Background: an optimization exercise with open tools, aiming at small area and a short achievable clock period. Do not read the settings as production practice. RTL that was checked went through simulation tests only; none was proved equivalent to the original. The series may have gaps, and a smaller design here may also do less where the tests do not look. Function not checked in runs 2 to 5, 12 and 13: the RTL went through the layout flow alone.

### Wire density map, run 1

Scale: 1 px per µm. 31 x 31 tiles, from dark purple (low) to yellow (high), scaled to the fullest tile. Values are wire area over tile area, all layers added.
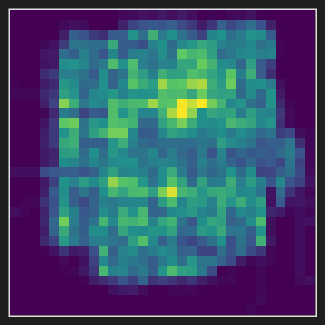
### Wiring by layer, run 1

Scale: 1.5 px per µm. Two of the layers only.
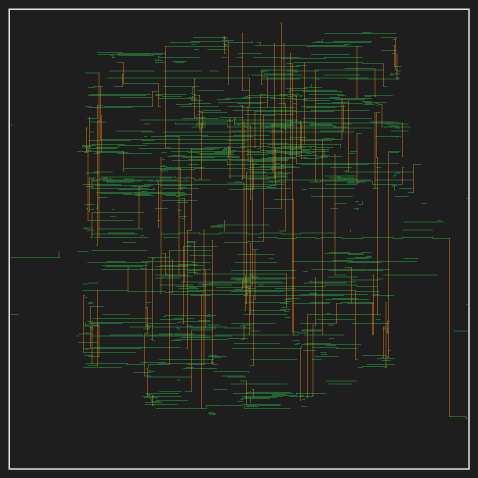
### Finished layout with every layer on, run 1

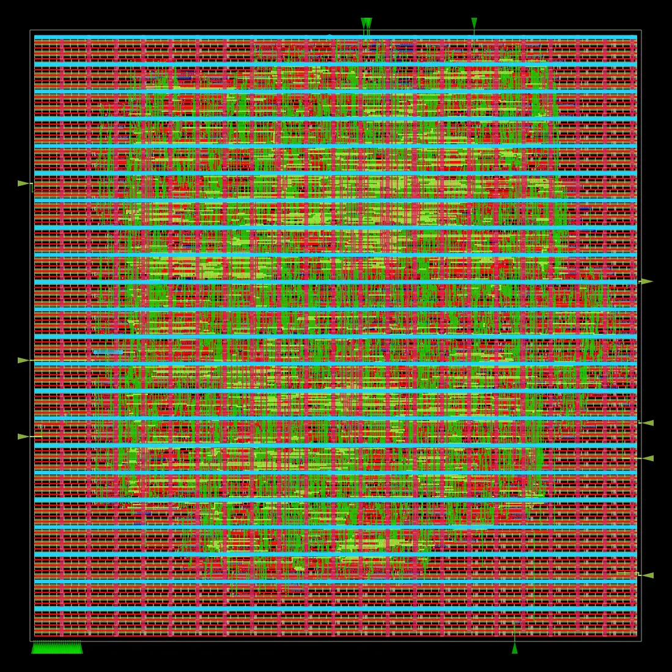
**run.sh**
```bash
#!/bin/bash
# synth_recipe.tcl (not shown) runs the flow's synth.tcl, then flattens the netlist and writes it again
# the make line also repeats each setting of config.mk as NAME=value (left out here)
make -C /OpenROAD-flow-scripts/flow DESIGN_CONFIG=/design/flow/config.mk WORK_HOME=/design/flow/orfs CLKGATE_MAP_FILE= SYNTH_SCRIPT=/design/flow/synth_recipe.tcl finish
```
**config.mk**
```make
export PLATFORM = sky130hd
export DESIGN_NAME = neural_predictor
export DESIGN_NICKNAME = neural_predictor
export VERILOG_FILES = /design/flow/design.v
export SDC_FILE = /design/flow/constraint.sdc
export NUM_CORES = 4
export LEC_CHECK = 0
export CAP_MARGIN = 20
export CORE_MARGIN = 2
export CORE_UTILIZATION = 35
export CTS_BUF_LIST = sky130_fd_sc_hd__clkbuf_16
export CTS_CLUSTER_DIAMETER = 80
export CTS_CLUSTER_SIZE = 28
export PLACE_DENSITY = 0.55
export SETUP_SLACK_MARGIN = 5
export SLEW_MARGIN = 20
```
**constraint.sdc**
```tcl
create_clock -name core_clock -period 17.0 [get_ports {clk}]
set_input_delay 3.4000 -clock core_clock [delete_from_list [all_inputs] [get_ports {clk}]]
set_output_delay 3.4000 -clock core_clock [all_outputs]
set_load 0.01 [all_outputs]
```
**design.v**
```verilog
module neural_predictor(input clk, input rst, input current_pc_valid, input [15:0] current_pc,
	input result_valid, input [15:0] result_pc, input result,
	output current_should_jump);
	reg [7:0] history;
	reg [575:0] wt;
	reg [7:0] slot_valid;
	reg [7:0] slot_neg;
	reg [7:0] slot_small;
	reg [2:0] wp;
	reg [2:0] rp;
	reg x0, x1, x2, x3, y0, y1;
	wire [3:0] cnt_next = (!history[0] + !history[1] + !history[2] + !history[3])
	                    + (!history[4] + !history[5] + !history[6] + !result);
	wire ny0 = cnt_next >= 4'd2;
	wire ny1 = cnt_next >= 4'd4;
	wire [3:0] npa = cnt_next - {2'd0, ny0 & ny1, ny0 ^ ny1, 1'b0};
	wire [7:0] cp_oh = 8'd1 << current_pc[2:0];
	wire [7:0] r_oh = 8'd1 << result_pc[2:0];
	wire [7:0] cw [0:8];
	genvar p, k, l;
	generate
		for (k = 0; k < 9; k = k + 1) begin : rd
			wire [7:0] ca [0:8];
			assign ca[0] = 8'd0;
			for (p = 0; p < 8; p = p + 1) begin : o
				assign ca[p+1] = ca[p] | (wt[(p*9+k)*8 +: 8] & {8{cp_oh[p]}});
			end
			assign cw[k] = ca[8];
		end
	endgenerate
	wire [7:0] op [0:8];
	assign op[0] = cw[0];
	generate
		for (k = 1; k < 9; k = k + 1) begin : sel
			assign op[k] = cw[k] ^ {8{~history[k-1]}};
		end
	endgenerate
	wire [11:0] ts, tc;
	csa_tree tree(op[0], op[1], op[2], op[3], op[4], op[5], op[6], op[7], op[8],
		x0, x1, x2, y0, y1, ts, tc);
	wire [11:0] gg [0:4];
	wire [11:0] pp [0:4];
	assign gg[0] = (ts & tc) | {11'd0, (ts[0] ^ tc[0]) & x3};
	assign pp[0] = ts ^ tc;
	generate
		for (l = 0; l < 4; l = l + 1) begin : ks
			for (k = 0; k < 12; k = k + 1) begin : b
				if (k >= (1 << l)) begin : c
					assign gg[l+1][k] = gg[l][k] | (pp[l][k] & gg[l][k - (1 << l)]);
					assign pp[l+1][k] = pp[l][k] & pp[l][k - (1 << l)];
				end else begin : n
					assign gg[l+1][k] = gg[l][k];
					assign pp[l+1][k] = pp[l][k];
				end
			end
		end
	endgenerate
	wire [11:0] y = pp[0] ^ {gg[4][10:0], x3};
	wire zero = &(pp[0] ~^ {ts[10:0] | tc[10:0], x3});
	assign current_should_jump = ~y[11] & ~zero;
	wire cur_neg = y[11];
	wire cur_small = (y + 12'd28) <= 12'd56;
	wire pop_valid = result_valid & slot_valid[rp];
	wire s_neg = slot_neg[rp];
	wire s_small = slot_small[rp];
	wire train = pop_valid & (s_small | (result ? s_neg : ~s_neg));
	wire [7:0] rw [0:8];   
	wire [7:0] nw [0:8];
	generate
		for (k = 0; k < 9; k = k + 1) begin : upd
			wire [7:0] ra [0:8];
			assign ra[0] = 8'd0;
			for (p = 0; p < 8; p = p + 1) begin : o
				assign ra[p+1] = ra[p] | (wt[(p*9+k)*8 +: 8] & {8{r_oh[p]}});
			end
			assign rw[k] = ra[8];
			assign nw[k] = rst ? 8'd0 : (rw[k] + {{7{~result}}, 1'b1});
		end
		for (p = 0; p < 8; p = p + 1) begin : wr
			for (k = 0; k < 9; k = k + 1) begin : wk
				wire hbit;
				if (k == 0) begin : b
					assign hbit = 1'b1;
				end else begin : h
					assign hbit = history[k-1];
				end
				always @(posedge clk)
					if (rst | (train & r_oh[p] & hbit))
						wt[(p*9+k)*8 +: 8] <= nw[k];
			end
		end
	endgenerate
	always @(posedge clk) begin
		if (rst) begin
			history <= 8'd0;
			{x0, x1, x2, x3, y0, y1} <= 6'b111111;
			slot_valid <= 8'd0;
			wp <= 3'd0;
			rp <= 3'd0;
		end else begin
			if (pop_valid) begin
				history <= {history[6:0], result};
				{x0, x1, x2, x3, y0, y1} <= {npa > 4'd0, npa > 4'd1, npa > 4'd2, npa > 4'd3, ny0, ny1};
			end
			if (current_pc_valid) begin
				slot_valid[wp] <= 1'b1;
				slot_neg[wp] <= cur_neg;
				slot_small[wp] <= cur_small;
				wp <= wp + 3'd1;
			end
			if (result_valid) begin
				slot_valid[rp] <= 1'b0;
				rp <= rp + 3'd1;
			end
		end
	end
endmodule
module csa_tree(input [7:0] op0, input [7:0] op1, input [7:0] op2, input [7:0] op3,
	input [7:0] op4, input [7:0] op5, input [7:0] op6, input [7:0] op7, input [7:0] op8,
	input x0, input x1, input x2, input y0, input y1,
	output [11:0] ts, output [11:0] tc);
	wire s1 = op0[0] ^ op1[0] ^ op2[0];
	wire c2 = (op0[0] & op1[0]) | (op0[0] & op2[0]) | (op1[0] & op2[0]);
	wire s3 = x0 ^ op3[0] ^ op4[0];
	wire c4 = (x0 & op3[0]) | (x0 & op4[0]) | (op3[0] & op4[0]);
	wire s5 = op0[1] ^ op1[1] ^ op2[1];
	wire c6 = (op0[1] & op1[1]) | (op0[1] & op2[1]) | (op1[1] & op2[1]);
	wire s7 = op3[1] ^ op4[1] ^ op5[1];
	wire c8 = (op3[1] & op4[1]) | (op3[1] & op5[1]) | (op4[1] & op5[1]);
	wire s9 = y0 ^ op6[1] ^ op7[1];
	wire c10 = (y0 & op6[1]) | (y0 & op7[1]) | (op6[1] & op7[1]);
	wire s11 = op0[2] ^ op1[2] ^ op2[2];
	wire c12 = (op0[2] & op1[2]) | (op0[2] & op2[2]) | (op1[2] & op2[2]);
	wire s13 = op3[2] ^ op4[2] ^ op5[2];
	wire c14 = (op3[2] & op4[2]) | (op3[2] & op5[2]) | (op4[2] & op5[2]);
	wire s15 = op6[2] ^ op7[2] ^ op8[2];
	wire c16 = (op6[2] & op7[2]) | (op6[2] & op8[2]) | (op7[2] & op8[2]);
	wire s17 = op0[3] ^ op1[3] ^ op2[3];
	wire c18 = (op0[3] & op1[3]) | (op0[3] & op2[3]) | (op1[3] & op2[3]);
	wire s19 = op3[3] ^ op4[3] ^ op5[3];
	wire c20 = (op3[3] & op4[3]) | (op3[3] & op5[3]) | (op4[3] & op5[3]);
	wire s21 = op6[3] ^ op7[3] ^ op8[3];
	wire c22 = (op6[3] & op7[3]) | (op6[3] & op8[3]) | (op7[3] & op8[3]);
	wire s23 = op0[4] ^ op1[4] ^ op2[4];
	wire c24 = (op0[4] & op1[4]) | (op0[4] & op2[4]) | (op1[4] & op2[4]);
	wire s25 = op3[4] ^ op4[4] ^ op5[4];
	wire c26 = (op3[4] & op4[4]) | (op3[4] & op5[4]) | (op4[4] & op5[4]);
	wire s27 = op6[4] ^ op7[4] ^ op8[4];
	wire c28 = (op6[4] & op7[4]) | (op6[4] & op8[4]) | (op7[4] & op8[4]);
	wire s29 = op0[5] ^ op1[5] ^ op2[5];
	wire c30 = (op0[5] & op1[5]) | (op0[5] & op2[5]) | (op1[5] & op2[5]);
	wire s31 = op3[5] ^ op4[5] ^ op5[5];
	wire c32 = (op3[5] & op4[5]) | (op3[5] & op5[5]) | (op4[5] & op5[5]);
	wire s33 = op6[5] ^ op7[5] ^ op8[5];
	wire c34 = (op6[5] & op7[5]) | (op6[5] & op8[5]) | (op7[5] & op8[5]);
	wire s35 = op0[6] ^ op1[6] ^ op2[6];
	wire c36 = (op0[6] & op1[6]) | (op0[6] & op2[6]) | (op1[6] & op2[6]);
	wire s37 = op3[6] ^ op4[6] ^ op5[6];
	wire c38 = (op3[6] & op4[6]) | (op3[6] & op5[6]) | (op4[6] & op5[6]);
	wire s39 = op6[6] ^ op7[6] ^ op8[6];
	wire c40 = (op6[6] & op7[6]) | (op6[6] & op8[6]) | (op7[6] & op8[6]);
	wire s41 = op0[7] ^ ~op1[7] ^ ~op2[7];
	wire c42 = (op0[7] & ~op1[7]) | (op0[7] & ~op2[7]) | (~op1[7] & ~op2[7]);
	wire s43 = ~op3[7] ^ ~op4[7] ^ ~op5[7];
	wire c44 = (~op3[7] & ~op4[7]) | (~op3[7] & ~op5[7]) | (~op4[7] & ~op5[7]);
	wire s45 = ~op6[7] ^ ~op7[7] ^ ~op8[7];
	wire c46 = (~op6[7] & ~op7[7]) | (~op6[7] & ~op8[7]) | (~op7[7] & ~op8[7]);
	wire s47 = op5[0] ^ op6[0] ^ op7[0];
	wire c48 = (op5[0] & op6[0]) | (op5[0] & op7[0]) | (op6[0] & op7[0]);
	wire s49 = op8[1] ^ c2 ^ c4;
	wire c50 = (op8[1] & c2) | (op8[1] & c4) | (c2 & c4);
	wire s51 = y1 ^ s5 ^ s7;
	wire c52 = (y1 & s5) | (y1 & s7) | (s5 & s7);
	wire s53 = c10 ^ c6 ^ c8;
	wire c54 = (c10 & c6) | (c10 & c8) | (c6 & c8);
	wire s55 = s11 ^ s13 ^ s15;
	wire c56 = (s11 & s13) | (s11 & s15) | (s13 & s15);
	wire s57 = c12 ^ c14 ^ c16;
	wire c58 = (c12 & c14) | (c12 & c16) | (c14 & c16);
	wire s59 = s17 ^ s19 ^ s21;
	wire c60 = (s17 & s19) | (s17 & s21) | (s19 & s21);
	wire s61 = c18 ^ c20 ^ c22;
	wire c62 = (c18 & c20) | (c18 & c22) | (c20 & c22);
	wire s63 = s23 ^ s25 ^ s27;
	wire c64 = (s23 & s25) | (s23 & s27) | (s25 & s27);
	wire s65 = c24 ^ c26 ^ c28;
	wire c66 = (c24 & c26) | (c24 & c28) | (c26 & c28);
	wire s67 = s29 ^ s31 ^ s33;
	wire c68 = (s29 & s31) | (s29 & s33) | (s31 & s33);
	wire s69 = c30 ^ c32 ^ c34;
	wire c70 = (c30 & c32) | (c30 & c34) | (c32 & c34);
	wire s71 = s35 ^ s37 ^ s39;
	wire c72 = (s35 & s37) | (s35 & s39) | (s37 & s39);
	wire s73 = c36 ^ c38 ^ c40;
	wire c74 = (c36 & c38) | (c36 & c40) | (c38 & c40);
	wire s75 = s41 ^ s43 ^ s45;
	wire c76 = (s41 & s43) | (s41 & s45) | (s43 & s45);
	wire s77 = op0[7] ^ c42 ^ c44;
	wire c78 = (op0[7] & c42) | (op0[7] & c44) | (c42 & c44);
	wire s79 = x1 ^ op8[0] ^ s1;
	wire c80 = (x1 & op8[0]) | (x1 & s1) | (op8[0] & s1);
	wire s81 = c48 ^ s9 ^ s49;
	wire c82 = (c48 & s9) | (c48 & s49) | (s9 & s49);
	wire s83 = c50 ^ c52 ^ s53;
	wire c84 = (c50 & c52) | (c50 & s53) | (c52 & s53);
	wire s85 = c54 ^ c56 ^ s57;
	wire c86 = (c54 & c56) | (c54 & s57) | (c56 & s57);
	wire s87 = c58 ^ c60 ^ s61;
	wire c88 = (c58 & c60) | (c58 & s61) | (c60 & s61);
	wire s89 = c62 ^ c64 ^ s65;
	wire c90 = (c62 & c64) | (c62 & s65) | (c64 & s65);
	wire s91 = c66 ^ c68 ^ s69;
	wire c92 = (c66 & c68) | (c66 & s69) | (c68 & s69);
	wire s93 = c70 ^ c72 ^ s73;
	wire c94 = (c70 & c72) | (c70 & s73) | (c72 & s73);
	wire s95 = c46 ^ c74 ^ c76;
	wire c96 = (c46 & c74) | (c46 & c76) | (c74 & c76);
	wire s97 = x2 ^ s3 ^ s47;
	wire c98 = (x2 & s3) | (x2 & s47) | (s3 & s47);
	wire s99 = c80 ^ s51 ^ s81;
	wire c100 = (c80 & s51) | (c80 & s81) | (s51 & s81);
	wire s101 = s55 ^ c82 ^ s83;
	wire c102 = (s55 & c82) | (s55 & s83) | (c82 & s83);
	wire s103 = s59 ^ c84 ^ s85;
	wire c104 = (s59 & c84) | (s59 & s85) | (c84 & s85);
	wire s105 = s63 ^ c86 ^ s87;
	wire c106 = (s63 & c86) | (s63 & s87) | (c86 & s87);
	wire s107 = s67 ^ c88 ^ s89;
	wire c108 = (s67 & c88) | (s67 & s89) | (c88 & s89);
	wire s109 = s71 ^ c90 ^ s91;
	wire c110 = (s71 & c90) | (s71 & s91) | (c90 & s91);
	wire s111 = s75 ^ c92 ^ s93;
	wire c112 = (s75 & c92) | (s75 & s93) | (c92 & s93);
	wire s113 = s77 ^ c94 ^ s95;
	wire c114 = (s77 & c94) | (s77 & s95) | (c94 & s95);
	wire s115 = op0[7] ^ c78 ^ c96;
	wire c116 = (op0[7] & c78) | (op0[7] & c96) | (c78 & c96);
	assign ts = {1'b1, ~op0[7], c114, c112, c110, c108, c106, c104, c102, c100, c98, s79};
	assign tc = {1'b0, c116, s115, s113, s111, s109, s107, s105, s103, s101, s99, s97};
endmodule
```
==> results.yml, run 1 <==
outcome:
  status: "finished clean"
logic_synthesis:
  async_reset_ff_frac: 0
  syn_nets: 2652
  synthTopCellsByCount: "592 x edfxtp_1, 535 x a22oi_1, 163 x nor2_1"
  synth_area_um2: 31800
  syn_avg_cell_area_um2: 13.0
  ys_types: 77
  synth_warnings: 1
global_route:
  grt_start_max_net_pins: 51
  grt_antenna_before_repair: 2
  grt_pass1_wl_um: 158000
routing:
  drt_iter0_drc: 3320
  firstDrtPassIters: 7
timing:
  finalCritPeriodShare: 0.698
  fin_worst_skew_ps: 48.8
min_path:
  worstHoldStart: "x1$_SDFFE_PP1P_"
  whs_path_depth: 2
  hold_end: "x1$_SDFFE_PP1P_"
place:
  gp_congestion: 0.851
clock_tree:
  hold_buffers: 0
  htree_levels: 2
  insertion_delay_ps: 610
critical_path:
  path_common_cell: "fa_2"
  rr_worst_depth: 17
run:
  max_cap_viol_count: 0
final_layout:
  fin_cells: 3629
-- 'Wire density map' (at the start) --
- tiles over half the peak: 20%
- nearly empty tiles: 29%
- emptiest ninth of the die: lower right
- fullest tile: 0.74
- mean over tiles: 0.21
total global routing track utilization: 0.232
final wirelength: 113000 µm

-- 'Wiring by layer' (at the start) --
- green: metal 3 (wire length 12400 µm)
- orange: metal 4 (wire length 5220 µm)
DR vias: 23304
drt wl/cell: 31.1 µm

-- 'Finished layout with every layer on' (at the start) --
utilization after layout: 0.396
Rows: 110
post-route cell area: 35700 µm²
I/O pin count: 38

run 1: state kept, by name, indices dropped and copies added, names as in the netlist:
name / cells
slot_neg: 8
wp: 3
x2: 1
slot_valid: 8
history: 8
x1: 1
rp: 3
wt: 576
y0: 1
slot_small: 8
x0: 1
x3: 1
y1: 1
run 1: timing repair:
action                                 4_1_cts  5_1_grt
buffers inserted                            20        9
endpoints found under the hold margin        0        0
pin swaps                                   31       41
resized for setup                          109       31
cloned                                      14        4
setup endpoints to repair                    1        1
run 1: how the worst max path moves through the flow:
stage / to / cells past startpoint
CTS: current_should_jump / 20
detailed placement: current_should_jump / 19
global route: current_should_jump / 20
finish: current_should_jump / 20
global placement: current_should_jump / 19
floorplan: current_should_jump / 18
run 1: kinds of logic (layout without fill, tap and decap cells):
| logic type | count (synthesis) | after routing | share of synthesized area |
|---|---|---|---|
| compound gates | 739 | 739 | 0.172 |
| xor+xnor | 132 | 132 | 0.0363 |
| fa+ha+maj | 162 | 162 | 0.0810 |
| buf+inv | 255 | 250 | 0.0314 |
| flops | 620 | 620 | 0.576 |
| mux | 43 | 43 | 0.0199 |
| other cells | 0 | 1 | 0 |
| simple gates | 502 | 506 | 0.0828 |
run 1: routing by layer:
| layer | vias up | global-route usage | share of wire |
|---|---|---|---|
| met4 | 2 | 0.110 | 0.046 |
| met2 | 1579 | 0.373 | 0.46 |
| li1 | 9708 | - | - |
| met3 | 300 | 0.0483 | 0.11 |
| met5 | - | 0 | 0.00011 |
| met1 | 11715 | 0.298 | 0.38 |
run 1: critical path, delay by kind of cell:
family / cells / cell delay [ps]
xor+xnor: 1 / 330
buf+inv: 5 / 700
simple gates: 5 / 830
compound gates: 4 / 880
fa+ha+maj: 5 / 2310
run 1: final cells by class:
cell class | instances | area (µm²)
Antenna cell | 1 | 2.50
Timing Repair Buffer | 90 | 1150
Fill cell | 8368 | 54300
Clock inverter | 26 | 389
Multi-Input combinational cell | 1582 | 13000
Tap cell | 1176 | 1470
Inverter | 95 | 359
Sequential cell | 620 | 18300
Clock buffer | 39 | 976
run 1: metrics by stage:
| stage | util | area [µm²] |
|---|---|---|
| final | 0.396 | 35700 |
| after global routing | 0.396 | 35700 |
| after global placement | 0.368 | 33100 |
| after CTS | 0.393 | 35300 |
| after detailed placement | 0.368 | 33100 |
| after floorplan | - | 31800 |
run 1: cells in the final DEF, fill, tap and decap left out, types with 8 or more instances in the layout:
master	instances
nand3_1	13
a21o_1	40
a211oi_1	9
fa_2	13
a21oi_2	9
xnor2_1	69
nand2_1	57
nor2b_1	14
a21oi_1	36
xnor2_2	10
nand4_1	143
buf_6	8
mux2i_1	23
nor4_1	9
a22oi_2	9
clkbuf_16	43
and3_1	16
a311oi_1	11
edfxtp_1	592
dfxtp_1	28
nor3_1	23
o211ai_1	9
buf_16	14
nor2_1	154
inv_1	94
fa_1	60
o31ai_1	8
o21ai_0	29
ha_1	80
xor2_1	46
buf_4	49
mux4_2	14
a22oi_1	526
### I/O pins on the die edge, run 1

Scale: 1.5 px per µm. Pins as bars across the die edge, other pins in gray.
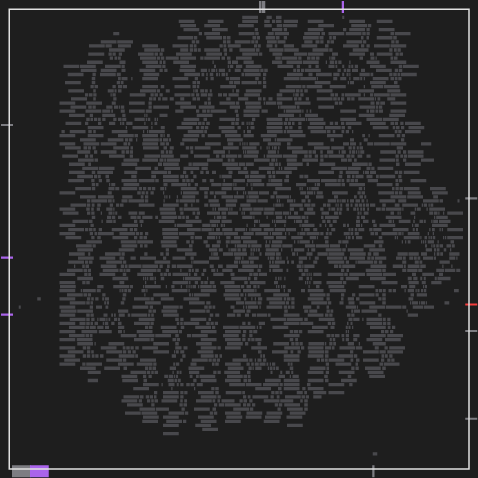

==> inputs of run 2 (changes only) <==
--- a/design.v
+++ b/design.v
@@ -59,7 +59,7 @@
 	wire zero = &(pp[0] ~^ {ts[10:0] | tc[10:0], x3});
 	assign current_should_jump = ~y[11] & ~zero;
 	wire cur_neg = y[11];
-	wire cur_small = (y + 12'd28) <= 12'd56;
+	wire cur_small = $signed(y) >= -12'sd28 && $signed(y) <= 12'sd28;
 	wire pop_valid = result_valid & slot_valid[rp];
 	wire s_neg = slot_neg[rp];
 	wire s_small = slot_small[rp];
### I/O pins on the die edge, run 2

Scale: 1.5 px per µm. Pins as bars across the die edge, other pins in gray.
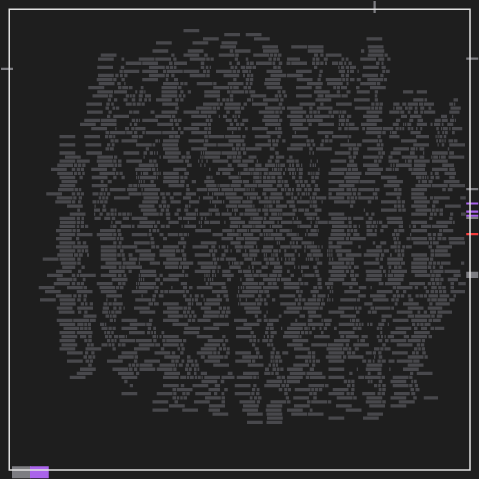
- purple: result_pc (pins 16; direction input; edge 13 bottom, 3 right)
- red: result (pins 1; direction input; edge right)
- all pins by edge: 26 bottom, 10 right, 1 left, 1 top
number of port buffers: 11
Die W: 306 µm

### Clock distribution, run 2

Scale: 1 px per µm.
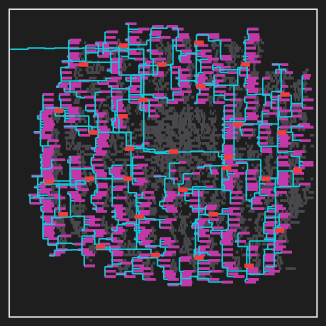
- cyan: clock wires (length 6650 µm)
- red: clock drivers (count 31)
- magenta: flip-flops (count 620)
- routed clock nets: 32
- flops lie: widely spread
Setup Skew: 20.5 ps

==> run 2 against run 1 <==
Effect of this change:
- final cell count fell by 0.44%
- final area rose by 0.29%
- area after synthesis rose by 0.44%
- fmax fell by 1.2%
- sequential cell count did not move
- still clean on timing, DRC and antenna
- critical path depth rose by 1
- highest routed layer is now met4
- via count rose by 0.61%
==> results.yml, run 2 <==
logic_synthesis:
  synth_compound_area_frac: 0.180
  synth_area_um2: 32000
  synth-simple-area-share: 0.0745
  syn_avg_cell_area_um2: 13.1
  synth_warnings: 1
  ys_types: 72
  syn_nets: 2646
  synth_top_family_by_area: "compound AO/OA/AOI/OAI gates"
  ys.flop_type: "edfxtp_1"
  async_reset_ff_frac: 0
  synth_mux_area_frac: 0.0259
  synthTopCellsByCount: "592 x edfxtp_1, 506 x a22oi_1, 155 x nor2_1"
  yosys.area_share.adder: 0.0802
  synth-xor-area-share: 0.0337
die:
  rows: 110
  start_util: 0.354
  io_pins: 38
routing:
  firstDrtPassIters: 5
  drt_iter0_drc: 3447
  dr_total_vias: 23446
  wl_per_cell_um: 31.7
  wirelength_um: 114000
clock_tree:
  insertion_delay_ps: 650
  cts_max_path_buffers: 3
  htree_levels: 1
final_layout:
  final_common_cell: "edfxtp_1"
  nNetsFinal: 2615
  largest_register_ffs: 576
  regMostFlops: "wt"
  multi_input_area_um2: 13300
  regArea_um2: 18300
  diodes: 0
  syn_to_final_growth_pct: 12.0
  final_cell_mix: "592 x edfxtp_1, 486 x a22oi_1, 151 x nor2_1"
  num-fill-cells: 8310
global_route:
  grt_pass1_vias: 23236
  grt_antenna_before_repair: 0
  grt_start_max_net_pins: 46
  grt_pass1_wl_um: 161000
  grt_usage: 0.234
place:
  dpl_cell_area_um2: 33300
  gp_congestion: 0.883
critical_path:
  worstSetupPathType: "input pin to output port"
  rr_worst_depth: 15
  cp-end-kind: "output port"
timing:
  maxSlewHeadroom: 0.169
  setup_viol: 0
  period_minus_slack_ps: 12010
  finalCritPeriodShare: 0.707
run:
  max_cap_viol_count: 0
outcome:
  status: "finished clean"
min_path:
  whs_path_depth: 2
### Finished layout with every layer on, run 2

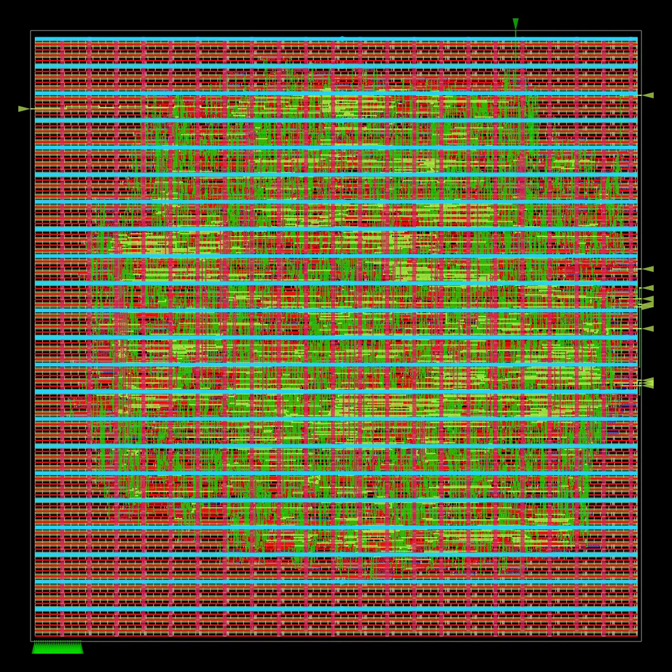
DIE HEIGHT: 306 µm
post-route cell area: 35800 µm²
Die Area: 93700 µm²
Final Non-Filler Cells: 3613

==> run 2: repair_timing <==
| action | 4_1_cts | 5_1_grt |
|---|---|---|
| pin swaps | 33 | 63 |
| gates cloned | 12 | 4 |
| endpoints found under the setup margin | 1 | 1 |
| hold buffers | 0 | 0 |
| gates resized for setup | 103 | 69 |
| buffers inserted | 25 | 8 |
| hold endpoints to repair | 0 | 0 |
==> run 2: cells by family after synthesis <==
family          after synthesis
compound gates              772
flops                       620
simple gates                447
buf+inv                     255
fa+ha+maj                   161
xor+xnor                    123
mux                          70
==> run 2: worst paths after layout <==
kind                      startpoint                 endpoint  slack [ps]
min                  x3$_SDFFE_PP1P_          x3$_SDFFE_PP1P_         500
max                    current_pc[2]      current_should_jump        4990
min reg2reg          x3$_SDFFE_PP1P_          x3$_SDFFE_PP1P_         500
max reg2reg  history[2]$_SDFFE_PP0P_  slot_small[4]$_DFFE_PP_       10720
==> run 2: area by class of cell <==
cell class	count	share of cell area
clock inverters	22	0.0100
well taps	1176	0.0411
clock buffers	31	0.0217
multi-input cells	1575	0.370
inverters	92	0.00972
flip-flops and latches	620	0.512
repair buffers	97	0.0349
==> run 2: stage by stage <==
| step | util | std cells | hold WS (ps) | setup WS (ps) |
|---|---|---|---|---|
| floorplan | - | 2448 | 445 | 5280 |
| global placement | 0.368 | 3508 | 468 | 2640 |
| detailed placement | 0.368 | 3509 | 485 | 2660 |
| CTS | 0.391 | 3599 | 502 | 5010 |
| global route | 0.396 | 3613 | 522 | 4970 |
| finish | 0.396 | 3613 | 500 | 4990 |
==> run 2: metal layers <==
layer	vias up	part of all wire	GRT usage
li1	9717	-	-
met1	11988	0.40	0.317
met2	1499	0.46	0.373
met3	242	0.11	0.0454
met4	0	0.033	0.0869
met5	-	0	0
==> run 2: worst max-delay path, stage by stage <==
cell	delay, ps
buf_8	140
nor3b_4	160
buf_4	150
buf_16	180
a22oi_1	190
nand4_1	390
xnor2_2	310
fa_2	590
inv_1	60
fa_2	390
fa_1	520
fa_2	480
ha_4	310
o21a_1	160
o22ai_2	90
a21o_1	180
o21bai_1	120
a21oi_1	90
o21a_4	220
a41oi_4	300
buf_6	160
### Wire density map, run 2

Scale: 1 px per µm. 31 x 31 tiles, from dark purple (low) to yellow (high), scaled to the fullest tile. Values are wire area over tile area, all layers added.
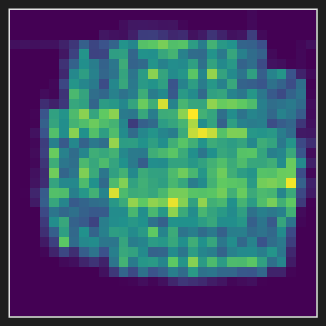

==> inputs of run 3 (changes only) <==
--- a/config.mk
+++ b/config.mk
@@ -8,9 +8,6 @@
 export CAP_MARGIN = 20
 export CORE_MARGIN = 2
 export CORE_UTILIZATION = 35
-export CTS_BUF_LIST = sky130_fd_sc_hd__clkbuf_16
-export CTS_CLUSTER_DIAMETER = 80
-export CTS_CLUSTER_SIZE = 28
 export PLACE_DENSITY = 0.55
 export SETUP_SLACK_MARGIN = 5
 export SLEW_MARGIN = 20
### Wire density map, run 3

Scale: 1 px per µm. 31 x 31 tiles, from dark purple (low) to yellow (high), scaled to the fullest tile. Values are wire area over tile area, all layers added.
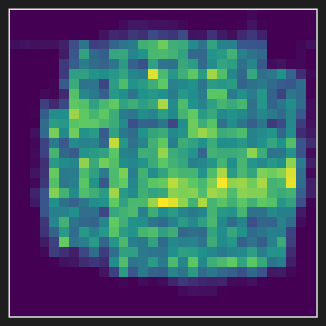
- emptiest ninth of the die: lower left
- tiles over half the peak: 31%
- fullest tile: 0.67
- nearly empty tiles: 29%
DR vias: 23934
total global routing track utilization: 0.237
final wirelength: 117000 µm
drt wl/cell: 31.7 µm

### Wiring by layer, run 3

Scale: 1.5 px per µm. Two of the layers only.
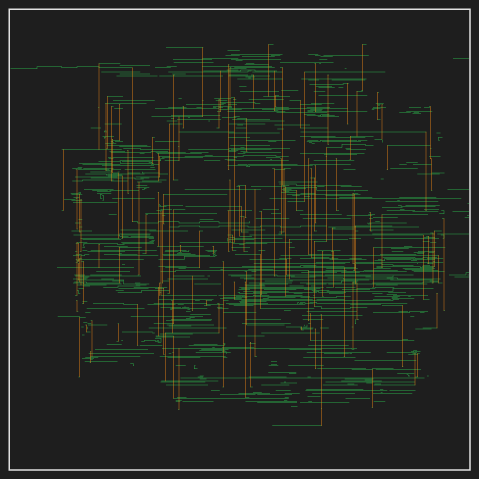
- orange: metal 4 (wire length 4830 µm)
- green: metal 3 (wire length 13800 µm)

==> run 3 against run 2 <==
Effect of this change:
- critical endpoint unchanged
- non-clock buffer count grew 6
- still clean on timing, DRC and antenna
- hold slack worse by 2.0 ps
- sequential cell count is the same
- die area stayed put
- register-to-register slack improved by 50 ps
- core utilization rose by 1.4 points
- synthesized cell count is the same
==> results.yml, run 3 <==
timing:
  fin_worst_skew_ps: 21.5
  finalCritPeriodShare: 0.705
  period_minus_slack_ps: 11990
clock_tree:
  hold_buffers: 0
  htree_levels: 3
  cts_max_path_buffers: 3
final_layout:
  regMostFlops: "wt"
  num-fill-cells: 8212
  final_cell_mix: "592 x edfxtp_1, 484 x a22oi_1, 152 x nor2_1"
die:
  start_util: 0.354
  dieArea_um2: 93700
  io_pins: 38
logic_synthesis:
  ys.flop_type: "edfxtp_1"
  synth_area_um2: 32000
  synth_warnings: 1
  syn_avg_cell_area_um2: 13.1
  async_reset_ff_frac: 0
critical_path:
  cp-startpoint: "current_pc[2]"
global_route:
  grt_pass1_wl_um: 162000
  grt_antenna_before_repair: 1
run:
  max_cap_viol_count: 0
outcome:
  status: "finished clean"
min_path:
  worstHoldStart: "x3$_SDFFE_PP1P_"
### I/O pins on the die edge, run 3

Scale: 1.5 px per µm. Pins as bars across the die edge, other pins in gray.
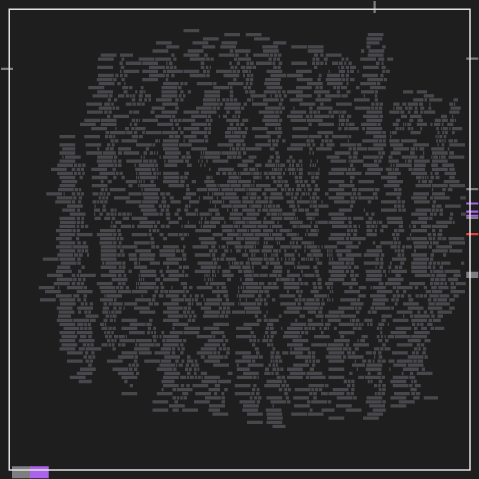
- purple: result_pc (pins 16; direction input; edge 13 bottom, 3 right)
- red: result (pins 1; direction input; edge right)

==> run 3: cell types whose count changed in the layout (fill, tap and decap cells not counted), moves of 4 or more <==
cell and delta:
clkbuf_16 +48, clkbuf_1 +17, clkinv_2 +14, buf_4 -7, buf_6 +5, xnor2_1 +5
xnor2_2 -5, bufinv_16 -4, clkinv_1 +4, clkinvlp_4 +4
==> run 3: repair_timing <==
item,4_1_cts,5_1_grt
resized for setup,102,73
pin swaps,39,54
gates cloned,10,9
hold endpoints to repair,0,0
endpoints found under the setup margin,1,1
buffers inserted,25,11
==> run 3: critical path, stage by stage <==
cell      delay [ps]
buf_12           140
nor3b_4          150
buf_6            150
buf_16           170
buf_12           150
a22oi_2          130
nand4_1          380
xnor2_2          280
fa_1             540
fa_2             430
fa_1             580
fa_2             480
ha_4             300
o21a_1           140
o22ai_2           90
a21o_1           180
o21bai_1         120
a21oi_1           90
o21a_4           220
a41oi_4          300
buf_6            160
==> run 3: cell families after synthesis <==
| group | synth area share |
|---|---|
| XOR/XNOR | 0.0337 |
| buffers and inverters | 0.0319 |
| adder cells (fa/ha/maj) | 0.0802 |
| AO/OA/AOI/OAI | 0.180 |
| flip-flops | 0.574 |
| multiplexers | 0.0259 |
| AND/OR/NAND/NOR | 0.0745 |
==> run 3: layout make-up <==
cell class / count / area (µm²) / share of cell area
flip-flops and latches: 620 / 18300 / 0.495
repair buffers: 103 / 1450 / 0.0392
clock inverters: 32 / 263 / 0.00709
well taps: 1176 / 1470 / 0.0397
inverters: 92 / 348 / 0.00939
diodes: 2 / 5.00 / 0.000135
multi-input cells: 1575 / 13200 / 0.357
clock buffers: 93 / 1940 / 0.0524
==> run 3: layer usage <==
metal,vias to the layer above,GRT usage,routed length (µm)
met5,-,0,0
met3,311,0.0485,13800
li1,9826,-,-
met4,0,0.108,4830
met2,1708,0.368,52900
met1,12089,0.319,45500
==> run 3: final timing paths <==
path                                                end  slack, ps  cells past startpoint
worst max-delay path                current_should_jump       5010                     21
worst min register to register          x3$_SDFFE_PP1P_        500                      2
worst max register to register  slot_small[4]$_DFFE_PP_      10770                     15
worst min-delay path                    x3$_SDFFE_PP1P_        500                      2
==> run 3: stage by stage <==
step / std cells / utilization / worst slack (ps)
final: 3693 / 0.410 / 5010
after global routing: 3691 / 0.410 / 4880
after detailed placement: 3509 / 0.368 / 2660
after CTS: 3669 / 0.402 / 5020
after floorplan: 2448 / - / 5280
after global placement: 3508 / 0.368 / 2640
### Finished layout with every layer on, run 3

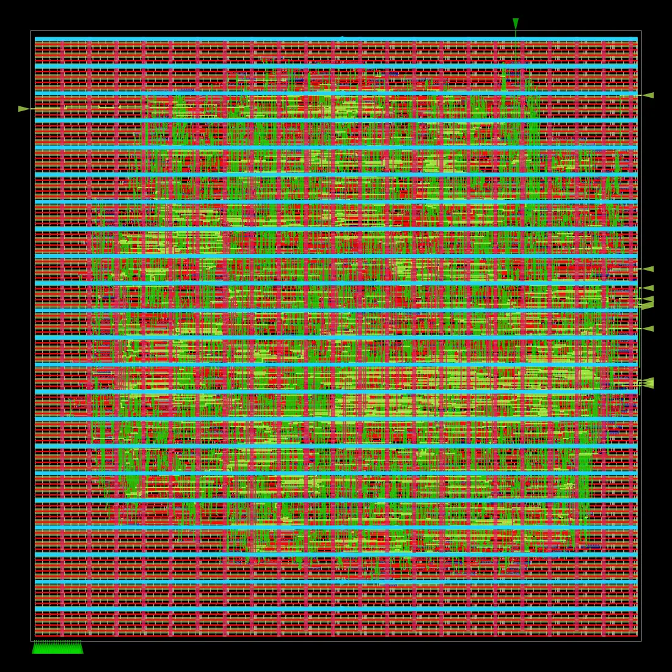

==> inputs of run 4 (changes only) <==
==> flow/run.sh (new file) <==
#!/bin/bash
# The standard layout, with timing repair aiming for 7 ns of setup slack.
set -euo pipefail
bash standard.sh SETUP_SLACK_MARGIN=7 finish > standard_finish.log 2>&1
==> standard.sh (new file) <==
#!/bin/bash
# synth_recipe.tcl (not shown) runs the flow's synth.tcl, then flattens the netlist and writes it again
# the make line also repeats each setting of config.mk as NAME=value (left out here)
make -C /OpenROAD-flow-scripts/flow DESIGN_CONFIG=/design/flow/config.mk WORK_HOME=/design/flow/orfs CLKGATE_MAP_FILE= SYNTH_SCRIPT=/design/flow/synth_recipe.tcl "${@:-finish}"
--- a/config.mk
+++ b/config.mk
@@ -9,5 +9,4 @@
 export CORE_MARGIN = 2
 export CORE_UTILIZATION = 35
 export PLACE_DENSITY = 0.55
-export SETUP_SLACK_MARGIN = 5
 export SLEW_MARGIN = 20
removed: run.sh
### Finished layout with every layer on, run 4

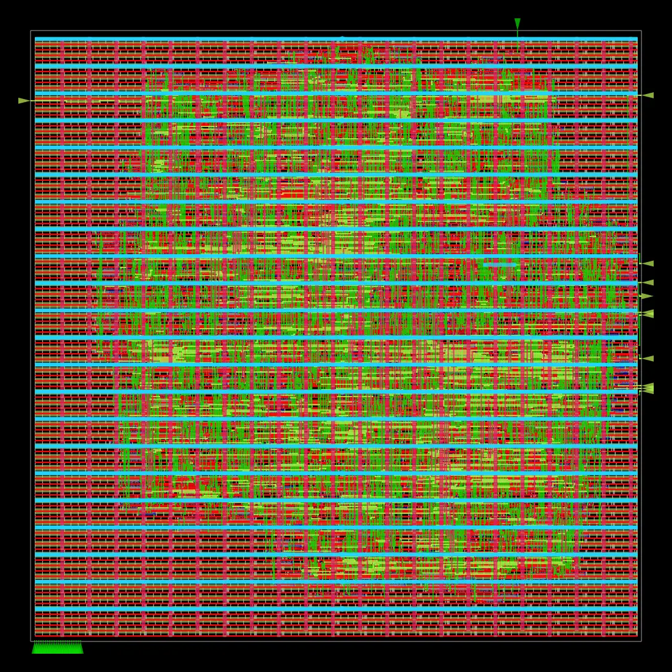
utilization after layout: 0.412
post-route cell area: 37200 µm²
final wirelength: 117000 µm
Final Non-Filler Cells: 3704

### I/O pins on the die edge, run 4

Scale: 1.5 px per µm. Pins as bars across the die edge, other pins in gray.
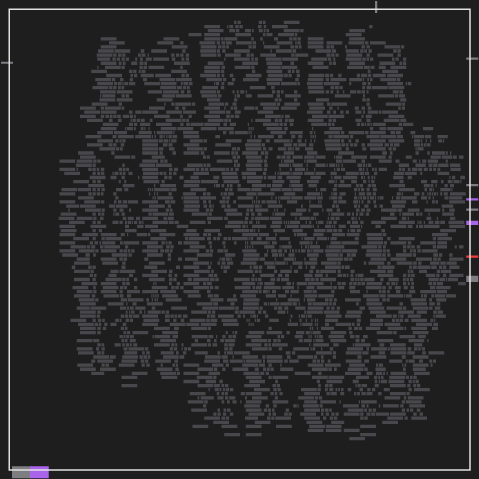
- purple: result_pc (pins 16; direction input; edge 13 bottom, 3 right)
- red: result (pins 1; direction input; edge right)

### Clock distribution, run 4

Scale: 1 px per µm.
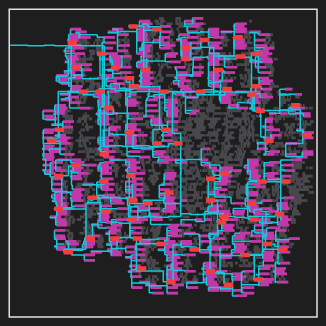
- red: clock drivers (count 70)
- magenta: flip-flops (count 620)
- cyan: clock wires (length 7680 µm)
- flops lie: widely spread
- routed clock nets: 71
Setup Skew: 29.3 ps

==> run 4 against run 3 <==
Effect of this change:
- clock skew increased by 7.8 ps
- core utilization increased by 0.17 points
- non-clock buffer count increased by 11
- die area unchanged
- area after synthesis unchanged
- via count decreased by 0.41%
- critical endpoint unchanged
- worst setup slack improved by 140 ps
- sequential cell count unchanged
- critical path type unchanged
- highest routed layer is now met5
- first-iteration DRC count decreased by 0.39%
==> results.yml, run 4 <==
final_layout:
  regArea_um2: 18300
  num-fill-cells: 8192
  regMostFlops: "wt"
  multi_input_area_um2: 13200
  final_cell_mix: "592 x edfxtp_1, 487 x a22oi_1, 149 x nor2_1"
logic_synthesis:
  synth_compound_area_frac: 0.180
  syn_avg_cell_area_um2: 13.1
  synth_warnings: 1
  synth-simple-area-share: 0.0745
  ys.flop_type: "edfxtp_1"
  async_reset_ff_frac: 0
  synth_mux_area_frac: 0.0259
  synth_top_family_by_area: "compound AO/OA/AOI/OAI gates"
  yosys.area_share.adder: 0.0802
  synth-xor-area-share: 0.0337
  synth_area_um2: 32000
run:
  max_cap_viol_count: 0
die:
  core_area_um2: 90300
  die_w_um: 306
  dieArea_um2: 93700
  io_pins: 38
  start_util: 0.354
routing:
  wl_per_cell_um: 31.6
  wl_met1_um: 45200
  route.met2.wl_um: 52900
  dr_total_vias: 23835
  highest_layer: "met5"
  met3_wirelength_um: 13400
critical_path:
  crit_buf_inv: 6
  rr_worst_depth: 15
  ff2ff_setup_slack_ps: 10850
  crit_chain: "buf_12 > nor3b_4 > buf_6 > buf_16 > buf_12 > a22oi_1 > nand4_1 > xnor2_2 > fa_2 > inv_2 > fa_2 > fa_1 > fa_2 > ha_4 > o21a_1 > o22ai_2 > a21o_1 > o21bai_1 > a21oi_1 > o21a_2 > a41oi_2 > buf_4"
  slowest_delay_ps: 540
  r2r_end: "slot_small[0]$_DFFE_PP_"
  slowest_stage: "fa_2"
  crit_family: "adder cells"
timing:
  period_minus_slack_ps: 11850
outcome:
  status: "finished clean"
global_route:
  grt_usage: 0.244
  grt_antenna_before_repair: 1
clock_tree:
  hold_buffers: 0
  cts_max_path_buffers: 3
  htree_levels: 3
place:
  gp_congestion: 0.866
min_path:
  hold_end: "y1$_SDFFE_PP1P_"
  whs_path_depth: 2
  worstHoldStart: "y1$_SDFFE_PP1P_"
run 4: cell count changes in the layout (fill, tap and decap cells not counted), moves of 4 or more:
cell / previous run / this run
bufbuf_16: 1 / 5
buf_16: 13 / 18
clkinvlp_4: 5 / 10
a21oi_2: 8 / 4
buf_6: 12 / 6
buf_4: 48 / 60
inv_1: 88 / 84
clkbuf_16: 83 / 72
inv_2: 2 / 6
buf_12: 14 / 19
a21oi_4: 0 / 4
run 4: timing repair:
action | in CTS | in global routing
gates resized for setup | 149 | 16
pin swaps | 67 | 44
setup buffers | 45 | 4
endpoints found under the setup margin | 9 | 1
cloned | 18 | 0
run 4: cells by family after synthesis:
| kind of cell | after synthesis |
|---|---|
| AO/OA/AOI/OAI | 772 |
| XOR/XNOR | 123 |
| adder cells (fa/ha/maj) | 161 |
| buffers and inverters | 255 |
| flip-flops | 620 |
| multiplexers | 70 |
| AND/OR/NAND/NOR | 447 |
run 4: worst max path at each step:
| stage | startpoint | endpoint | slack [ps] | depth (start not counted) |
|---|---|---|---|---|
| 6_report | current_pc[0] | current_should_jump | 5150 | 22 |
| 4_1_cts | current_pc[1] | current_should_jump | 5240 | 22 |
| 3_3_place_gp | current_pc[0] | current_should_jump | 3140 | 20 |
| 2_1_floorplan | current_pc[2] | current_should_jump | 5820 | 20 |
| 5_1_grt | current_pc[1] | current_should_jump | 5040 | 23 |
| 3_5_place_dp | current_pc[1] | current_should_jump | 3080 | 22 |
run 4: layout make-up:
type                            count  share of cell area
Timing Repair Buffer              114              0.0435
Clock buffer                       90              0.0511
Multi-Input combinational cell   1576               0.356
Inverter                           92             0.00935
Tap cell                         1176              0.0396
Sequential cell                   620               0.493
Clock inverter                     36             0.00784
run 4: worst reg2reg max path, delay by kind of cell, from the launching register on:
kind / cells / cell delay [ps]
compound gates: 3 / 1190
xor+xnor: 1 / 240
fa+ha+maj: 5 / 2440
buf+inv: 2 / 230
flops: 1 / 970
mux: 1 / 290
simple gates: 3 / 670
run 4: layer usage:
| layer | up-vias | GRT usage |
|---|---|---|
| met3 | 353 | 0.0668 |
| met1 | 12011 | 0.315 |
| li1 | 9885 | - |
| met4 | 2 | 0.109 |
| met2 | 1584 | 0.385 |
| met5 | - | 0 |
run 4: through the flow:
stage                     setup WS, ps  instances   util  hold WS [ps]
after floorplan                   5820       2448      -           445
after global placement            3140       3511  0.370           464
after detailed placement          3080       3511  0.370           466
after CTS                         5240       3700  0.410           480
after global routing              5040       3704  0.412           514
final                             5150       3704  0.412           482
### Wire density map, run 4

Scale: 1 px per µm. 31 x 31 tiles, from dark purple (low) to yellow (high), scaled to the fullest tile. Values are wire area over tile area, all layers added.
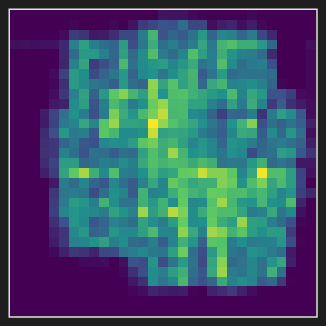

==> inputs of run 5 (changes only) <==
==> run.sh (new file) <==
#!/bin/bash
# synth_recipe.tcl (not shown) runs the flow's synth.tcl, then flattens the netlist and writes it again
# the make line also repeats each setting of config.mk as NAME=value (left out here)
make -C /OpenROAD-flow-scripts/flow DESIGN_CONFIG=/design/flow/config.mk WORK_HOME=/design/flow/orfs CLKGATE_MAP_FILE= SYNTH_SCRIPT=/design/flow/synth_recipe.tcl finish
--- a/config.mk
+++ b/config.mk
@@ -7,6 +7,10 @@
 export LEC_CHECK = 0
 export CAP_MARGIN = 20
 export CORE_MARGIN = 2
-export CORE_UTILIZATION = 35
-export PLACE_DENSITY = 0.55
+export CORE_UTILIZATION = 55
+export CTS_BUF_LIST = sky130_fd_sc_hd__clkbuf_8
+export CTS_CLUSTER_DIAMETER = 50
+export CTS_CLUSTER_SIZE = 16
+export PLACE_DENSITY = 0.7
+export SETUP_SLACK_MARGIN = 5
 export SLEW_MARGIN = 20
removed: flow/run.sh
removed: standard.sh
### Wire density map, run 5

Scale: 1.5 px per µm. 25 x 25 tiles, from dark purple (low) to yellow (high), scaled to the fullest tile. Values are wire area over tile area, all layers added.
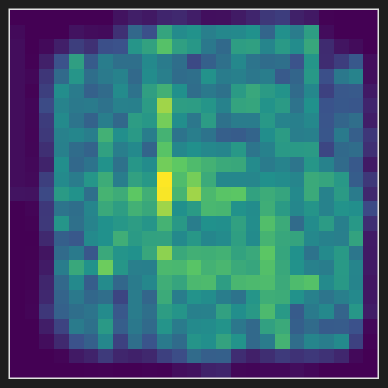
- mean over tiles: 0.31
- tiles over half the peak: 29%
- fullest tile: 0.86
- nearly empty tiles: 11%
drt wl/cell: 32.0 µm
DR vias: 23733

### Clock distribution, run 5

Scale: 1.5 px per µm.
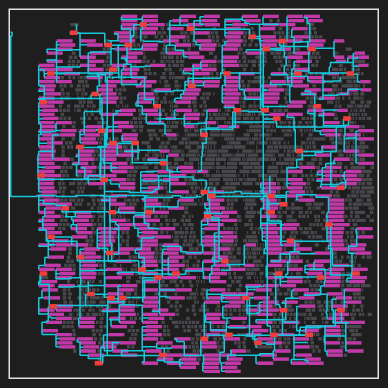
- cyan: clock wires (length 7360 µm)
- red: clock drivers (count 69)
- magenta: flip-flops (count 620)
- flops lie: widely spread
- routed clock nets: 70
worst skew pair latency: 720 ps
Setup Skew: 53.6 ps

### Wiring by layer, run 5

Scale: 2 px per µm. Two of the layers only.
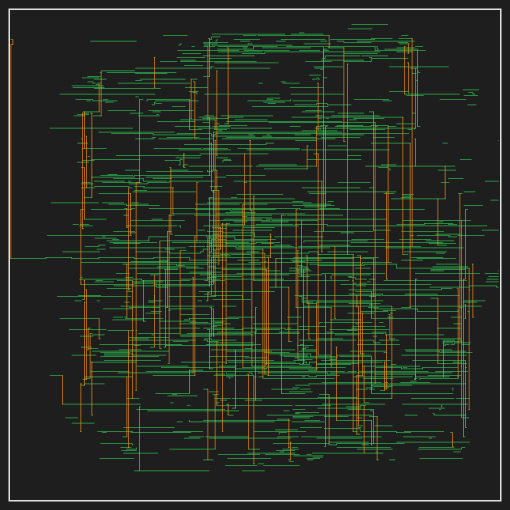
- green: metal 3 (wire length 14200 µm)
- orange: metal 4 (wire length 5990 µm)
final wirelength: 104000 µm
total global routing track utilization: 0.342

==> run 5 against run 4 <==
Effect of this change:
- still clean on timing, DRC and antenna
- fmax fell by 0.56%
- global-route usage rose by 9.7 points
- via count fell by 0.43%
- highest routed layer is now met4
==> results.yml, run 5 <==
outcome:
  status: "finished clean"
die:
  dieArea_um2: 60000
  start_util: 0.555
  core_area_um2: 57600
  io_pins: 38
  die_w_um: 245
logic_synthesis:
  synthTopCellsByCount: "592 x edfxtp_1, 506 x a22oi_1, 155 x nor2_1"
  synth.ff_latch_count: 620
  synth_warnings: 1
  synth_area_um2: 32000
  synth.most_common_cell: "edfxtp_1"
  async_reset_ff_frac: 0
  syn_avg_cell_area_um2: 13.1
  ys.flop_type: "edfxtp_1"
  ys_types: 72
timing:
  hold_slack_ps: 486
  period_minus_slack_ps: 11910
  maxSlewHeadroom: 0.148
  rsz0062_at_grt: "false"
routing:
  drt_iter0_drc: 3723
critical_path:
  rr_worst_depth: 17
  r2r_end: "slot_small[5]$_DFFE_PP_"
  ff2ff_setup_slack_ps: 10980
  worstPathRequired_ps: 13600
  timing.rr.start: "wt[520]$_DFFE_PP_"
global_route:
  grt_antenna_before_repair: 1
  grt_pass1_vias: 23106
  grt_pass1_wl_um: 149000
final_layout:
  num-fill-cells: 4301
  regMostFlops: "wt"
  largest_register_ffs: 576
  final_cell_mix: "592 x edfxtp_1, 502 x a22oi_1, 152 x nor2_1"
place:
  portBuffers: 11
  gp_congestion: 0.943
min_path:
  whs_path_depth: 2
  worstHoldStart: "y1$_SDFFE_PP1P_"
  hold_end: "y1$_SDFFE_PP1P_"
run:
  max_cap_viol_count: 0
clock_tree:
  htree_levels: 3
  cts_max_path_buffers: 3
  clkTransAtPathRegs_ps: 70
run 5: routing by layer:
metal | up-vias | GRT usage | share of wire
li1 | 9784 | - | -
met1 | 11713 | 0.458 | 0.37
met2 | 1868 | 0.510 | 0.44
met3 | 368 | 0.0885 | 0.14
met4 | 0 | 0.189 | 0.057
met5 | - | 0 | 0
run 5: worst max-delay path: stages:
cell,delay [ps]
buf_6,150
nor3b_4,170
buf_12,140
buf_4,170
buf_16,200
a22oi_1,180
nand4_1,380
xor2_1,280
fa_1,560
fa_1,440
fa_1,520
fa_1,550
ha_4,370
xor2_1,150
nand3b_1,130
nor4_4,320
a41oi_2,180
buf_2,180
run 5: what timing repair did:
action / CTS / global route
hold buffers: 0 / 0
setup endpoints to repair: 1 / 1
cloned: 8 / 2
gates resized for setup: 76 / 32
setup buffers: 19 / 3
endpoints found under the hold margin: 0 / 0
pin swaps: 22 / 33
run 5: cells by family after synthesis:
family | after synthesis | synth area share
DFF | 620 | 0.574
buffers and inverters | 255 | 0.0319
muxes | 70 | 0.0259
adders and majority gates | 161 | 0.0802
and+or+nand+nor | 447 | 0.0745
xor gates and xnor gates | 123 | 0.0337
AOI/OAI and AO/OA | 772 | 0.180
run 5: area by class of cell:
type	instances	area, µm²	share of cell area
sequential	620	18300	0.522
clock buffer	72	991	0.0282
tap	765	957	0.0273
multi-input combinational	1576	13000	0.371
clock inverter	55	568	0.0162
timing repair buffer	74	885	0.0252
inverter	92	348	0.00991
antenna	2	5.00	0.000143
run 5: worst max-delay path by stage:
stage	start	endpoint	cells past startpoint	slack, ps
final	current_pc[1]	current_should_jump	18	5090
after global routing	current_pc[1]	current_should_jump	21	5000
after CTS	current_pc[0]	current_should_jump	21	5030
after detailed placement	current_pc[1]	current_should_jump	20	3060
after global placement	current_pc[1]	current_should_jump	20	3110
after floorplan	current_pc[1]	current_should_jump	19	5280
run 5: stage by stage:
step           cell area (µm²)  setup slack (ps)  std cells  utilization
5_1_grt                  35100              5000       3255        0.610
3_3_place_gp             32700              3110       3095        0.568
6_report                 35100              5090       3256        0.610
3_5_place_dp             32700              3060       3095        0.568
4_1_cts                  34900              5030       3249        0.606
2_1_floorplan            32000              5280       2448            -
### I/O pins on the die edge, run 5

Scale: 2 px per µm. Pins as bars across the die edge, other pins in gray.
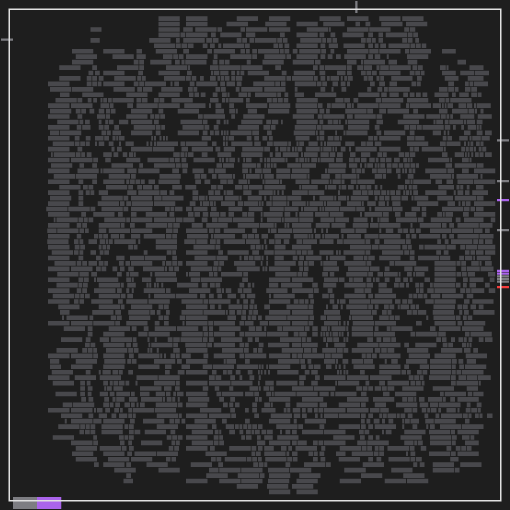

==> inputs of run 6 (changes only) <==
--- a/design.v
+++ b/design.v
@@ -59,7 +59,7 @@
 	wire zero = &(pp[0] ~^ {ts[10:0] | tc[10:0], x3});
 	assign current_should_jump = ~y[11] & ~zero;
 	wire cur_neg = y[11];
-	wire cur_small = $signed(y) >= -12'sd28 && $signed(y) <= 12'sd28;
+	wire cur_small = (y + 12'd28) <= 12'd56;
 	wire pop_valid = result_valid & slot_valid[rp];
 	wire s_neg = slot_neg[rp];
 	wire s_small = slot_small[rp];
--- a/config.mk
+++ b/config.mk
@@ -8,9 +8,9 @@
 export CAP_MARGIN = 20
 export CORE_MARGIN = 2
 export CORE_UTILIZATION = 55
-export CTS_BUF_LIST = sky130_fd_sc_hd__clkbuf_8
-export CTS_CLUSTER_DIAMETER = 50
-export CTS_CLUSTER_SIZE = 16
+export CTS_BUF_LIST = sky130_fd_sc_hd__clkbuf_16
+export CTS_CLUSTER_DIAMETER = 80
+export CTS_CLUSTER_SIZE = 28
 export PLACE_DENSITY = 0.7
 export SETUP_SLACK_MARGIN = 5
 export SLEW_MARGIN = 20
### I/O pins on the die edge, run 6

Scale: 2 px per µm. Pins as bars across the die edge, other pins in gray.
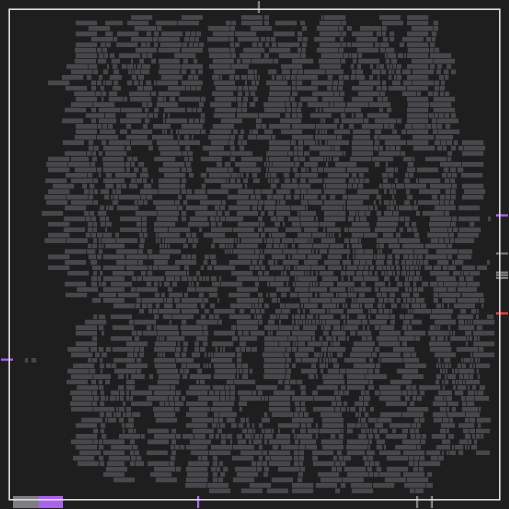
- purple: result_pc (pins 16; direction input; edge 14 bottom, 1 left, 1 right)
- red: result (pins 1; direction input; edge right)
- all pins by edge: 30 bottom, 6 right, 1 left, 1 top
DIE HEIGHT: 244 µm
Die W: 244 µm

### Finished layout with every layer on, run 6

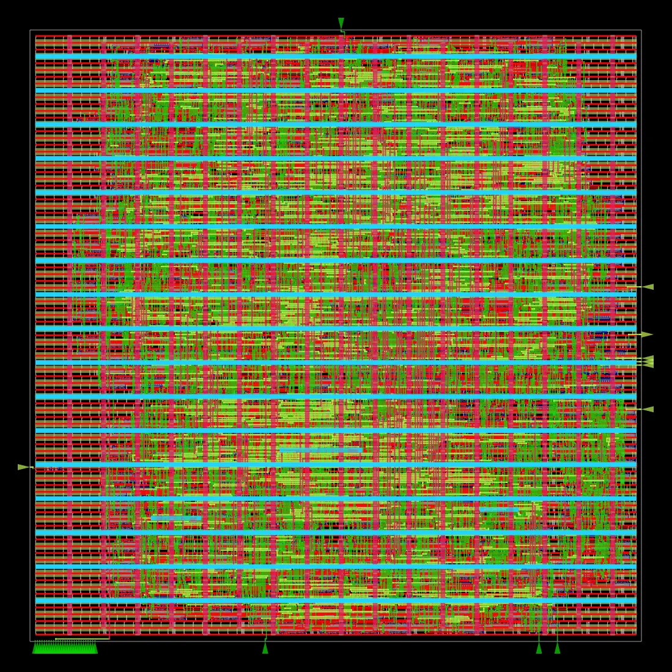
Final Non-Filler Cells: 3207
utilization after layout: 0.607
final wirelength: 104000 µm

### Wire density map, run 6

Scale: 1.5 px per µm. 24 x 24 tiles, from dark purple (low) to yellow (high), scaled to the fullest tile. Values are wire area over tile area, all layers added.
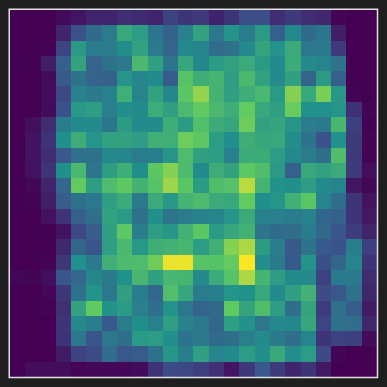
- mean over tiles: 0.31
- tiles over half the peak: 35%
- densest ninth of the die: center
total global routing track utilization: 0.339
DR vias: 23442

==> run 6 against run 5 <==
Effect of this change:
- fmax barely moved
- critical endpoint unchanged
- still clean
- routed wire length is 0.45% lower
- critical path depth increased by 1
- non-clock buffer count increased by 9
==> results.yml, run 6 <==
outcome:
  status: "finished clean"
logic_synthesis:
  ys.flop_type: "edfxtp_1"
  synth.ff_latch_count: 620
  synth.most_common_cell: "edfxtp_1"
  synth_area_um2: 31800
  async_reset_ff_frac: 0
  syn_avg_cell_area_um2: 13.0
  ys_types: 77
  synthTopCellsByCount: "592 x edfxtp_1, 535 x a22oi_1, 163 x nor2_1"
  synth_warnings: 1
timing:
  rsz0062_at_grt: "false"
  fin_worst_skew_ps: 25.6
  maxSlewHeadroom: 0.171
  fin_ws_ps: 5090
  period_minus_slack_ps: 11910
place:
  portBuffers: 11
  pre_cts_ws_ps: 2760
  gp_congestion: 0.918
die:
  start_util: 0.553
  core_area_um2: 57500
  io_pins: 38
global_route:
  grt_pass1_wl_um: 148000
  grt_pass1_vias: 22941
critical_path:
  slowest_delay_ps: 610
  slowest_stage: "fa_2"
  worstPathRequired_ps: 13600
  crit_chain: "buf_6 > and3_4 > buf_6 > a22oi_1 > nand4_1 > xor2_2 > fa_2 > fa_1 > fa_1 > inv_1 > fa_2 > ha_4 > a211oi_4 > o311ai_4 > a41o_1 > o21a_1 > nor2_4 > nor2_1 > buf_2"
  ff2ff_setup_slack_ps: 10610
final_layout:
  largest_register_ffs: 576
  regMostFlops: "wt"
clock_tree:
  htree_levels: 2
  insertion_delay_ps: 600
routing:
  wl_per_cell_um: 32.3
  drt_iter0_drc: 3739
[run 6: cell types whose count changed after synthesis, moves of 10 or more]
cell,before,now
a211oi_1,27,9
a221oi_1,14,4
a22o_1,18,4
a22oi_1,506,535
and3_1,7,18
mux2i_1,47,23
nand2_1,24,59
nand3_1,24,13
nand4_1,131,143
nor3_1,12,24
o21a_1,14,3
xor2_1,41,53
[run 6: worst min-delay path, delay by kind of cell (launching register included)]
family / cells / cell delay [ps]
flip-flops: 1 / 370
AO/OA/AOI/OAI: 1 / 70
AND/OR/NAND/NOR: 1 / 50
[run 6: final timing paths]
check / to / cells after the start / startpoint
max: current_should_jump / 19 / current_pc[1]
min: x2$_SDFFE_PP1P_ / 2 / x2$_SDFFE_PP1P_
max reg2reg: slot_small[1]$_DFFE_PP_ / 19 / wt[152]$_DFFE_PP_
min reg2reg: x2$_SDFFE_PP1P_ / 2 / x2$_SDFFE_PP1P_
[run 6: logic make-up after synthesis]
kind of cell / share of synthesized area
AO/OA/AOI/OAI: 0.172
buffers and inverters: 0.0314
AND/OR/NAND/NOR: 0.0828
XOR/XNOR: 0.0363
multiplexers: 0.0199
adder cells (fa/ha/maj): 0.0810
flip-flops: 0.576
[run 6: layout make-up]
type,instances,area [µm²]
Tap cell,765,957
Clock inverter,23,279
Fill cell,4331,22600
Inverter,95,358
Sequential cell,620,18300
Timing Repair Buffer,83,1070
Multi-Input combinational cell,1584,13000
Clock buffer,37,926
[run 6: stage by stage]
stage | area, µm² | cells
2_1_floorplan | 31800 | 2453
3_3_place_gp | 32600 | 3103
3_5_place_dp | 32600 | 3103
4_1_cts | 34600 | 3200
5_1_grt | 34900 | 3207
6_report | 34900 | 3207
[run 6: layer usage]
layer / wire, µm / up-vias / share of wire / track usage
li1: - / 9691 / - / -
met1: 37100 / 11477 / 0.36 / 0.447
met2: 45600 / 1871 / 0.44 / 0.513
met3: 14800 / 397 / 0.14 / 0.0973
met4: 6120 / 6 / 0.059 / 0.178
met5: 63 / - / 0.00061 / 0
[run 6: repair_timing]
action                     in CTS  in global routing
setup endpoints to repair       1                  1
pin swaps                      34                 40
gates cloned                   13                  3
gates resized for setup       107                 34
buffers inserted               24                  4
hold buffers                    0                  0
### Wiring by layer, run 6

Scale: 2 px per µm. Two of the layers only.
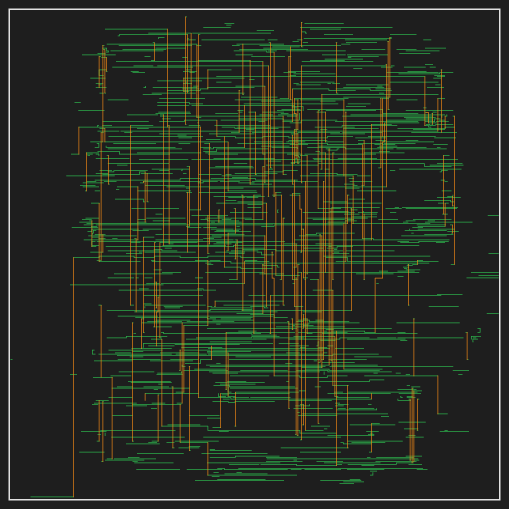

==> inputs of run 7 (changes only) <==
--- a/config.mk
+++ b/config.mk
@@ -12,5 +12,5 @@
 export CTS_CLUSTER_DIAMETER = 80
 export CTS_CLUSTER_SIZE = 28
 export PLACE_DENSITY = 0.7
-export SETUP_SLACK_MARGIN = 5
+export SETUP_SLACK_MARGIN = 4
 export SLEW_MARGIN = 20
### Wiring by layer, run 7

Scale: 2 px per µm. Two of the layers only.
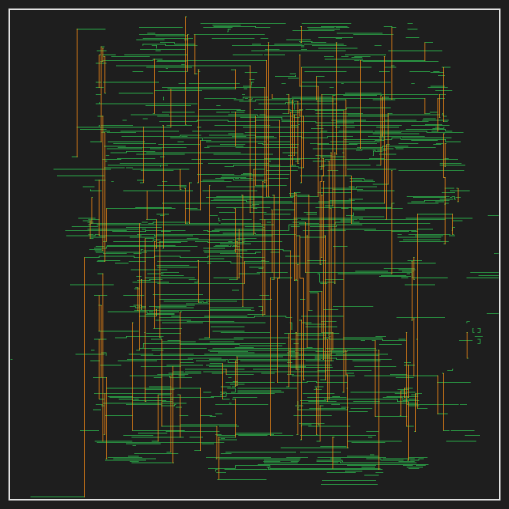
drt wl/cell: 31.4 µm
final wirelength: 100000 µm
total global routing track utilization: 0.327
DR vias: 23167

### I/O pins on the die edge, run 7

Scale: 2 px per µm. Pins as bars across the die edge, other pins in gray.
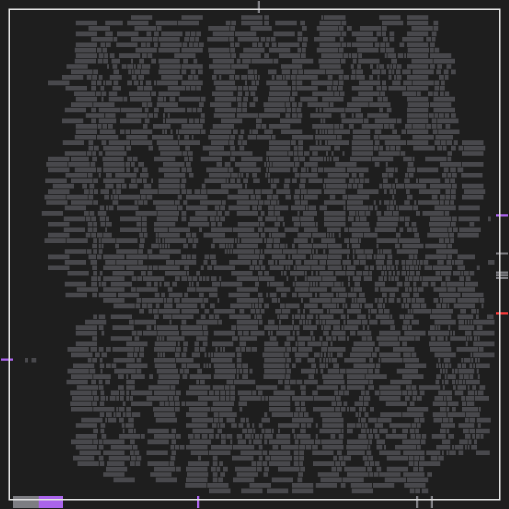

==> run 7 against run 6 <==
Effect of this change:
- final area is 2.2% lower
- count of clock-buffer cells in the layout stayed put
- critical path type unchanged
- critical endpoint unchanged
- via count is 1.2% lower
- still clean on timing, DRC and antenna
- synthesized cell count stayed put
- sequential share of layout area is 1.2 points higher
- first-iteration DRC count is 6.9% lower
- final cell count is 0.69% lower
- non-clock buffer count is 22 lower
- global-route usage is 1.3 points lower
==> results.yml, run 7 <==
outcome:
  status: "finished clean"
die:
  core_area_um2: 57500
  io_pins: 38
  die_w_um: 244
  start_util: 0.553
logic_synthesis:
  syn_avg_cell_area_um2: 13.0
  synth.ff_latch_count: 620
  synthTopCellsByCount: "592 x edfxtp_1, 535 x a22oi_1, 163 x nor2_1"
  async_reset_ff_frac: 0
  synth.most_common_cell: "edfxtp_1"
  ys_types: 77
  synth_area_um2: 31800
min_path:
  worstHoldStart: "x1$_SDFFE_PP1P_"
  whs_path_depth: 2
final_layout:
  fin_cells: 3185
  multi_input_area_um2: 12700
  largest_register_ffs: 576
  regMostFlops: "wt"
  finish.utilization: 0.594
  stdcell_area_um2: 34100
critical_path:
  slowest_stage: "fa_1"
  worstPathRequired_ps: 13600
  ff2ff_setup_slack_ps: 10590
  r2r_end: "slot_small[1]$_DFFE_PP_"
  rr_worst_depth: 18
  timing.rr.start: "wt[329]$_DFFE_PP_"
  slowest_delay_ps: 570
routing:
  drt_iter0_drc: 3482
timing:
  fin_ws_ps: 4180
  rsz0062_at_grt: "false"
  maxSlewHeadroom: 0.117
  period_minus_slack_ps: 12820
clock_tree:
  insertion_delay_ps: 600
  htree_levels: 2
  hold_buffers: 0
place:
  portBuffers: 11
  pre_cts_ws_ps: 2760
  dpl_cell_area_um2: 32600
global_route:
  grt_pass1_vias: 22712
### Wire density map, run 7

Scale: 1.5 px per µm. 24 x 24 tiles, from dark purple (low) to yellow (high), scaled to the fullest tile. Values are wire area over tile area, all layers added.
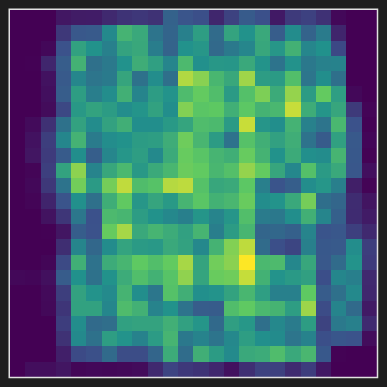
- mean over tiles: 0.30
- tiles over half the peak: 42%
- fullest tile: 0.74
- nearly empty tiles: 13%
- densest ninth of the die: center

## run 7: per-layer routing
| layer | routed length, µm | GRT usage | vias to the layer above | share of wire |
|---|---|---|---|---|
| li1 | - | - | 9624 | - |
| met1 | 36200 | 0.439 | 11358 | 0.36 |
| met2 | 44600 | 0.499 | 1817 | 0.45 |
| met3 | 13500 | 0.0763 | 366 | 0.14 |
| met4 | 5660 | 0.170 | 2 | 0.057 |
| met5 | 13 | 0 | - | 0.00013 |
## run 7: worst max-delay path by stage
stage / startpoint / to / slack (ps)
floorplan: current_pc[1] / current_should_jump / 5160
global placement: current_pc[1] / current_should_jump / 2860
detailed placement: current_pc[2] / current_should_jump / 2760
CTS: current_pc[1] / current_should_jump / 4050
global route: current_pc[2] / current_should_jump / 3990
finish: current_pc[2] / current_should_jump / 4180
## run 7: repair_timing
item | 4_1_cts | 5_1_grt
endpoints found under the hold margin | 0 | 0
resized for setup | 33 | 23
gates cloned | 6 | 3
setup endpoints to repair | 1 | 1
buffers inserted | 10 | 3
pin swaps | 5 | 5
## run 7: area by class of cell
type                       instances  area share
inverter                          95      0.0105
clock buffer                      37      0.0271
multi-input combinational       1584       0.371
timing repair buffer              61      0.0179
sequential                       620       0.537
tap                              765      0.0280
clock inverter                    23     0.00818
## run 7: cell families after synthesis
logic type / count (synthesis) / share of synthesized area
AND/OR/NAND/NOR: 502 / 0.0828
AO/OA/AOI/OAI: 739 / 0.172
multiplexers: 43 / 0.0199
XOR/XNOR: 132 / 0.0363
flip-flops: 620 / 0.576
adder cells (fa/ha/maj): 162 / 0.0810
buffers and inverters: 255 / 0.0314
## run 7: worst register-to-register path, cell delays in order, from the launching register on
cell,delay [ps]
edfxtp_1,430
a22oi_1,230
nand4_1,300
xor2_1,290
fa_1,510
fa_1,520
fa_1,540
inv_1,50
fa_1,490
ha_1,390
nor2_1,290
nor2_1,100
xnor2_1,320
inv_1,80
ha_1,320
nor4_1,360
nor4_2,70
nor4_2,690
o41ai_1,170
### Finished layout with every layer on, run 7

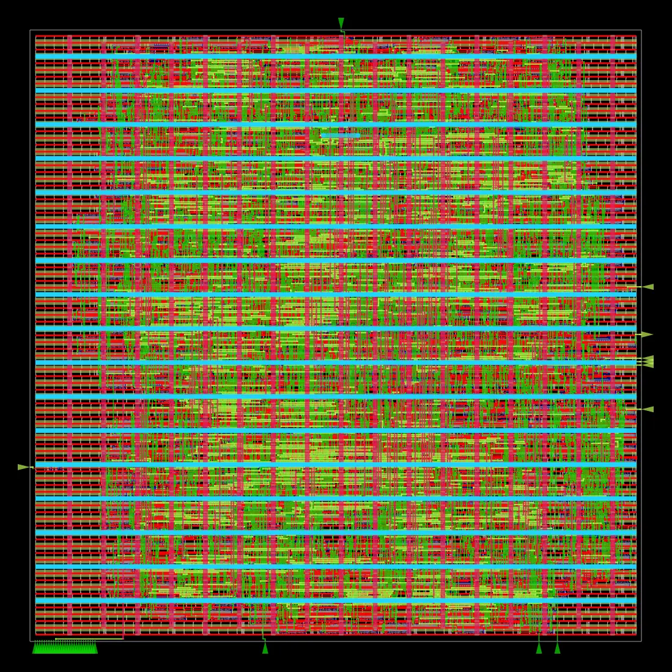

==> inputs of run 8 (changes only) <==
--- a/design.v
+++ b/design.v
@@ -15,7 +15,8 @@
 	wire ny1 = cnt_next >= 4'd4;
 	wire [3:0] npa = cnt_next - {2'd0, ny0 & ny1, ny0 ^ ny1, 1'b0};
 	wire [7:0] cp_oh = 8'd1 << current_pc[2:0];
-	wire [7:0] r_oh = 8'd1 << result_pc[2:0];
+	wire [7:0] r_oh = rst ? 8'd0 : 8'd1 << result_pc[2:0];
+	wire [7:0] r_we = rst ? 8'hff : 8'd1 << result_pc[2:0];
 	wire [7:0] cw [0:8];
 	genvar p, k, l;
 	generate
@@ -74,7 +75,7 @@
 				assign ra[p+1] = ra[p] | (wt[(p*9+k)*8 +: 8] & {8{r_oh[p]}});
 			end
 			assign rw[k] = ra[8];
-			assign nw[k] = rst ? 8'd0 : (rw[k] + {{7{~result}}, 1'b1});
+			assign nw[k] = rw[k] + {{7{~result & ~rst}}, ~rst};
 		end
 		for (p = 0; p < 8; p = p + 1) begin : wr
 			for (k = 0; k < 9; k = k + 1) begin : wk
@@ -85,7 +86,7 @@
 					assign hbit = history[k-1];
 				end
 				always @(posedge clk)
-					if (rst | (train & r_oh[p] & hbit))
+					if ((rst | train) & r_we[p] & (rst | hbit))
 						wt[(p*9+k)*8 +: 8] <= nw[k];
 			end
 		end
--- a/config.mk
+++ b/config.mk
@@ -12,5 +12,5 @@
 export CTS_CLUSTER_DIAMETER = 80
 export CTS_CLUSTER_SIZE = 28
 export PLACE_DENSITY = 0.7
-export SETUP_SLACK_MARGIN = 4
+export SETUP_SLACK_MARGIN = 5
 export SLEW_MARGIN = 20
### Finished layout with every layer on, run 8

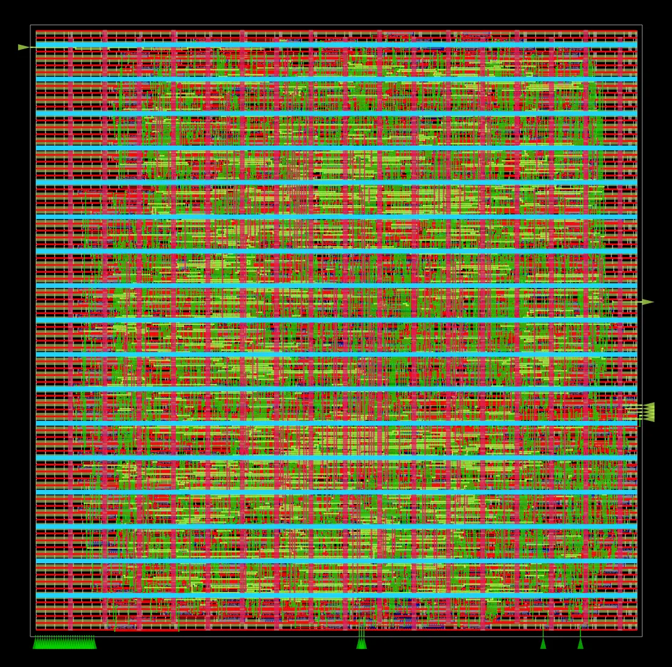
Rows: 87
DIE HEIGHT: 242 µm
post-route cell area: 33600 µm²
utilization after layout: 0.599
Die W: 242 µm

### Wire density map, run 8

Scale: 1.5 px per µm. 24 x 24 tiles, from dark purple (low) to yellow (high), scaled to the fullest tile. Values are wire area over tile area, all layers added.
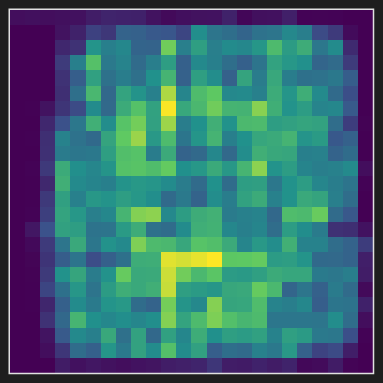
- nearly empty tiles: 13%
- tiles over half the peak: 35%
- mean over tiles: 0.29
total global routing track utilization: 0.314
drt wl/cell: 31.0 µm

### Wiring by layer, run 8

Scale: 2 px per µm. Two of the layers only.
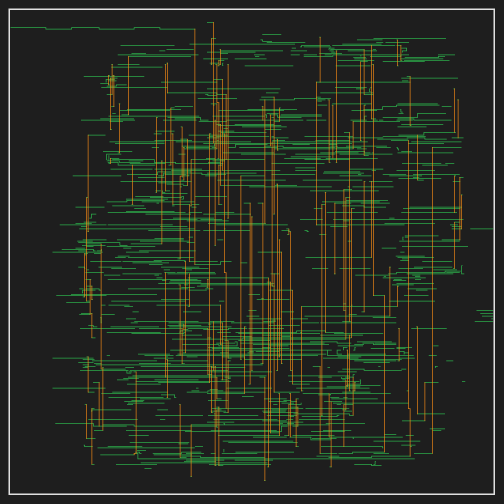
final wirelength: 95500 µm
DR vias: 22139

==> run 8 against run 7 <==
Effect of this change:
- clock skew rose by 10 ps
- hold slack got worse by 3.9 ps
- worst setup slack improved by 990 ps
- final area shrank 1.5%
- fmax increased by 8.3%
- non-clock buffer count up 10
- first-iteration DRC count up 9.0%
- global-route usage down 1.3 points
- die area down 2.2%
- critical path type unchanged
- critical endpoint unchanged
- largest cell class unchanged
==> results.yml, run 8 <==
clock_tree:
  hold_buffers: 0
  cts-root-buf: "clkbuf_16"
  htree_levels: 1
  clkTransAtPathRegs_ps: 90
  insertion_delay_ps: 640
  cts_tree: "built"
critical_path:
  ff2ff_setup_slack_ps: 10920
  path_common_cell: "fa_2"
  crit_family: "adder cells"
  slowest_stage: "fa_2"
  timing.rr.start: "history[2]$_SDFFE_PP0P_"
  slowest_delay_ps: 580
  worstPathRequired_ps: 13600
  cp-startpoint: "current_pc[2]"
timing:
  tns_ps: 0
  rsz0062_at_grt: "false"
  maxSlewHeadroom: 0.196
  fmax_mhz: 84.5
  fin_worst_skew_ps: 33.6
  period_minus_slack_ps: 11830
min_path:
  worstHoldStart: "x1$_SDFFE_PP1P_"
  hp-class: "register to register"
routing:
  avgViaCountPerCell: 7.20
  drt_iter0_drc: 3796
logic_synthesis:
  yosys.area.top_type: "edfxtp_1"
  syn_avg_cell_area_um2: 13.2
  synth.ff_latch_count: 620
  ys_seq_area_frac: 0.590
  synthTopCellsByCount: "592 x edfxtp_1, 571 x a22oi_1, 142 x nand4_1"
  async_reset_ff_frac: 0
  ys_types: 62
  synth.most_common_cell: "edfxtp_1"
  synth_area_um2: 31100
die:
  dieArea_um2: 58400
  io_pins: 38
  core_area_um2: 56200
  start_util: 0.554
final_layout:
  final_common_cell: "edfxtp_1"
  regMostFlops: "wt"
  largest_register_ffs: 576
global_route:
  grt_pass1_vias: 21914
place:
  portBuffers: 11
outcome:
  status: "finished clean"
## run 8: changes by cell type after synthesis, sizes merged, moves of 11 or more
| cell | before | now |
|---|---|---|
| and3 | 18 | 5 |
| inv | 94 | 117 |
| xnor2 | 79 | 90 |
| mux2i | 23 | 11 |
| a21o | 41 | 17 |
| nand2 | 60 | 40 |
| a22oi | 535 | 571 |
| o21ai | 32 | 12 |
| a21oi | 47 | 66 |
| o21bai | 2 | 27 |
| nor2 | 164 | 123 |
## run 8: final timing paths
kind,endpoint,cells after the start
hold / removal,x1$_SDFFE_PP1P_,2
setup reg to reg,slot_small[4]$_DFFE_PP_,19
hold reg to reg,x1$_SDFFE_PP1P_,2
setup / recovery,current_should_jump,19
## run 8: timing repair
item / 4_1_cts / 5_1_grt
gates resized for setup: 72 / 35
cloned: 7 / 4
setup buffers: 9 / 7
setup endpoints to repair: 1 / 1
pin swaps: 18 / 25
## run 8: final cells by class
| type | count | area, µm² |
|---|---|---|
| inverter | 120 | 450 |
| clock inverter | 20 | 203 |
| timing repair buffer | 71 | 855 |
| sequential | 620 | 18300 |
| tap | 756 | 946 |
| multi-input combinational | 1457 | 12100 |
| antenna | 1 | 2.50 |
| fill | 4249 | 22500 |
| clock buffer | 31 | 776 |
## run 8: metal layers
layer	track usage	wire length (µm)	vias to the layer above
met4	0.153	5500	0
met2	0.502	43500	1671
met1	0.419	34700	10931
li1	-	-	9199
met3	0.0534	11800	338
met5	0	0	-
## run 8: logic make-up after synthesis
kind of cell               Yosys count  share of synthesized area
buffers and inverters              274                     0.0337
and+or+nand+nor                    362                     0.0601
adders and majority gates          172                     0.0868
DFF                                620                      0.590
AOI/OAI and AO/OA                  748                      0.177
xor gates and xnor gates           153                     0.0431
muxes                               20                    0.00897
## run 8: tightest hold or removal path: stages (launching register included)
cell and delay [ps]:
dfxtp_1 340, mux2i_1 70, nand2_1 70
## run 8: through the flow
| step | utilization | instance area [µm²] | hold WS [ps] | std cells | setup slack, ps |
|---|---|---|---|---|---|
| detailed placement | 0.569 | 31900 | 471 | 2997 | 3260 |
| CTS | 0.595 | 33400 | 507 | 3064 | 5010 |
| global route | 0.599 | 33600 | 528 | 3075 | 5030 |
| floorplan | - | 31100 | 445 | 2349 | 5510 |
| finish | 0.599 | 33600 | 511 | 3076 | 5170 |
| global placement | 0.569 | 31900 | 459 | 2997 | 3350 |
### Clock distribution, run 8

Scale: 1.5 px per µm.
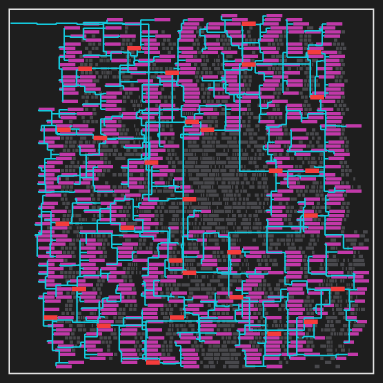

==> inputs of run 9 (changes only) <==
--- a/config.mk
+++ b/config.mk
@@ -7,10 +7,10 @@
 export LEC_CHECK = 0
 export CAP_MARGIN = 20
 export CORE_MARGIN = 2
-export CORE_UTILIZATION = 55
+export CORE_UTILIZATION = 65
 export CTS_BUF_LIST = sky130_fd_sc_hd__clkbuf_16
 export CTS_CLUSTER_DIAMETER = 80
 export CTS_CLUSTER_SIZE = 28
-export PLACE_DENSITY = 0.7
+export PLACE_DENSITY = 0.8
 export SETUP_SLACK_MARGIN = 5
 export SLEW_MARGIN = 20
### Clock distribution, run 9

Scale: 1.5 px per µm.
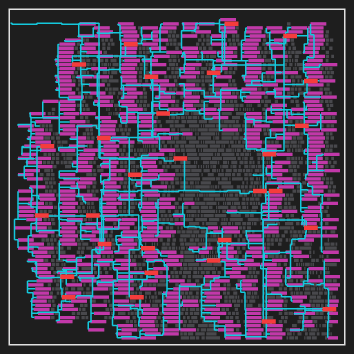
- red: clock drivers (count 29)
- magenta: flip-flops (count 620)
- cyan: clock wires (length 5770 µm)
- routed clock nets: 30
- flops lie: widely spread
Setup Skew: 29.0 ps
worst skew pair latency: 650 ps

### Finished layout with every layer on, run 9

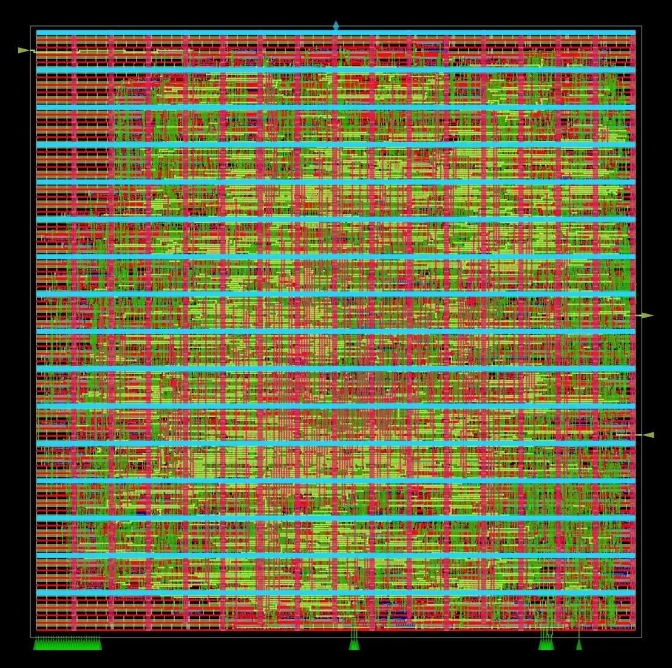
Die W: 223 µm
final wirelength: 101000 µm
DIE HEIGHT: 223 µm
Die Area: 49600 µm²

### I/O pins on the die edge, run 9

Scale: 2 px per µm. Pins as bars across the die edge, other pins in gray.
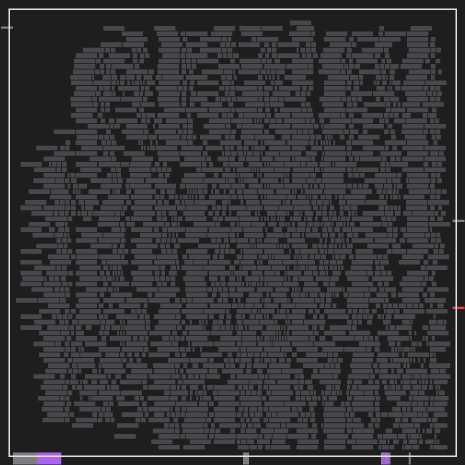
- purple: result_pc (pins 16; direction input; edge bottom)
- red: result (pins 1; direction input; edge right)

==> run 9 against run 8 <==
Effect of this change:
- sequential cell count unchanged
- global-route usage rose by 7.7 points
- register-to-register slack got worse by 460 ps
- area after synthesis is the same
- critical endpoint unchanged
==> results.yml, run 9 <==
clock_tree:
  cts_tree: "built"
  hold_buffers: 0
  htree_levels: 1
logic_synthesis:
  yosys.area.top_type: "edfxtp_1"
  synth.ff_latch_count: 620
  ys_types: 62
  syn_avg_cell_area_um2: 13.2
  synthTopCellsByCount: "592 x edfxtp_1, 571 x a22oi_1, 142 x nand4_1"
global_route:
  grt_pass1_vias: 22641
critical_path:
  worstPathRequired_ps: 13600
  timing.rr.start: "history[2]$_SDFFE_PP0P_"
  cp-startpoint: "current_pc[0]"
timing:
  hold_slack_ps: 529
  fin_ws_ps: 4690
  tns_ps: 0
  period_minus_slack_ps: 12310
die:
  rows: 80
  io_pins: 38
routing:
  avgViaCountPerCell: 7.85
  dr_total_vias: 23213
place:
  portBuffers: 11
  pre_cts_ws_ps: 3400
  dpl_cell_area_um2: 31800
min_path:
  worstHoldStart: "slot_valid[4]$_SDFF_PP0_"
  hp-class: "register to register"
final_layout:
  regMostFlops: "wt"
  regArea_um2: 18300
outcome:
  status: "finished clean"
-- run 9: layout make-up --
type | count | area share
flip-flops and latches | 620 | 0.542
multi-input cells | 1457 | 0.360
repair buffers | 89 | 0.0348
well taps | 615 | 0.0227
clock buffers | 29 | 0.0214
inverters | 120 | 0.0133
clock inverters | 25 | 0.00543
diodes | 1 | 0.0000739
-- run 9: kinds of logic after synthesis --
kind of cell / synth area share
AOI/OAI and AO/OA: 0.177
muxes: 0.00897
adders and majority gates: 0.0868
DFF: 0.590
buffers and inverters: 0.0337
and+or+nand+nor: 0.0601
xor gates and xnor gates: 0.0431
-- run 9: worst paths after layout --
check	endpoint	slack [ps]	cells after the start
worst max register to register	slot_small[4]$_DFFE_PP_	10460	18
worst min register to register	slot_valid[4]$_SDFF_PP0_	530	2
worst max-delay path	current_should_jump	4690	22
worst min-delay path	slot_valid[4]$_SDFF_PP0_	530	2
-- run 9: critical path: stages --
cell and delay [ps]:
buf_6 150, nor3b_4 170, buf_4 190, buf_16 210, a22oi_1 220, nand4_1 220
xnor2_2 610, fa_1 360, inv_1 90, fa_1 540, inv_1 100, fa_2 460
inv_1 120, fa_2 460, buf_4 170, ha_4 290, o211ai_1 130, o21ai_1 210
o2111ai_1 140, a21o_2 240, nor2_1 110, dlygate4sd2_1 270
-- run 9: timing repair --
action                                  CTS  global route
buffers inserted                         17            11
endpoints found under the setup margin    1             1
gates cloned                             13             7
resized for setup                        58            51
pin swaps                                23            40
-- run 9: per-layer routing --
metal  global-route usage  vias to the layer above  wire length (µm)
li1                     -                     9240                 -
met1                0.489                    11125             32400
met2                0.589                     2296             44300
met3                0.129                      552             16600
met4                0.253                        0              8000
met5                    0                        -                 0
### Wire density map, run 9

Scale: 1.5 px per µm. 22 x 22 tiles, from dark purple (low) to yellow (high), scaled to the fullest tile. Values are wire area over tile area, all layers added.
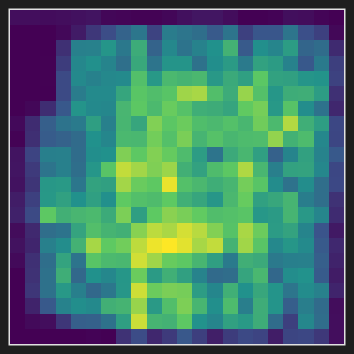

==> inputs of run 10 (changes only) <==
==> flow/run.sh (new file) <==
#!/bin/bash
# The standard layout, with the adders left to ABC instead of full-adder cells.
set -euo pipefail
bash standard.sh ADDER_MAP_FILE= finish > standard_finish.log 2>&1
==> standard.sh (new file) <==
#!/bin/bash
# synth_recipe.tcl (not shown) runs the flow's synth.tcl, then flattens the netlist and writes it again
# the make line also repeats each setting of config.mk as NAME=value (left out here)
make -C /OpenROAD-flow-scripts/flow DESIGN_CONFIG=/design/flow/config.mk WORK_HOME=/design/flow/orfs CLKGATE_MAP_FILE= SYNTH_SCRIPT=/design/flow/synth_recipe.tcl "${@:-finish}"
--- a/config.mk
+++ b/config.mk
@@ -7,10 +7,10 @@
 export LEC_CHECK = 0
 export CAP_MARGIN = 20
 export CORE_MARGIN = 2
-export CORE_UTILIZATION = 65
+export CORE_UTILIZATION = 55
 export CTS_BUF_LIST = sky130_fd_sc_hd__clkbuf_16
 export CTS_CLUSTER_DIAMETER = 80
 export CTS_CLUSTER_SIZE = 28
-export PLACE_DENSITY = 0.8
+export PLACE_DENSITY = 0.7
 export SETUP_SLACK_MARGIN = 5
 export SLEW_MARGIN = 20
removed: run.sh
### Wire density map, run 10

Scale: 1.5 px per µm. 25 x 25 tiles, from dark purple (low) to yellow (high), scaled to the fullest tile. Values are wire area over tile area, all layers added.
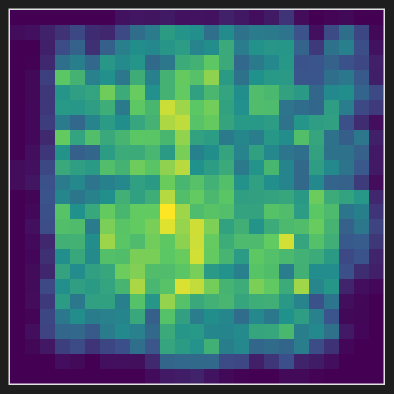
drt wl/cell: 32.8 µm
total global routing track utilization: 0.341

### I/O pins on the die edge, run 10

Scale: 2 px per µm. Pins as bars across the die edge, other pins in gray.
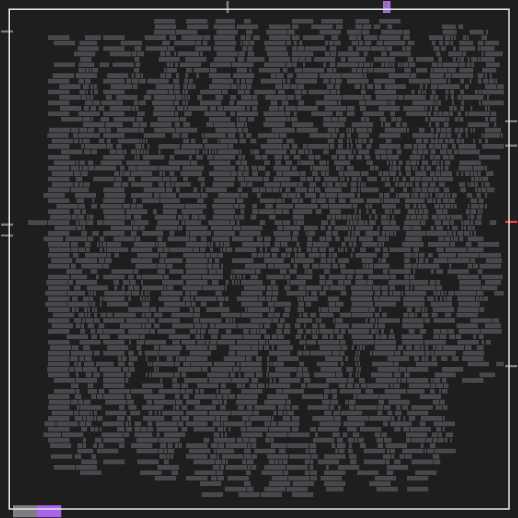
DIE HEIGHT: 249 µm
Die W: 249 µm

==> run 10 against run 9 <==
Effect of this change:
- final cell count is 13% higher
- first-iteration DRC count is 14% lower
- die area is 25% higher
- synthesized cell count is 8.8% higher
- sequential share of layout area is 3.5 points lower
- area after synthesis is 6.3% higher
- final area is 6.9% higher
- sequential cell count stayed put
==> results.yml, run 10 <==
outcome:
  status: "finished clean"
critical_path:
  r2r_end: "slot_small[6]$_DFFE_PP_"
  timing.rr.start: "history[0]$_SDFFE_PP0P_"
  cp-startpoint: "current_pc[0]"
  ff2ff_setup_slack_ps: 10380
  critPathCapture: "current_should_jump"
logic_synthesis:
  yosys.area.top_type: "edfxtp_1"
  syn_avg_cell_area_um2: 12.9
  synth.ff_latch_count: 620
  synthTopCellsByCount: "592 x edfxtp_1, 184 x xnor2_1, 177 x nor2_1"
die:
  rows: 89
  io_pins: 38
global_route:
  use_met2: 0.534
  grt_pass1_vias: 23587
  grt_util_met1: 0.435
  gr-usage-met3: 0.0834
clock_tree:
  htree_levels: 1
timing:
  hold_slack_ps: 494
  tns_ps: 0
  period_minus_slack_ps: 12020
  fin_worst_skew_ps: 65.6
min_path:
  hp-class: "register to register"
### Wiring by layer, run 10

Scale: 2 px per µm. Two of the layers only.
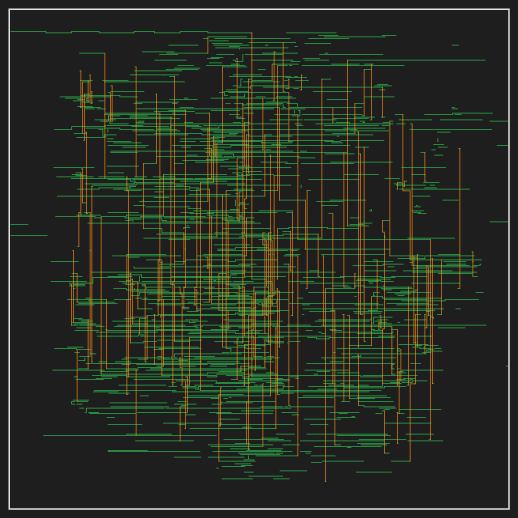
- green: metal 3 (wire length 14200 µm)
- orange: metal 4 (wire length 6700 µm)
final wirelength: 109000 µm
DR vias: 24296

[run 10: kinds of logic after synthesis]
group / synth area share
simple gates: 0.0742
mux: 0.0721
fa+ha+maj: 0.0227
xor+xnor: 0.0936
compound gates: 0.150
buf+inv: 0.0319
flops: 0.555
[run 10: cell type report]
| cell class | instances | area [µm²] |
|---|---|---|
| Timing Repair Buffer | 120 | 1550 |
| Inverter | 39 | 150 |
| Clock buffer | 31 | 776 |
| Clock inverter | 20 | 279 |
| Tap cell | 773 | 967 |
| Sequential cell | 620 | 18300 |
| Multi-Input combinational cell | 1721 | 14100 |
| Fill cell | 4460 | 23100 |
| Antenna cell | 2 | 5.00 |
[run 10: metal layers]
metal / part of all wire / vias up / wire length (µm)
li1: - / 10055 / -
met1: 0.36 / 11921 / 39000
met2: 0.45 / 1906 / 49400
met3: 0.13 / 414 / 14200
met4: 0.061 / 0 / 6700
met5: 0 / - / 0
[run 10: through the flow]
stage / util / setup slack (ps) / area (µm²)
final: 0.611 / 4980 / 36200
after global routing: 0.611 / 4880 / 36200
after CTS: 0.605 / 5020 / 35800
after detailed placement: 0.568 / 2900 / 33700
after global placement: 0.568 / 3050 / 33700
after floorplan: - / 5660 / 33000
[run 10: how the worst min path moves through the flow]
stage,startpoint,cells after the start,slack [ps],to
after floorplan,slot_valid[7]$_SDFF_PP0_,2,450,slot_valid[7]$_SDFF_PP0_
after global routing,slot_valid[7]$_SDFF_PP0_,2,520,slot_valid[7]$_SDFF_PP0_
after CTS,x1$_SDFFE_PP1P_,1,490,x1$_SDFFE_PP1P_
after detailed placement,x1$_SDFFE_PP1P_,1,470,x1$_SDFFE_PP1P_
after global placement,x1$_SDFFE_PP1P_,1,460,x1$_SDFFE_PP1P_
final,x1$_SDFFE_PP1P_,1,490,x1$_SDFFE_PP1P_
[run 10: worst max-delay path, stage by stage]
cell and delay (ps):
buf_16 180, inv_2 720, a21oi_1 350, xor2_1 270, maj3_1 450, xnor2_1 180, xnor2_2 260, xnor3_2 370
maj3_2 350, or3b_1 370, o32a_1 340, a31o_1 260, buf_4 140, o211ai_1 300, o22ai_2 140, a21oi_4 180
o21a_4 180, buf_6 100
[run 10: timing repair]
action | 4_1_cts | 5_1_grt
setup buffers | 34 | 22
pin swaps | 31 | 20
resized for setup | 106 | 21
cloned | 13 | 2
setup endpoints to repair | 1 | 1
### Finished layout with every layer on, run 10

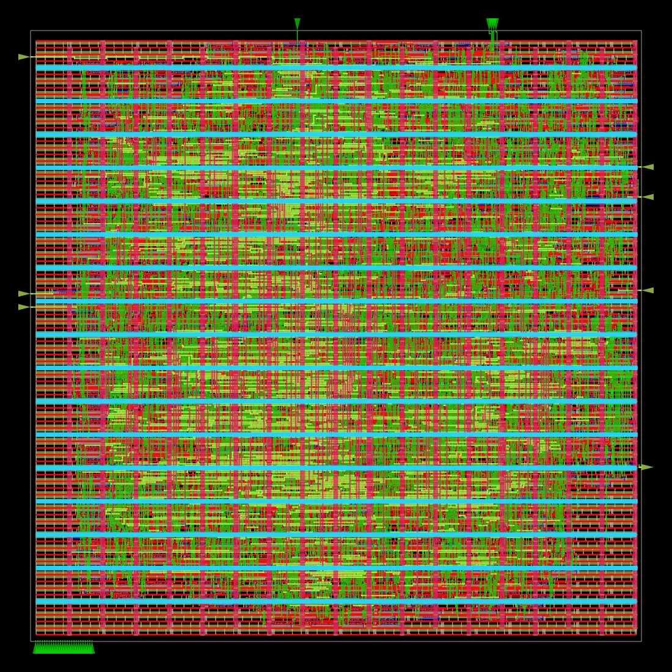

==> inputs of run 11 (changes only) <==
==> flow/run.sh (replaced) <==
#!/bin/bash
# The standard layout, with timing repair aiming for 5.5 ns of setup slack.
set -euo pipefail
bash standard.sh SETUP_SLACK_MARGIN=5.5 finish > standard_finish.log 2>&1
--- a/config.mk
+++ b/config.mk
@@ -12,5 +12,4 @@
 export CTS_CLUSTER_DIAMETER = 80
 export CTS_CLUSTER_SIZE = 28
 export PLACE_DENSITY = 0.7
-export SETUP_SLACK_MARGIN = 5
 export SLEW_MARGIN = 20
### Finished layout with every layer on, run 11

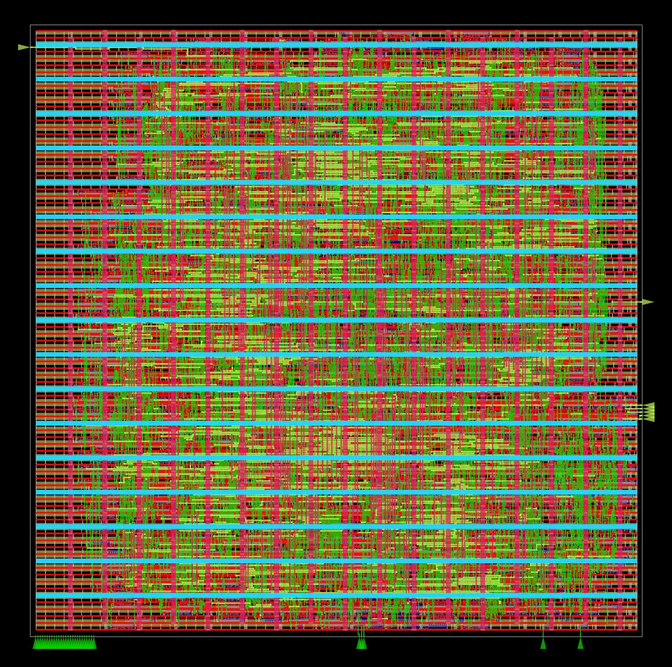
post-route cell area: 34600 µm²
Die W: 242 µm
utilization after layout: 0.616

### Wiring by layer, run 11

Scale: 2 px per µm. Two of the layers only.
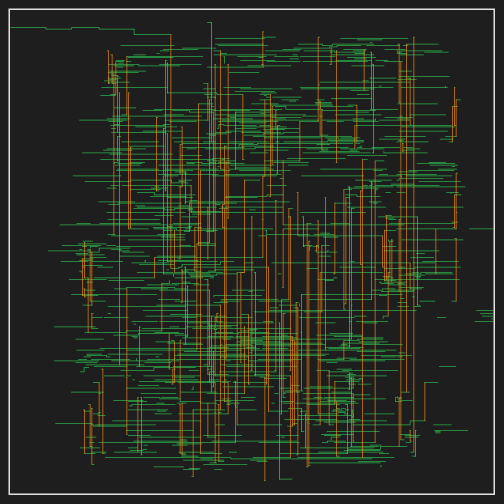
- orange: metal 4 (wire length 7360 µm)
- green: metal 3 (wire length 12600 µm)
drt wl/cell: 31.9 µm
total global routing track utilization: 0.334
final wirelength: 99400 µm
DR vias: 22667

### Wire density map, run 11

Scale: 1.5 px per µm. 24 x 24 tiles, from dark purple (low) to yellow (high), scaled to the fullest tile. Values are wire area over tile area, all layers added.
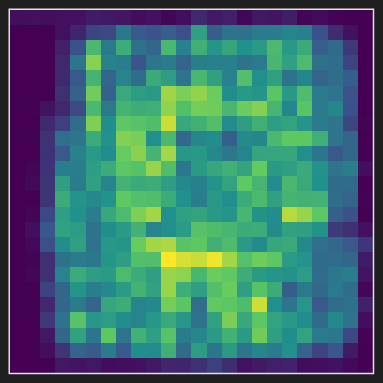
- fullest tile: 0.74
- nearly empty tiles: 12%
- mean over tiles: 0.30
- emptiest ninth of the die: upper left
- tiles over half the peak: 42%

==> run 11 against run 10 <==
Effect of this change:
- fmax is 2.5% higher
- hold slack better by 18 ps
- global-route usage is 0.65 points lower
- sequential share of layout area is 2.3 points higher
- register-to-register slack better by 300 ps
- core utilization is 0.55 points higher
- final cell count is 6.2% lower
==> results.yml, run 11 <==
outcome:
  status: "finished clean"
critical_path:
  timing.rr.start: "history[4]$_SDFFE_PP0P_"
  cp-startpoint: "current_pc[0]"
global_route:
  grt_pass1_vias: 22483
place:
  hpwl_um: 52000
  dpl_cell_area_um2: 31900
  pre_cts_ws_ps: 3260
logic_synthesis:
  yosys.area.top_type: "edfxtp_1"
  syn_nets: 2558
  ys.flop_type: "edfxtp_1"
  synthTopCellsByCount: "592 x edfxtp_1, 571 x a22oi_1, 142 x nand4_1"
  syn_avg_cell_area_um2: 13.2
  synth.ff_latch_count: 620
timing:
  finalCritPeriodShare: 0.690
  slew_violations: 0
  tns_ps: 0
  fin_ws_ps: 5280
  fin_worst_skew_ps: 22.7
  period_minus_slack_ps: 11720
final_layout:
  num-fill-cells: 4109
  regArea_um2: 18300
  largest_register_ffs: 576
  multi_input_area_um2: 12300
min_path:
  hp-class: "register to register"
  worstHoldStart: "x1$_SDFFE_PP1P_"
clock_tree:
  htree_levels: 1
die:
  rows: 87
==> run 11: cell count changes in the layout (fill, tap and decap cells not counted), moves of 68 or more <==
cell / change
xnor2_1: -98
ha_1: +90
inv_1: +74
a22oi_1: +384
nand3_1: -78
a221oi_1: -68
mux2i_1: -95
nand4_1: +123
a222oi_1: -69
==> run 11: layout make-up <==
cell class / count / share of cell area
Antenna cell: 2 / 0.000145
Clock buffer: 31 / 0.0224
Clock inverter: 20 / 0.00586
Inverter: 120 / 0.0130
Multi-Input combinational cell: 1457 / 0.355
Sequential cell: 620 / 0.530
Tap cell: 756 / 0.0273
Timing Repair Buffer: 114 / 0.0468
==> run 11: path summary, 6_finish.rpt <==
path / endpoint / slack, ps / cells after the start
setup / recovery: current_should_jump / 5280 / 21
hold / removal: x1$_SDFFE_PP1P_ / 510 / 2
setup reg to reg: slot_small[4]$_DFFE_PP_ / 10680 / 20
hold reg to reg: x1$_SDFFE_PP1P_ / 510 / 2
==> run 11: metrics by stage <==
stage	hold WS, ps
after global placement	459
final	512
after global routing	528
after detailed placement	471
after floorplan	445
after CTS	507
==> run 11: routing by layer <==
layer  up-vias  GRT usage  share of wire
met3       405     0.0689           0.13
met1     11109      0.436           0.35
li1       9292          -              -
met4         0      0.211          0.074
met2      1861      0.515           0.45
met5         -          0              0
==> run 11: cells by family (layout without fill, tap and decap cells) <==
family,count (synthesis),after routing,share of synthesized area
buffers and inverters,274,285,0.0337
multiplexers,20,20,0.00897
AO/OA/AOI/OAI,748,748,0.177
XOR/XNOR,153,153,0.0431
adder cells (fa/ha/maj),172,172,0.0868
other,0,2,0
flip-flops,620,620,0.590
AND/OR/NAND/NOR,362,364,0.0601
==> run 11: critical path: stages <==
cell       delay, ps
bufbuf_16        250
nor3b_4          230
buf_12           200
buf_16           190
buf_4            160
a22oi_1           70
nand4_1          190
xor2_2           250
fa_2             500
fa_2             380
fa_1             500
inv_1             50
fa_1             550
inv_1             60
ha_1             220
xnor2_1          140
nor3_1           250
nand4_1          210
nor4_4           280
nor2_1            80
buf_2            150
==> run 11: timing repair <==
item,4_1_cts,5_1_grt
pin swaps,94,9
setup endpoints to repair,1,1
hold buffers,0,0
resized for setup,187,1
setup buffers,47,1
gates cloned,22,0
### I/O pins on the die edge, run 11

Scale: 2 px per µm. Pins as bars across the die edge, other pins in gray.
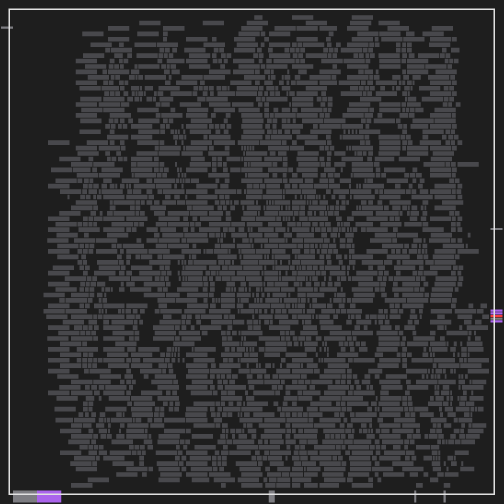

==> inputs of run 12 (changes only) <==
--- a/design.v
+++ b/design.v
@@ -15,16 +15,17 @@
 	wire ny1 = cnt_next >= 4'd4;
 	wire [3:0] npa = cnt_next - {2'd0, ny0 & ny1, ny0 ^ ny1, 1'b0};
 	wire [7:0] cp_oh = 8'd1 << current_pc[2:0];
-	wire [7:0] r_oh = rst ? 8'd0 : 8'd1 << result_pc[2:0];
-	wire [7:0] r_we = rst ? 8'hff : 8'd1 << result_pc[2:0];
+	wire [7:0] r_oh = 8'd1 << result_pc[2:0];
+	wire [7:0] cp_ohn = ~cp_oh;
+	wire [7:0] r_ohn = ~r_oh;
 	wire [7:0] cw [0:8];
 	genvar p, k, l;
 	generate
 		for (k = 0; k < 9; k = k + 1) begin : rd
 			wire [7:0] ca [0:8];
-			assign ca[0] = 8'd0;
+			assign ca[0] = 8'hff;
 			for (p = 0; p < 8; p = p + 1) begin : o
-				assign ca[p+1] = ca[p] | (wt[(p*9+k)*8 +: 8] & {8{cp_oh[p]}});
+				assign ca[p+1] = ca[p] & (wt[(p*9+k)*8 +: 8] | {8{cp_ohn[p]}});
 			end
 			assign cw[k] = ca[8];
 		end
@@ -70,12 +71,12 @@
 	generate
 		for (k = 0; k < 9; k = k + 1) begin : upd
 			wire [7:0] ra [0:8];
-			assign ra[0] = 8'd0;
+			assign ra[0] = 8'hff;
 			for (p = 0; p < 8; p = p + 1) begin : o
-				assign ra[p+1] = ra[p] | (wt[(p*9+k)*8 +: 8] & {8{r_oh[p]}});
+				assign ra[p+1] = ra[p] & (wt[(p*9+k)*8 +: 8] | {8{r_ohn[p]}});
 			end
 			assign rw[k] = ra[8];
-			assign nw[k] = rw[k] + {{7{~result & ~rst}}, ~rst};
+			assign nw[k] = rst ? 8'd0 : (rw[k] + {{7{~result}}, 1'b1});
 		end
 		for (p = 0; p < 8; p = p + 1) begin : wr
 			for (k = 0; k < 9; k = k + 1) begin : wk
@@ -86,7 +87,7 @@
 					assign hbit = history[k-1];
 				end
 				always @(posedge clk)
-					if ((rst | train) & r_we[p] & (rst | hbit))
+					if (rst | (train & r_oh[p] & hbit))
 						wt[(p*9+k)*8 +: 8] <= nw[k];
 			end
 		end
==> run.sh (new file) <==
#!/bin/bash
# synth_recipe.tcl (not shown) runs the flow's synth.tcl, then flattens the netlist and writes it again
# the make line also repeats each setting of config.mk as NAME=value (left out here)
make -C /OpenROAD-flow-scripts/flow DESIGN_CONFIG=/design/flow/config.mk WORK_HOME=/design/flow/orfs CLKGATE_MAP_FILE= SYNTH_SCRIPT=/design/flow/synth_recipe.tcl finish
--- a/config.mk
+++ b/config.mk
@@ -12,4 +12,5 @@
 export CTS_CLUSTER_DIAMETER = 80
 export CTS_CLUSTER_SIZE = 28
 export PLACE_DENSITY = 0.7
+export SETUP_SLACK_MARGIN = 5
 export SLEW_MARGIN = 20
removed: flow/run.sh
removed: standard.sh
### I/O pins on the die edge, run 12

Scale: 2 px per µm. Pins as bars across the die edge, other pins in gray.
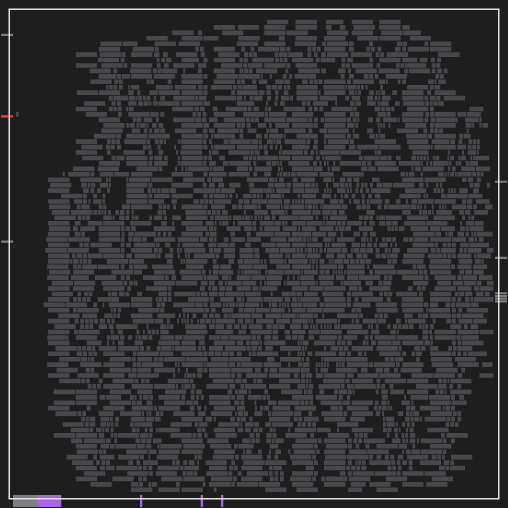
- purple: result_pc (pins 16; direction input; edge bottom)
- red: result (pins 1; direction input; edge left)
- all pins by edge: 29 bottom, 6 right, 3 left
Die W: 244 µm
DIE HEIGHT: 244 µm

### Wire density map, run 12

Scale: 1.5 px per µm. 24 x 24 tiles, from dark purple (low) to yellow (high), scaled to the fullest tile. Values are wire area over tile area, all layers added.
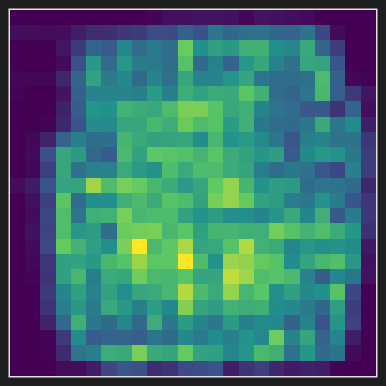
final wirelength: 111000 µm
total global routing track utilization: 0.357
drt wl/cell: 32.6 µm
DR vias: 24991

### Clock distribution, run 12

Scale: 1.5 px per µm.
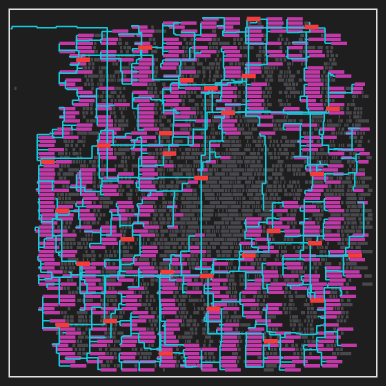
- magenta: flip-flops (count 620)
- red: clock drivers (count 30)
- cyan: clock wires (length 5990 µm)
- flops lie: widely spread
Setup Skew: 23.2 ps
worst skew pair latency: 640 ps

==> run 12 against run 11 <==
Effect of this change:
- first-iteration DRC count rose by 13%
- critical path type unchanged
- sequential cell count did not move
- non-clock buffer count rose by 52
==> results.yml, run 12 <==
final_layout:
  largest_register_ffs: 576
critical_path:
  slowest_stage: "fa_1"
  slowest_delay_ps: 540
  crit_family: "adder cells"
  crit_chain: "buf_12 > nand3b_1 > buf_4 > buf_8 > buf_16 > buf_12 > buf_4 > o22ai_1 > nor4_2 > xnor2_1 > fa_1 > fa_1 > inv_1 > fa_1 > inv_1 > fa_1 > ha_4 > o21ai_2 > nor2_4 > o22ai_4 > o211a_4 > nor2_2 > buf_2"
  crit_buf_inv: 9
logic_synthesis:
  synth_mux_area_frac: 0.0222
  syn_nets: 2766
  syn_avg_cell_area_um2: 12.3
  synth.ff_latch_count: 620
  synth_compound_area_frac: 0.154
  ys.flop_type: "edfxtp_1"
  yosys.area.top_type: "edfxtp_1"
  synth-simple-area-share: 0.0947
  yosys.area_share.adder: 0.0809
  synth-xor-area-share: 0.0347
place:
  pre_cts_ws_ps: 2850
  hpwl_um: 59700
die:
  rows: 87
timing:
  finalCritPeriodShare: 0.703
  tns_ps: 0
  slew_violations: 0
  fin_ws_ps: 5050
  period_minus_slack_ps: 11950
global_route:
  grt_pass1_vias: 24046
clock_tree:
  hold_buffers: 0
  htree_levels: 1
min_path:
  hp-class: "register to register"
outcome:
  status: "finished clean"
-- run 12: changes by cell type after synthesis, sizes merged, moves of 22 or more --
cell and change:
a22oi -569, mux2i +23, nand2 +31, nand2b +22, nand4 -137, nor2 +50
nor3 +58, nor4 +97, o21ai +28, o21bai -25, o22a +26, o22ai +478
-- run 12: layout make-up --
| class | instances | area [µm²] |
|---|---|---|
| Antenna cell | 4 | 10.0 |
| Clock buffer | 31 | 776 |
| Clock inverter | 25 | 199 |
| Fill cell | 4009 | 20400 |
| Inverter | 111 | 417 |
| Multi-Input combinational cell | 1676 | 13500 |
| Sequential cell | 620 | 18300 |
| Tap cell | 756 | 946 |
| Timing Repair Buffer | 166 | 2090 |
-- run 12: repair_timing --
item | CTS | global route
hold endpoints to repair | 0 | 0
resized for setup | 203 | 58
gates cloned | 19 | 3
pin swaps | 48 | 57
setup endpoints to repair | 1 | 1
buffers inserted | 61 | 32
-- run 12: metrics by stage --
| step | area, µm² | utilization |
|---|---|---|
| after global placement | 32500 | 0.573 |
| after detailed placement | 32500 | 0.573 |
| after CTS | 35600 | 0.628 |
| after global routing | 36300 | 0.639 |
| final | 36300 | 0.640 |
| after floorplan | 31700 | - |
-- run 12: path summary, 6_finish.rpt --
path                            slack [ps]                startpoint                       end  cells after the start
worst min register to register         520  slot_valid[4]$_SDFF_PP0_  slot_valid[4]$_SDFF_PP0_                      2
worst max register to register       10780   history[2]$_SDFFE_PP0P_   slot_small[7]$_DFFE_PP_                     18
worst min-delay path                   520  slot_valid[4]$_SDFF_PP0_  slot_valid[4]$_SDFF_PP0_                      2
worst max-delay path                  5050             current_pc[0]       current_should_jump                     23
-- run 12: logic make-up after synthesis --
kind of cell,after synthesis
adders and majority gates,161
DFF,620
muxes,57
AOI/OAI and AO/OA,746
and+or+nand+nor,581
xor gates and xnor gates,124
buffers and inverters,279
-- run 12: worst register-to-register path: stages (launching register included) --
cell      delay [ps]
dfxtp_1          610
clkinv_1         370
xnor2_1          250
fa_2             380
fa_1             500
fa_1             550
inv_1             50
fa_2             580
ha_1             300
a211oi_4         360
o21ba_1          260
nor2_1            80
inv_1             60
ha_1             220
xnor3_1          390
o211ai_2         100
a32oi_1          110
o31a_1           420
o41ai_1          430
-- run 12: per-layer routing --
metal  up-vias  share of wire
met3       490           0.15
li1      10187              -
met2      2202           0.44
met1     12110           0.35
met5         -        0.00014
met4         2          0.067
### Wiring by layer, run 12

Scale: 2 px per µm. Two of the layers only.
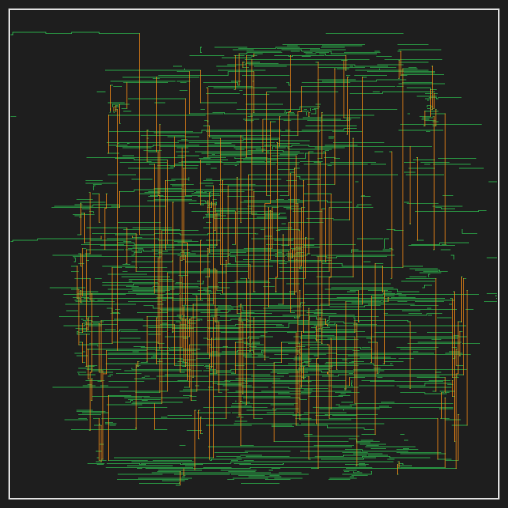

==> inputs of run 13 (changes only) <==
--- a/design.v
+++ b/design.v
@@ -3,6 +3,7 @@
 	output current_should_jump);
 	reg [7:0] history;
 	reg [575:0] wt;
+	reg [7:0] bh;
 	reg [7:0] slot_valid;
 	reg [7:0] slot_neg;
 	reg [7:0] slot_small;
@@ -16,34 +17,33 @@
 	wire [3:0] npa = cnt_next - {2'd0, ny0 & ny1, ny0 ^ ny1, 1'b0};
 	wire [7:0] cp_oh = 8'd1 << current_pc[2:0];
 	wire [7:0] r_oh = 8'd1 << result_pc[2:0];
-	wire [7:0] cp_ohn = ~cp_oh;
-	wire [7:0] r_ohn = ~r_oh;
 	wire [7:0] cw [0:8];
 	genvar p, k, l;
 	generate
 		for (k = 0; k < 9; k = k + 1) begin : rd
 			wire [7:0] ca [0:8];
-			assign ca[0] = 8'hff;
+			assign ca[0] = 8'd0;
 			for (p = 0; p < 8; p = p + 1) begin : o
-				assign ca[p+1] = ca[p] & (wt[(p*9+k)*8 +: 8] | {8{cp_ohn[p]}});
+				assign ca[p+1] = ca[p] | (wt[(p*9+k)*8 +: 8] & {8{cp_oh[p]}});
 			end
 			assign cw[k] = ca[8];
 		end
 	endgenerate
-	wire [7:0] op [0:8];
-	assign op[0] = cw[0];
+	wire cbh = |(bh & cp_oh);
+	wire [7:0] op [1:8];
+	wire [8:0] op0 = {cbh, cw[0]};
 	generate
 		for (k = 1; k < 9; k = k + 1) begin : sel
 			assign op[k] = cw[k] ^ {8{~history[k-1]}};
 		end
 	endgenerate
 	wire [11:0] ts, tc;
-	csa_tree tree(op[0], op[1], op[2], op[3], op[4], op[5], op[6], op[7], op[8],
+	csa_tree tree(op0, op[1], op[2], op[3], op[4], op[5], op[6], op[7], op[8],
 		x0, x1, x2, y0, y1, ts, tc);
 	wire [11:0] gg [0:4];
 	wire [11:0] pp [0:4];
-	assign gg[0] = (ts & tc) | {11'd0, (ts[0] ^ tc[0]) & x3};
-	assign pp[0] = ts ^ tc;
+	assign gg[0] = (ts & tc) | {11'd0, (ts[0] | tc[0]) & x3};
+	assign pp[0] = ts | tc;
 	generate
 		for (l = 0; l < 4; l = l + 1) begin : ks
 			for (k = 0; k < 12; k = k + 1) begin : b
@@ -57,26 +57,33 @@
 			end
 		end
 	endgenerate
-	wire [11:0] y = pp[0] ^ {gg[4][10:0], x3};
-	wire zero = &(pp[0] ~^ {ts[10:0] | tc[10:0], x3});
-	assign current_should_jump = ~y[11] & ~zero;
-	wire cur_neg = y[11];
-	wire cur_small = (y + 12'd28) <= 12'd56;
+	assign current_should_jump = ~(ts[11] ^ tc[11] ^ gg[4][10]);
+	wire [11:0] tv = ts ^ tc ^ {gg[4][10:0], x3};
+	wire cur_neg = tv[11] & ~(&tv[10:0]);
+	wire cur_small = (tv + 12'd29) <= 12'd56;
 	wire pop_valid = result_valid & slot_valid[rp];
 	wire s_neg = slot_neg[rp];
 	wire s_small = slot_small[rp];
 	wire train = pop_valid & (s_small | (result ? s_neg : ~s_neg));
 	wire [7:0] rw [0:8];   
 	wire [7:0] nw [0:8];
+	wire [7:0] rb = rw[0] + 8'd1;
+	wire [7:0] nb = rb + {{7{~result}}, 1'b1};
+	wire [8:0] nb9 = {nb[7], nb} - 9'd1;
+	wire nbh = rst | nb9[8];
 	generate
 		for (k = 0; k < 9; k = k + 1) begin : upd
 			wire [7:0] ra [0:8];
-			assign ra[0] = 8'hff;
+			assign ra[0] = 8'd0;
 			for (p = 0; p < 8; p = p + 1) begin : o
-				assign ra[p+1] = ra[p] & (wt[(p*9+k)*8 +: 8] | {8{r_ohn[p]}});
+				assign ra[p+1] = ra[p] | (wt[(p*9+k)*8 +: 8] & {8{r_oh[p]}});
 			end
 			assign rw[k] = ra[8];
-			assign nw[k] = rst ? 8'd0 : (rw[k] + {{7{~result}}, 1'b1});
+			if (k == 0) begin : nb
+				assign nw[k] = rst ? 8'hff : nb9[7:0];
+			end else begin : nk
+				assign nw[k] = rst ? 8'd0 : (rw[k] + {{7{~result}}, 1'b1});
+			end
 		end
 		for (p = 0; p < 8; p = p + 1) begin : wr
 			for (k = 0; k < 9; k = k + 1) begin : wk
@@ -89,6 +96,11 @@
 				always @(posedge clk)
 					if (rst | (train & r_oh[p] & hbit))
 						wt[(p*9+k)*8 +: 8] <= nw[k];
+				if (k == 0) begin : bhr
+					always @(posedge clk)
+						if (rst | (train & r_oh[p]))
+							bh[p] <= nbh;
+				end
 			end
 		end
 	endgenerate
@@ -117,7 +129,7 @@
 		end
 	end
 endmodule
-module csa_tree(input [7:0] op0, input [7:0] op1, input [7:0] op2, input [7:0] op3,
+module csa_tree(input [8:0] op0, input [7:0] op1, input [7:0] op2, input [7:0] op3,
 	input [7:0] op4, input [7:0] op5, input [7:0] op6, input [7:0] op7, input [7:0] op8,
 	input x0, input x1, input x2, input y0, input y1,
 	output [11:0] ts, output [11:0] tc);
@@ -197,8 +209,8 @@
 	wire c74 = (c36 & c38) | (c36 & c40) | (c38 & c40);
 	wire s75 = s41 ^ s43 ^ s45;
 	wire c76 = (s41 & s43) | (s41 & s45) | (s43 & s45);
-	wire s77 = op0[7] ^ c42 ^ c44;
-	wire c78 = (op0[7] & c42) | (op0[7] & c44) | (c42 & c44);
+	wire s77 = op0[8] ^ c42 ^ c44;
+	wire c78 = (op0[8] & c42) | (op0[8] & c44) | (c42 & c44);
 	wire s79 = x1 ^ op8[0] ^ s1;
 	wire c80 = (x1 & op8[0]) | (x1 & s1) | (op8[0] & s1);
 	wire s81 = c48 ^ s9 ^ s49;
@@ -235,8 +247,8 @@
 	wire c112 = (s75 & c92) | (s75 & s93) | (c92 & s93);
 	wire s113 = s77 ^ c94 ^ s95;
 	wire c114 = (s77 & c94) | (s77 & s95) | (c94 & s95);
-	wire s115 = op0[7] ^ c78 ^ c96;
-	wire c116 = (op0[7] & c78) | (op0[7] & c96) | (c78 & c96);
-	assign ts = {1'b1, ~op0[7], c114, c112, c110, c108, c106, c104, c102, c100, c98, s79};
+	wire s115 = op0[8] ^ c78 ^ c96;
+	wire c116 = (op0[8] & c78) | (op0[8] & c96) | (c78 & c96);
+	assign ts = {1'b1, ~op0[8], c114, c112, c110, c108, c106, c104, c102, c100, c98, s79};
 	assign tc = {1'b0, c116, s115, s113, s111, s109, s107, s105, s103, s101, s99, s97};
 endmodule
==> flow/run.sh (new file) <==
#!/bin/bash
# The standard layout, with timing repair aiming for 6 ns of setup slack.
set -euo pipefail
bash standard.sh SETUP_SLACK_MARGIN=6 finish > standard_finish.log 2>&1
==> standard.sh (new file) <==
#!/bin/bash
# synth_recipe.tcl (not shown) runs the flow's synth.tcl, then flattens the netlist and writes it again
# the make line also repeats each setting of config.mk as NAME=value (left out here)
make -C /OpenROAD-flow-scripts/flow DESIGN_CONFIG=/design/flow/config.mk WORK_HOME=/design/flow/orfs CLKGATE_MAP_FILE= SYNTH_SCRIPT=/design/flow/synth_recipe.tcl "${@:-finish}"
--- a/config.mk
+++ b/config.mk
@@ -12,5 +12,4 @@
 export CTS_CLUSTER_DIAMETER = 80
 export CTS_CLUSTER_SIZE = 28
 export PLACE_DENSITY = 0.7
-export SETUP_SLACK_MARGIN = 5
 export SLEW_MARGIN = 20
removed: run.sh
### Wiring by layer, run 13

Scale: 2 px per µm. Two of the layers only.
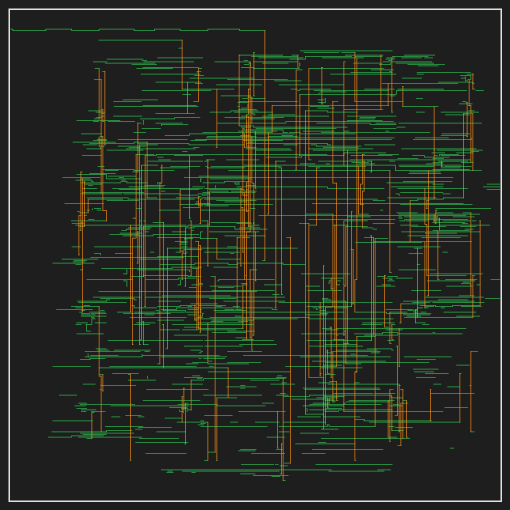
final wirelength: 101000 µm
drt wl/cell: 31.6 µm
DR vias: 23185

### Clock distribution, run 13

Scale: 1.5 px per µm.
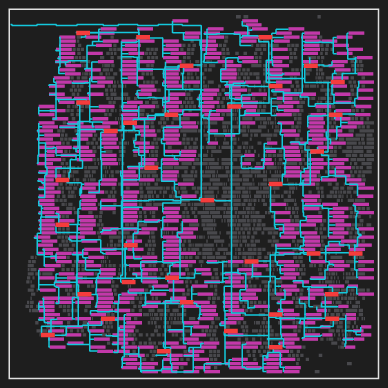
- red: clock drivers (count 35)
- magenta: flip-flops (count 628)
- cyan: clock wires (length 6370 µm)
- routed clock nets: 36
- flops lie: widely spread
worst skew pair latency: 610 ps

==> run 13 against run 12 <==
Effect of this change:
- global-route usage shrank 2.1 points
- hold slack improved by 18 ps
- largest cell class unchanged
- fmax up 2.4%
- register-to-register slack improved by 310 ps
==> results.yml, run 13 <==
outcome:
  status: "finished clean"
logic_synthesis:
  syn_avg_cell_area_um2: 13.0
  yosys.area.top_type: "edfxtp_1"
  yosys.area_share.adder: 0.0793
timing:
  finalCritPeriodShare: 0.686
  tns_ps: 0
  fin_worst_skew_ps: 31.3
routing:
  met3_wirelength_um: 13400
  highest_layer: "met4"
  wl_met1_um: 36200
critical_path:
  timing.rr.start: "wt[69]$_DFFE_PP_"
  slowest_stage: "fa_2"
  r2r_end: "slot_neg[0]$_DFFE_PP_"
  ff2ff_setup_slack_ps: 11090
  slowest_delay_ps: 590
  crit_buf_inv: 6
die:
  die_h_um: 245
  die_w_um: 245
  rows: 88
global_route:
  grt_pass1_vias: 22978
clock_tree:
  hold_buffers: 0
  htree_levels: 2
min_path:
  hold_end: "x3$_SDFFE_PP1P_"
  whs_path_depth: 1
  worstHoldStart: "x3$_SDFFE_PP1P_"
### Wire density map, run 13

Scale: 1.5 px per µm. 25 x 25 tiles, from dark purple (low) to yellow (high), scaled to the fullest tile. Values are wire area over tile area, all layers added.
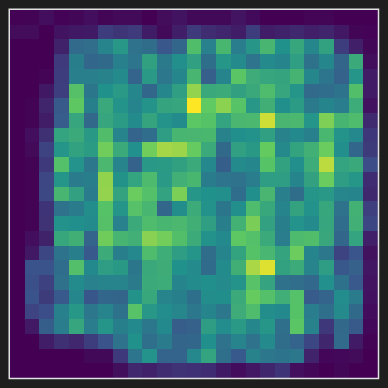
total global routing track utilization: 0.336

==> run 13: worst max path at each step <==
| stage | start | end | cells past startpoint |
|---|---|---|---|
| after floorplan | current_pc[0] | current_should_jump | 18 |
| after global placement | current_pc[1] | current_should_jump | 19 |
| after detailed placement | current_pc[1] | current_should_jump | 19 |
| after CTS | current_pc[0] | current_should_jump | 19 |
| after global routing | current_pc[0] | current_should_jump | 19 |
| final | current_pc[1] | current_should_jump | 19 |
==> run 13: repair_timing <==
item,4_1_cts,5_1_grt
cloned,10,0
hold endpoints to repair,0,0
setup buffers,20,0
pin swaps,39,2
setup endpoints to repair,1,1
gates resized for setup,111,0
==> run 13: final cells by class <==
type,count,area [µm²]
fillers,4274,22600
flip-flops and latches,628,18600
multi-input cells,1563,12800
repair buffers,78,1010
well taps,765,957
clock buffers,37,926
inverters,111,418
clock inverters,24,329
diodes,2,5.00
==> run 13: cell families (layout without fill, tap and decap cells) <==
family / count (synthesis) / in the layout
buffers and inverters: 271 / 250
XOR/XNOR: 139 / 139
AND/OR/NAND/NOR: 483 / 485
adder cells (fa/ha/maj): 159 / 159
AO/OA/AOI/OAI: 737 / 737
other: 0 / 2
flip-flops: 628 / 628
multiplexers: 43 / 43
==> run 13: through the flow <==
| step | setup slack, ps | instance area, µm² |
|---|---|---|
| floorplan | 6000 | 32300 |
| global placement | 3500 | 32900 |
| detailed placement | 3420 | 32900 |
| CTS | 5510 | 35000 |
| global route | 5270 | 35000 |
| finish | 5330 | 35000 |

separate check: timing with driven ports:
How much do the figures lean on ideal ports? The routed layouts below were timed once more, with nothing changed but the port constraints. Step 1 (the two cells are an assumption about what drives the block):
set clk [get_ports {clk}]
set_driving_cell -lib_cell sky130_fd_sc_hd__clkbuf_16 $clk
set_driving_cell -lib_cell sky130_fd_sc_hd__buf_2 [delete_from_list [all_inputs] $clk]
Step 2 times the ports against the registers' clock, not the clock port: input delays grow and output delays shrink by t, the midpoint of the rising clock arrivals with the driver on. a / b / c = ideal / step 1 / step 2; a / b = the first two.
run | shift t [ns] | setup slack, ns | worst setup path after step 2 | latest minus earliest clock arrival (ns) | worst data-port slew with drivers (ns)
run 1 | 0.651 | 5.136 / 5.103 / 5.103 | input to output | 0.049 / 0.049 | 0.05
run 2 | 0.706 | 4.987 / 4.936 / 4.936 | input to output | 0.021 / 0.021 | 0.07
run 3 | 0.683 | 5.012 / 4.962 / 4.962 | input to output | 0.026 / 0.026 | 0.07
run 4 | 0.680 | 5.154 / 5.103 / 5.103 | input to output | 0.031 / 0.032 | 0.14
run 5 | 0.750 | 5.087 / 5.042 / 5.042 | input to output | 0.053 / 0.054 | 0.06
run 6 | 0.655 | 5.086 / 5.036 / 5.036 | input to output | 0.025 / 0.025 | 0.06
run 7 | 0.649 | 4.184 / 4.154 / 4.154 | input to output | 0.025 / 0.025 | 0.06
run 8 | 0.685 | 5.169 / 5.139 / 5.139 | input to output | 0.036 / 0.035 | 0.04
run 9 | 0.690 | 4.692 / 4.658 / 4.658 | input to output | 0.034 / 0.034 | 0.05
run 10 | 0.726 | 4.981 / 4.778 / 4.778 | input to output | 0.066 / 0.066 | 0.23
run 11 | 0.683 | 5.277 / 5.194 / 5.194 | input to output | 0.025 / 0.025 | 0.10
run 12 | 0.691 | 5.051 / 4.965 / 4.965 | input to output | 0.024 / 0.024 | 0.08
run 13 | 0.659 | 5.334 / 5.285 / 5.285 | input to output | 0.031 / 0.031 | 0.07
After both steps setup and hold are still met in every run listed. The setup slack of run 10, which loses most, moves by -0.203 ns with the drivers and by -0.203 ns with both steps.
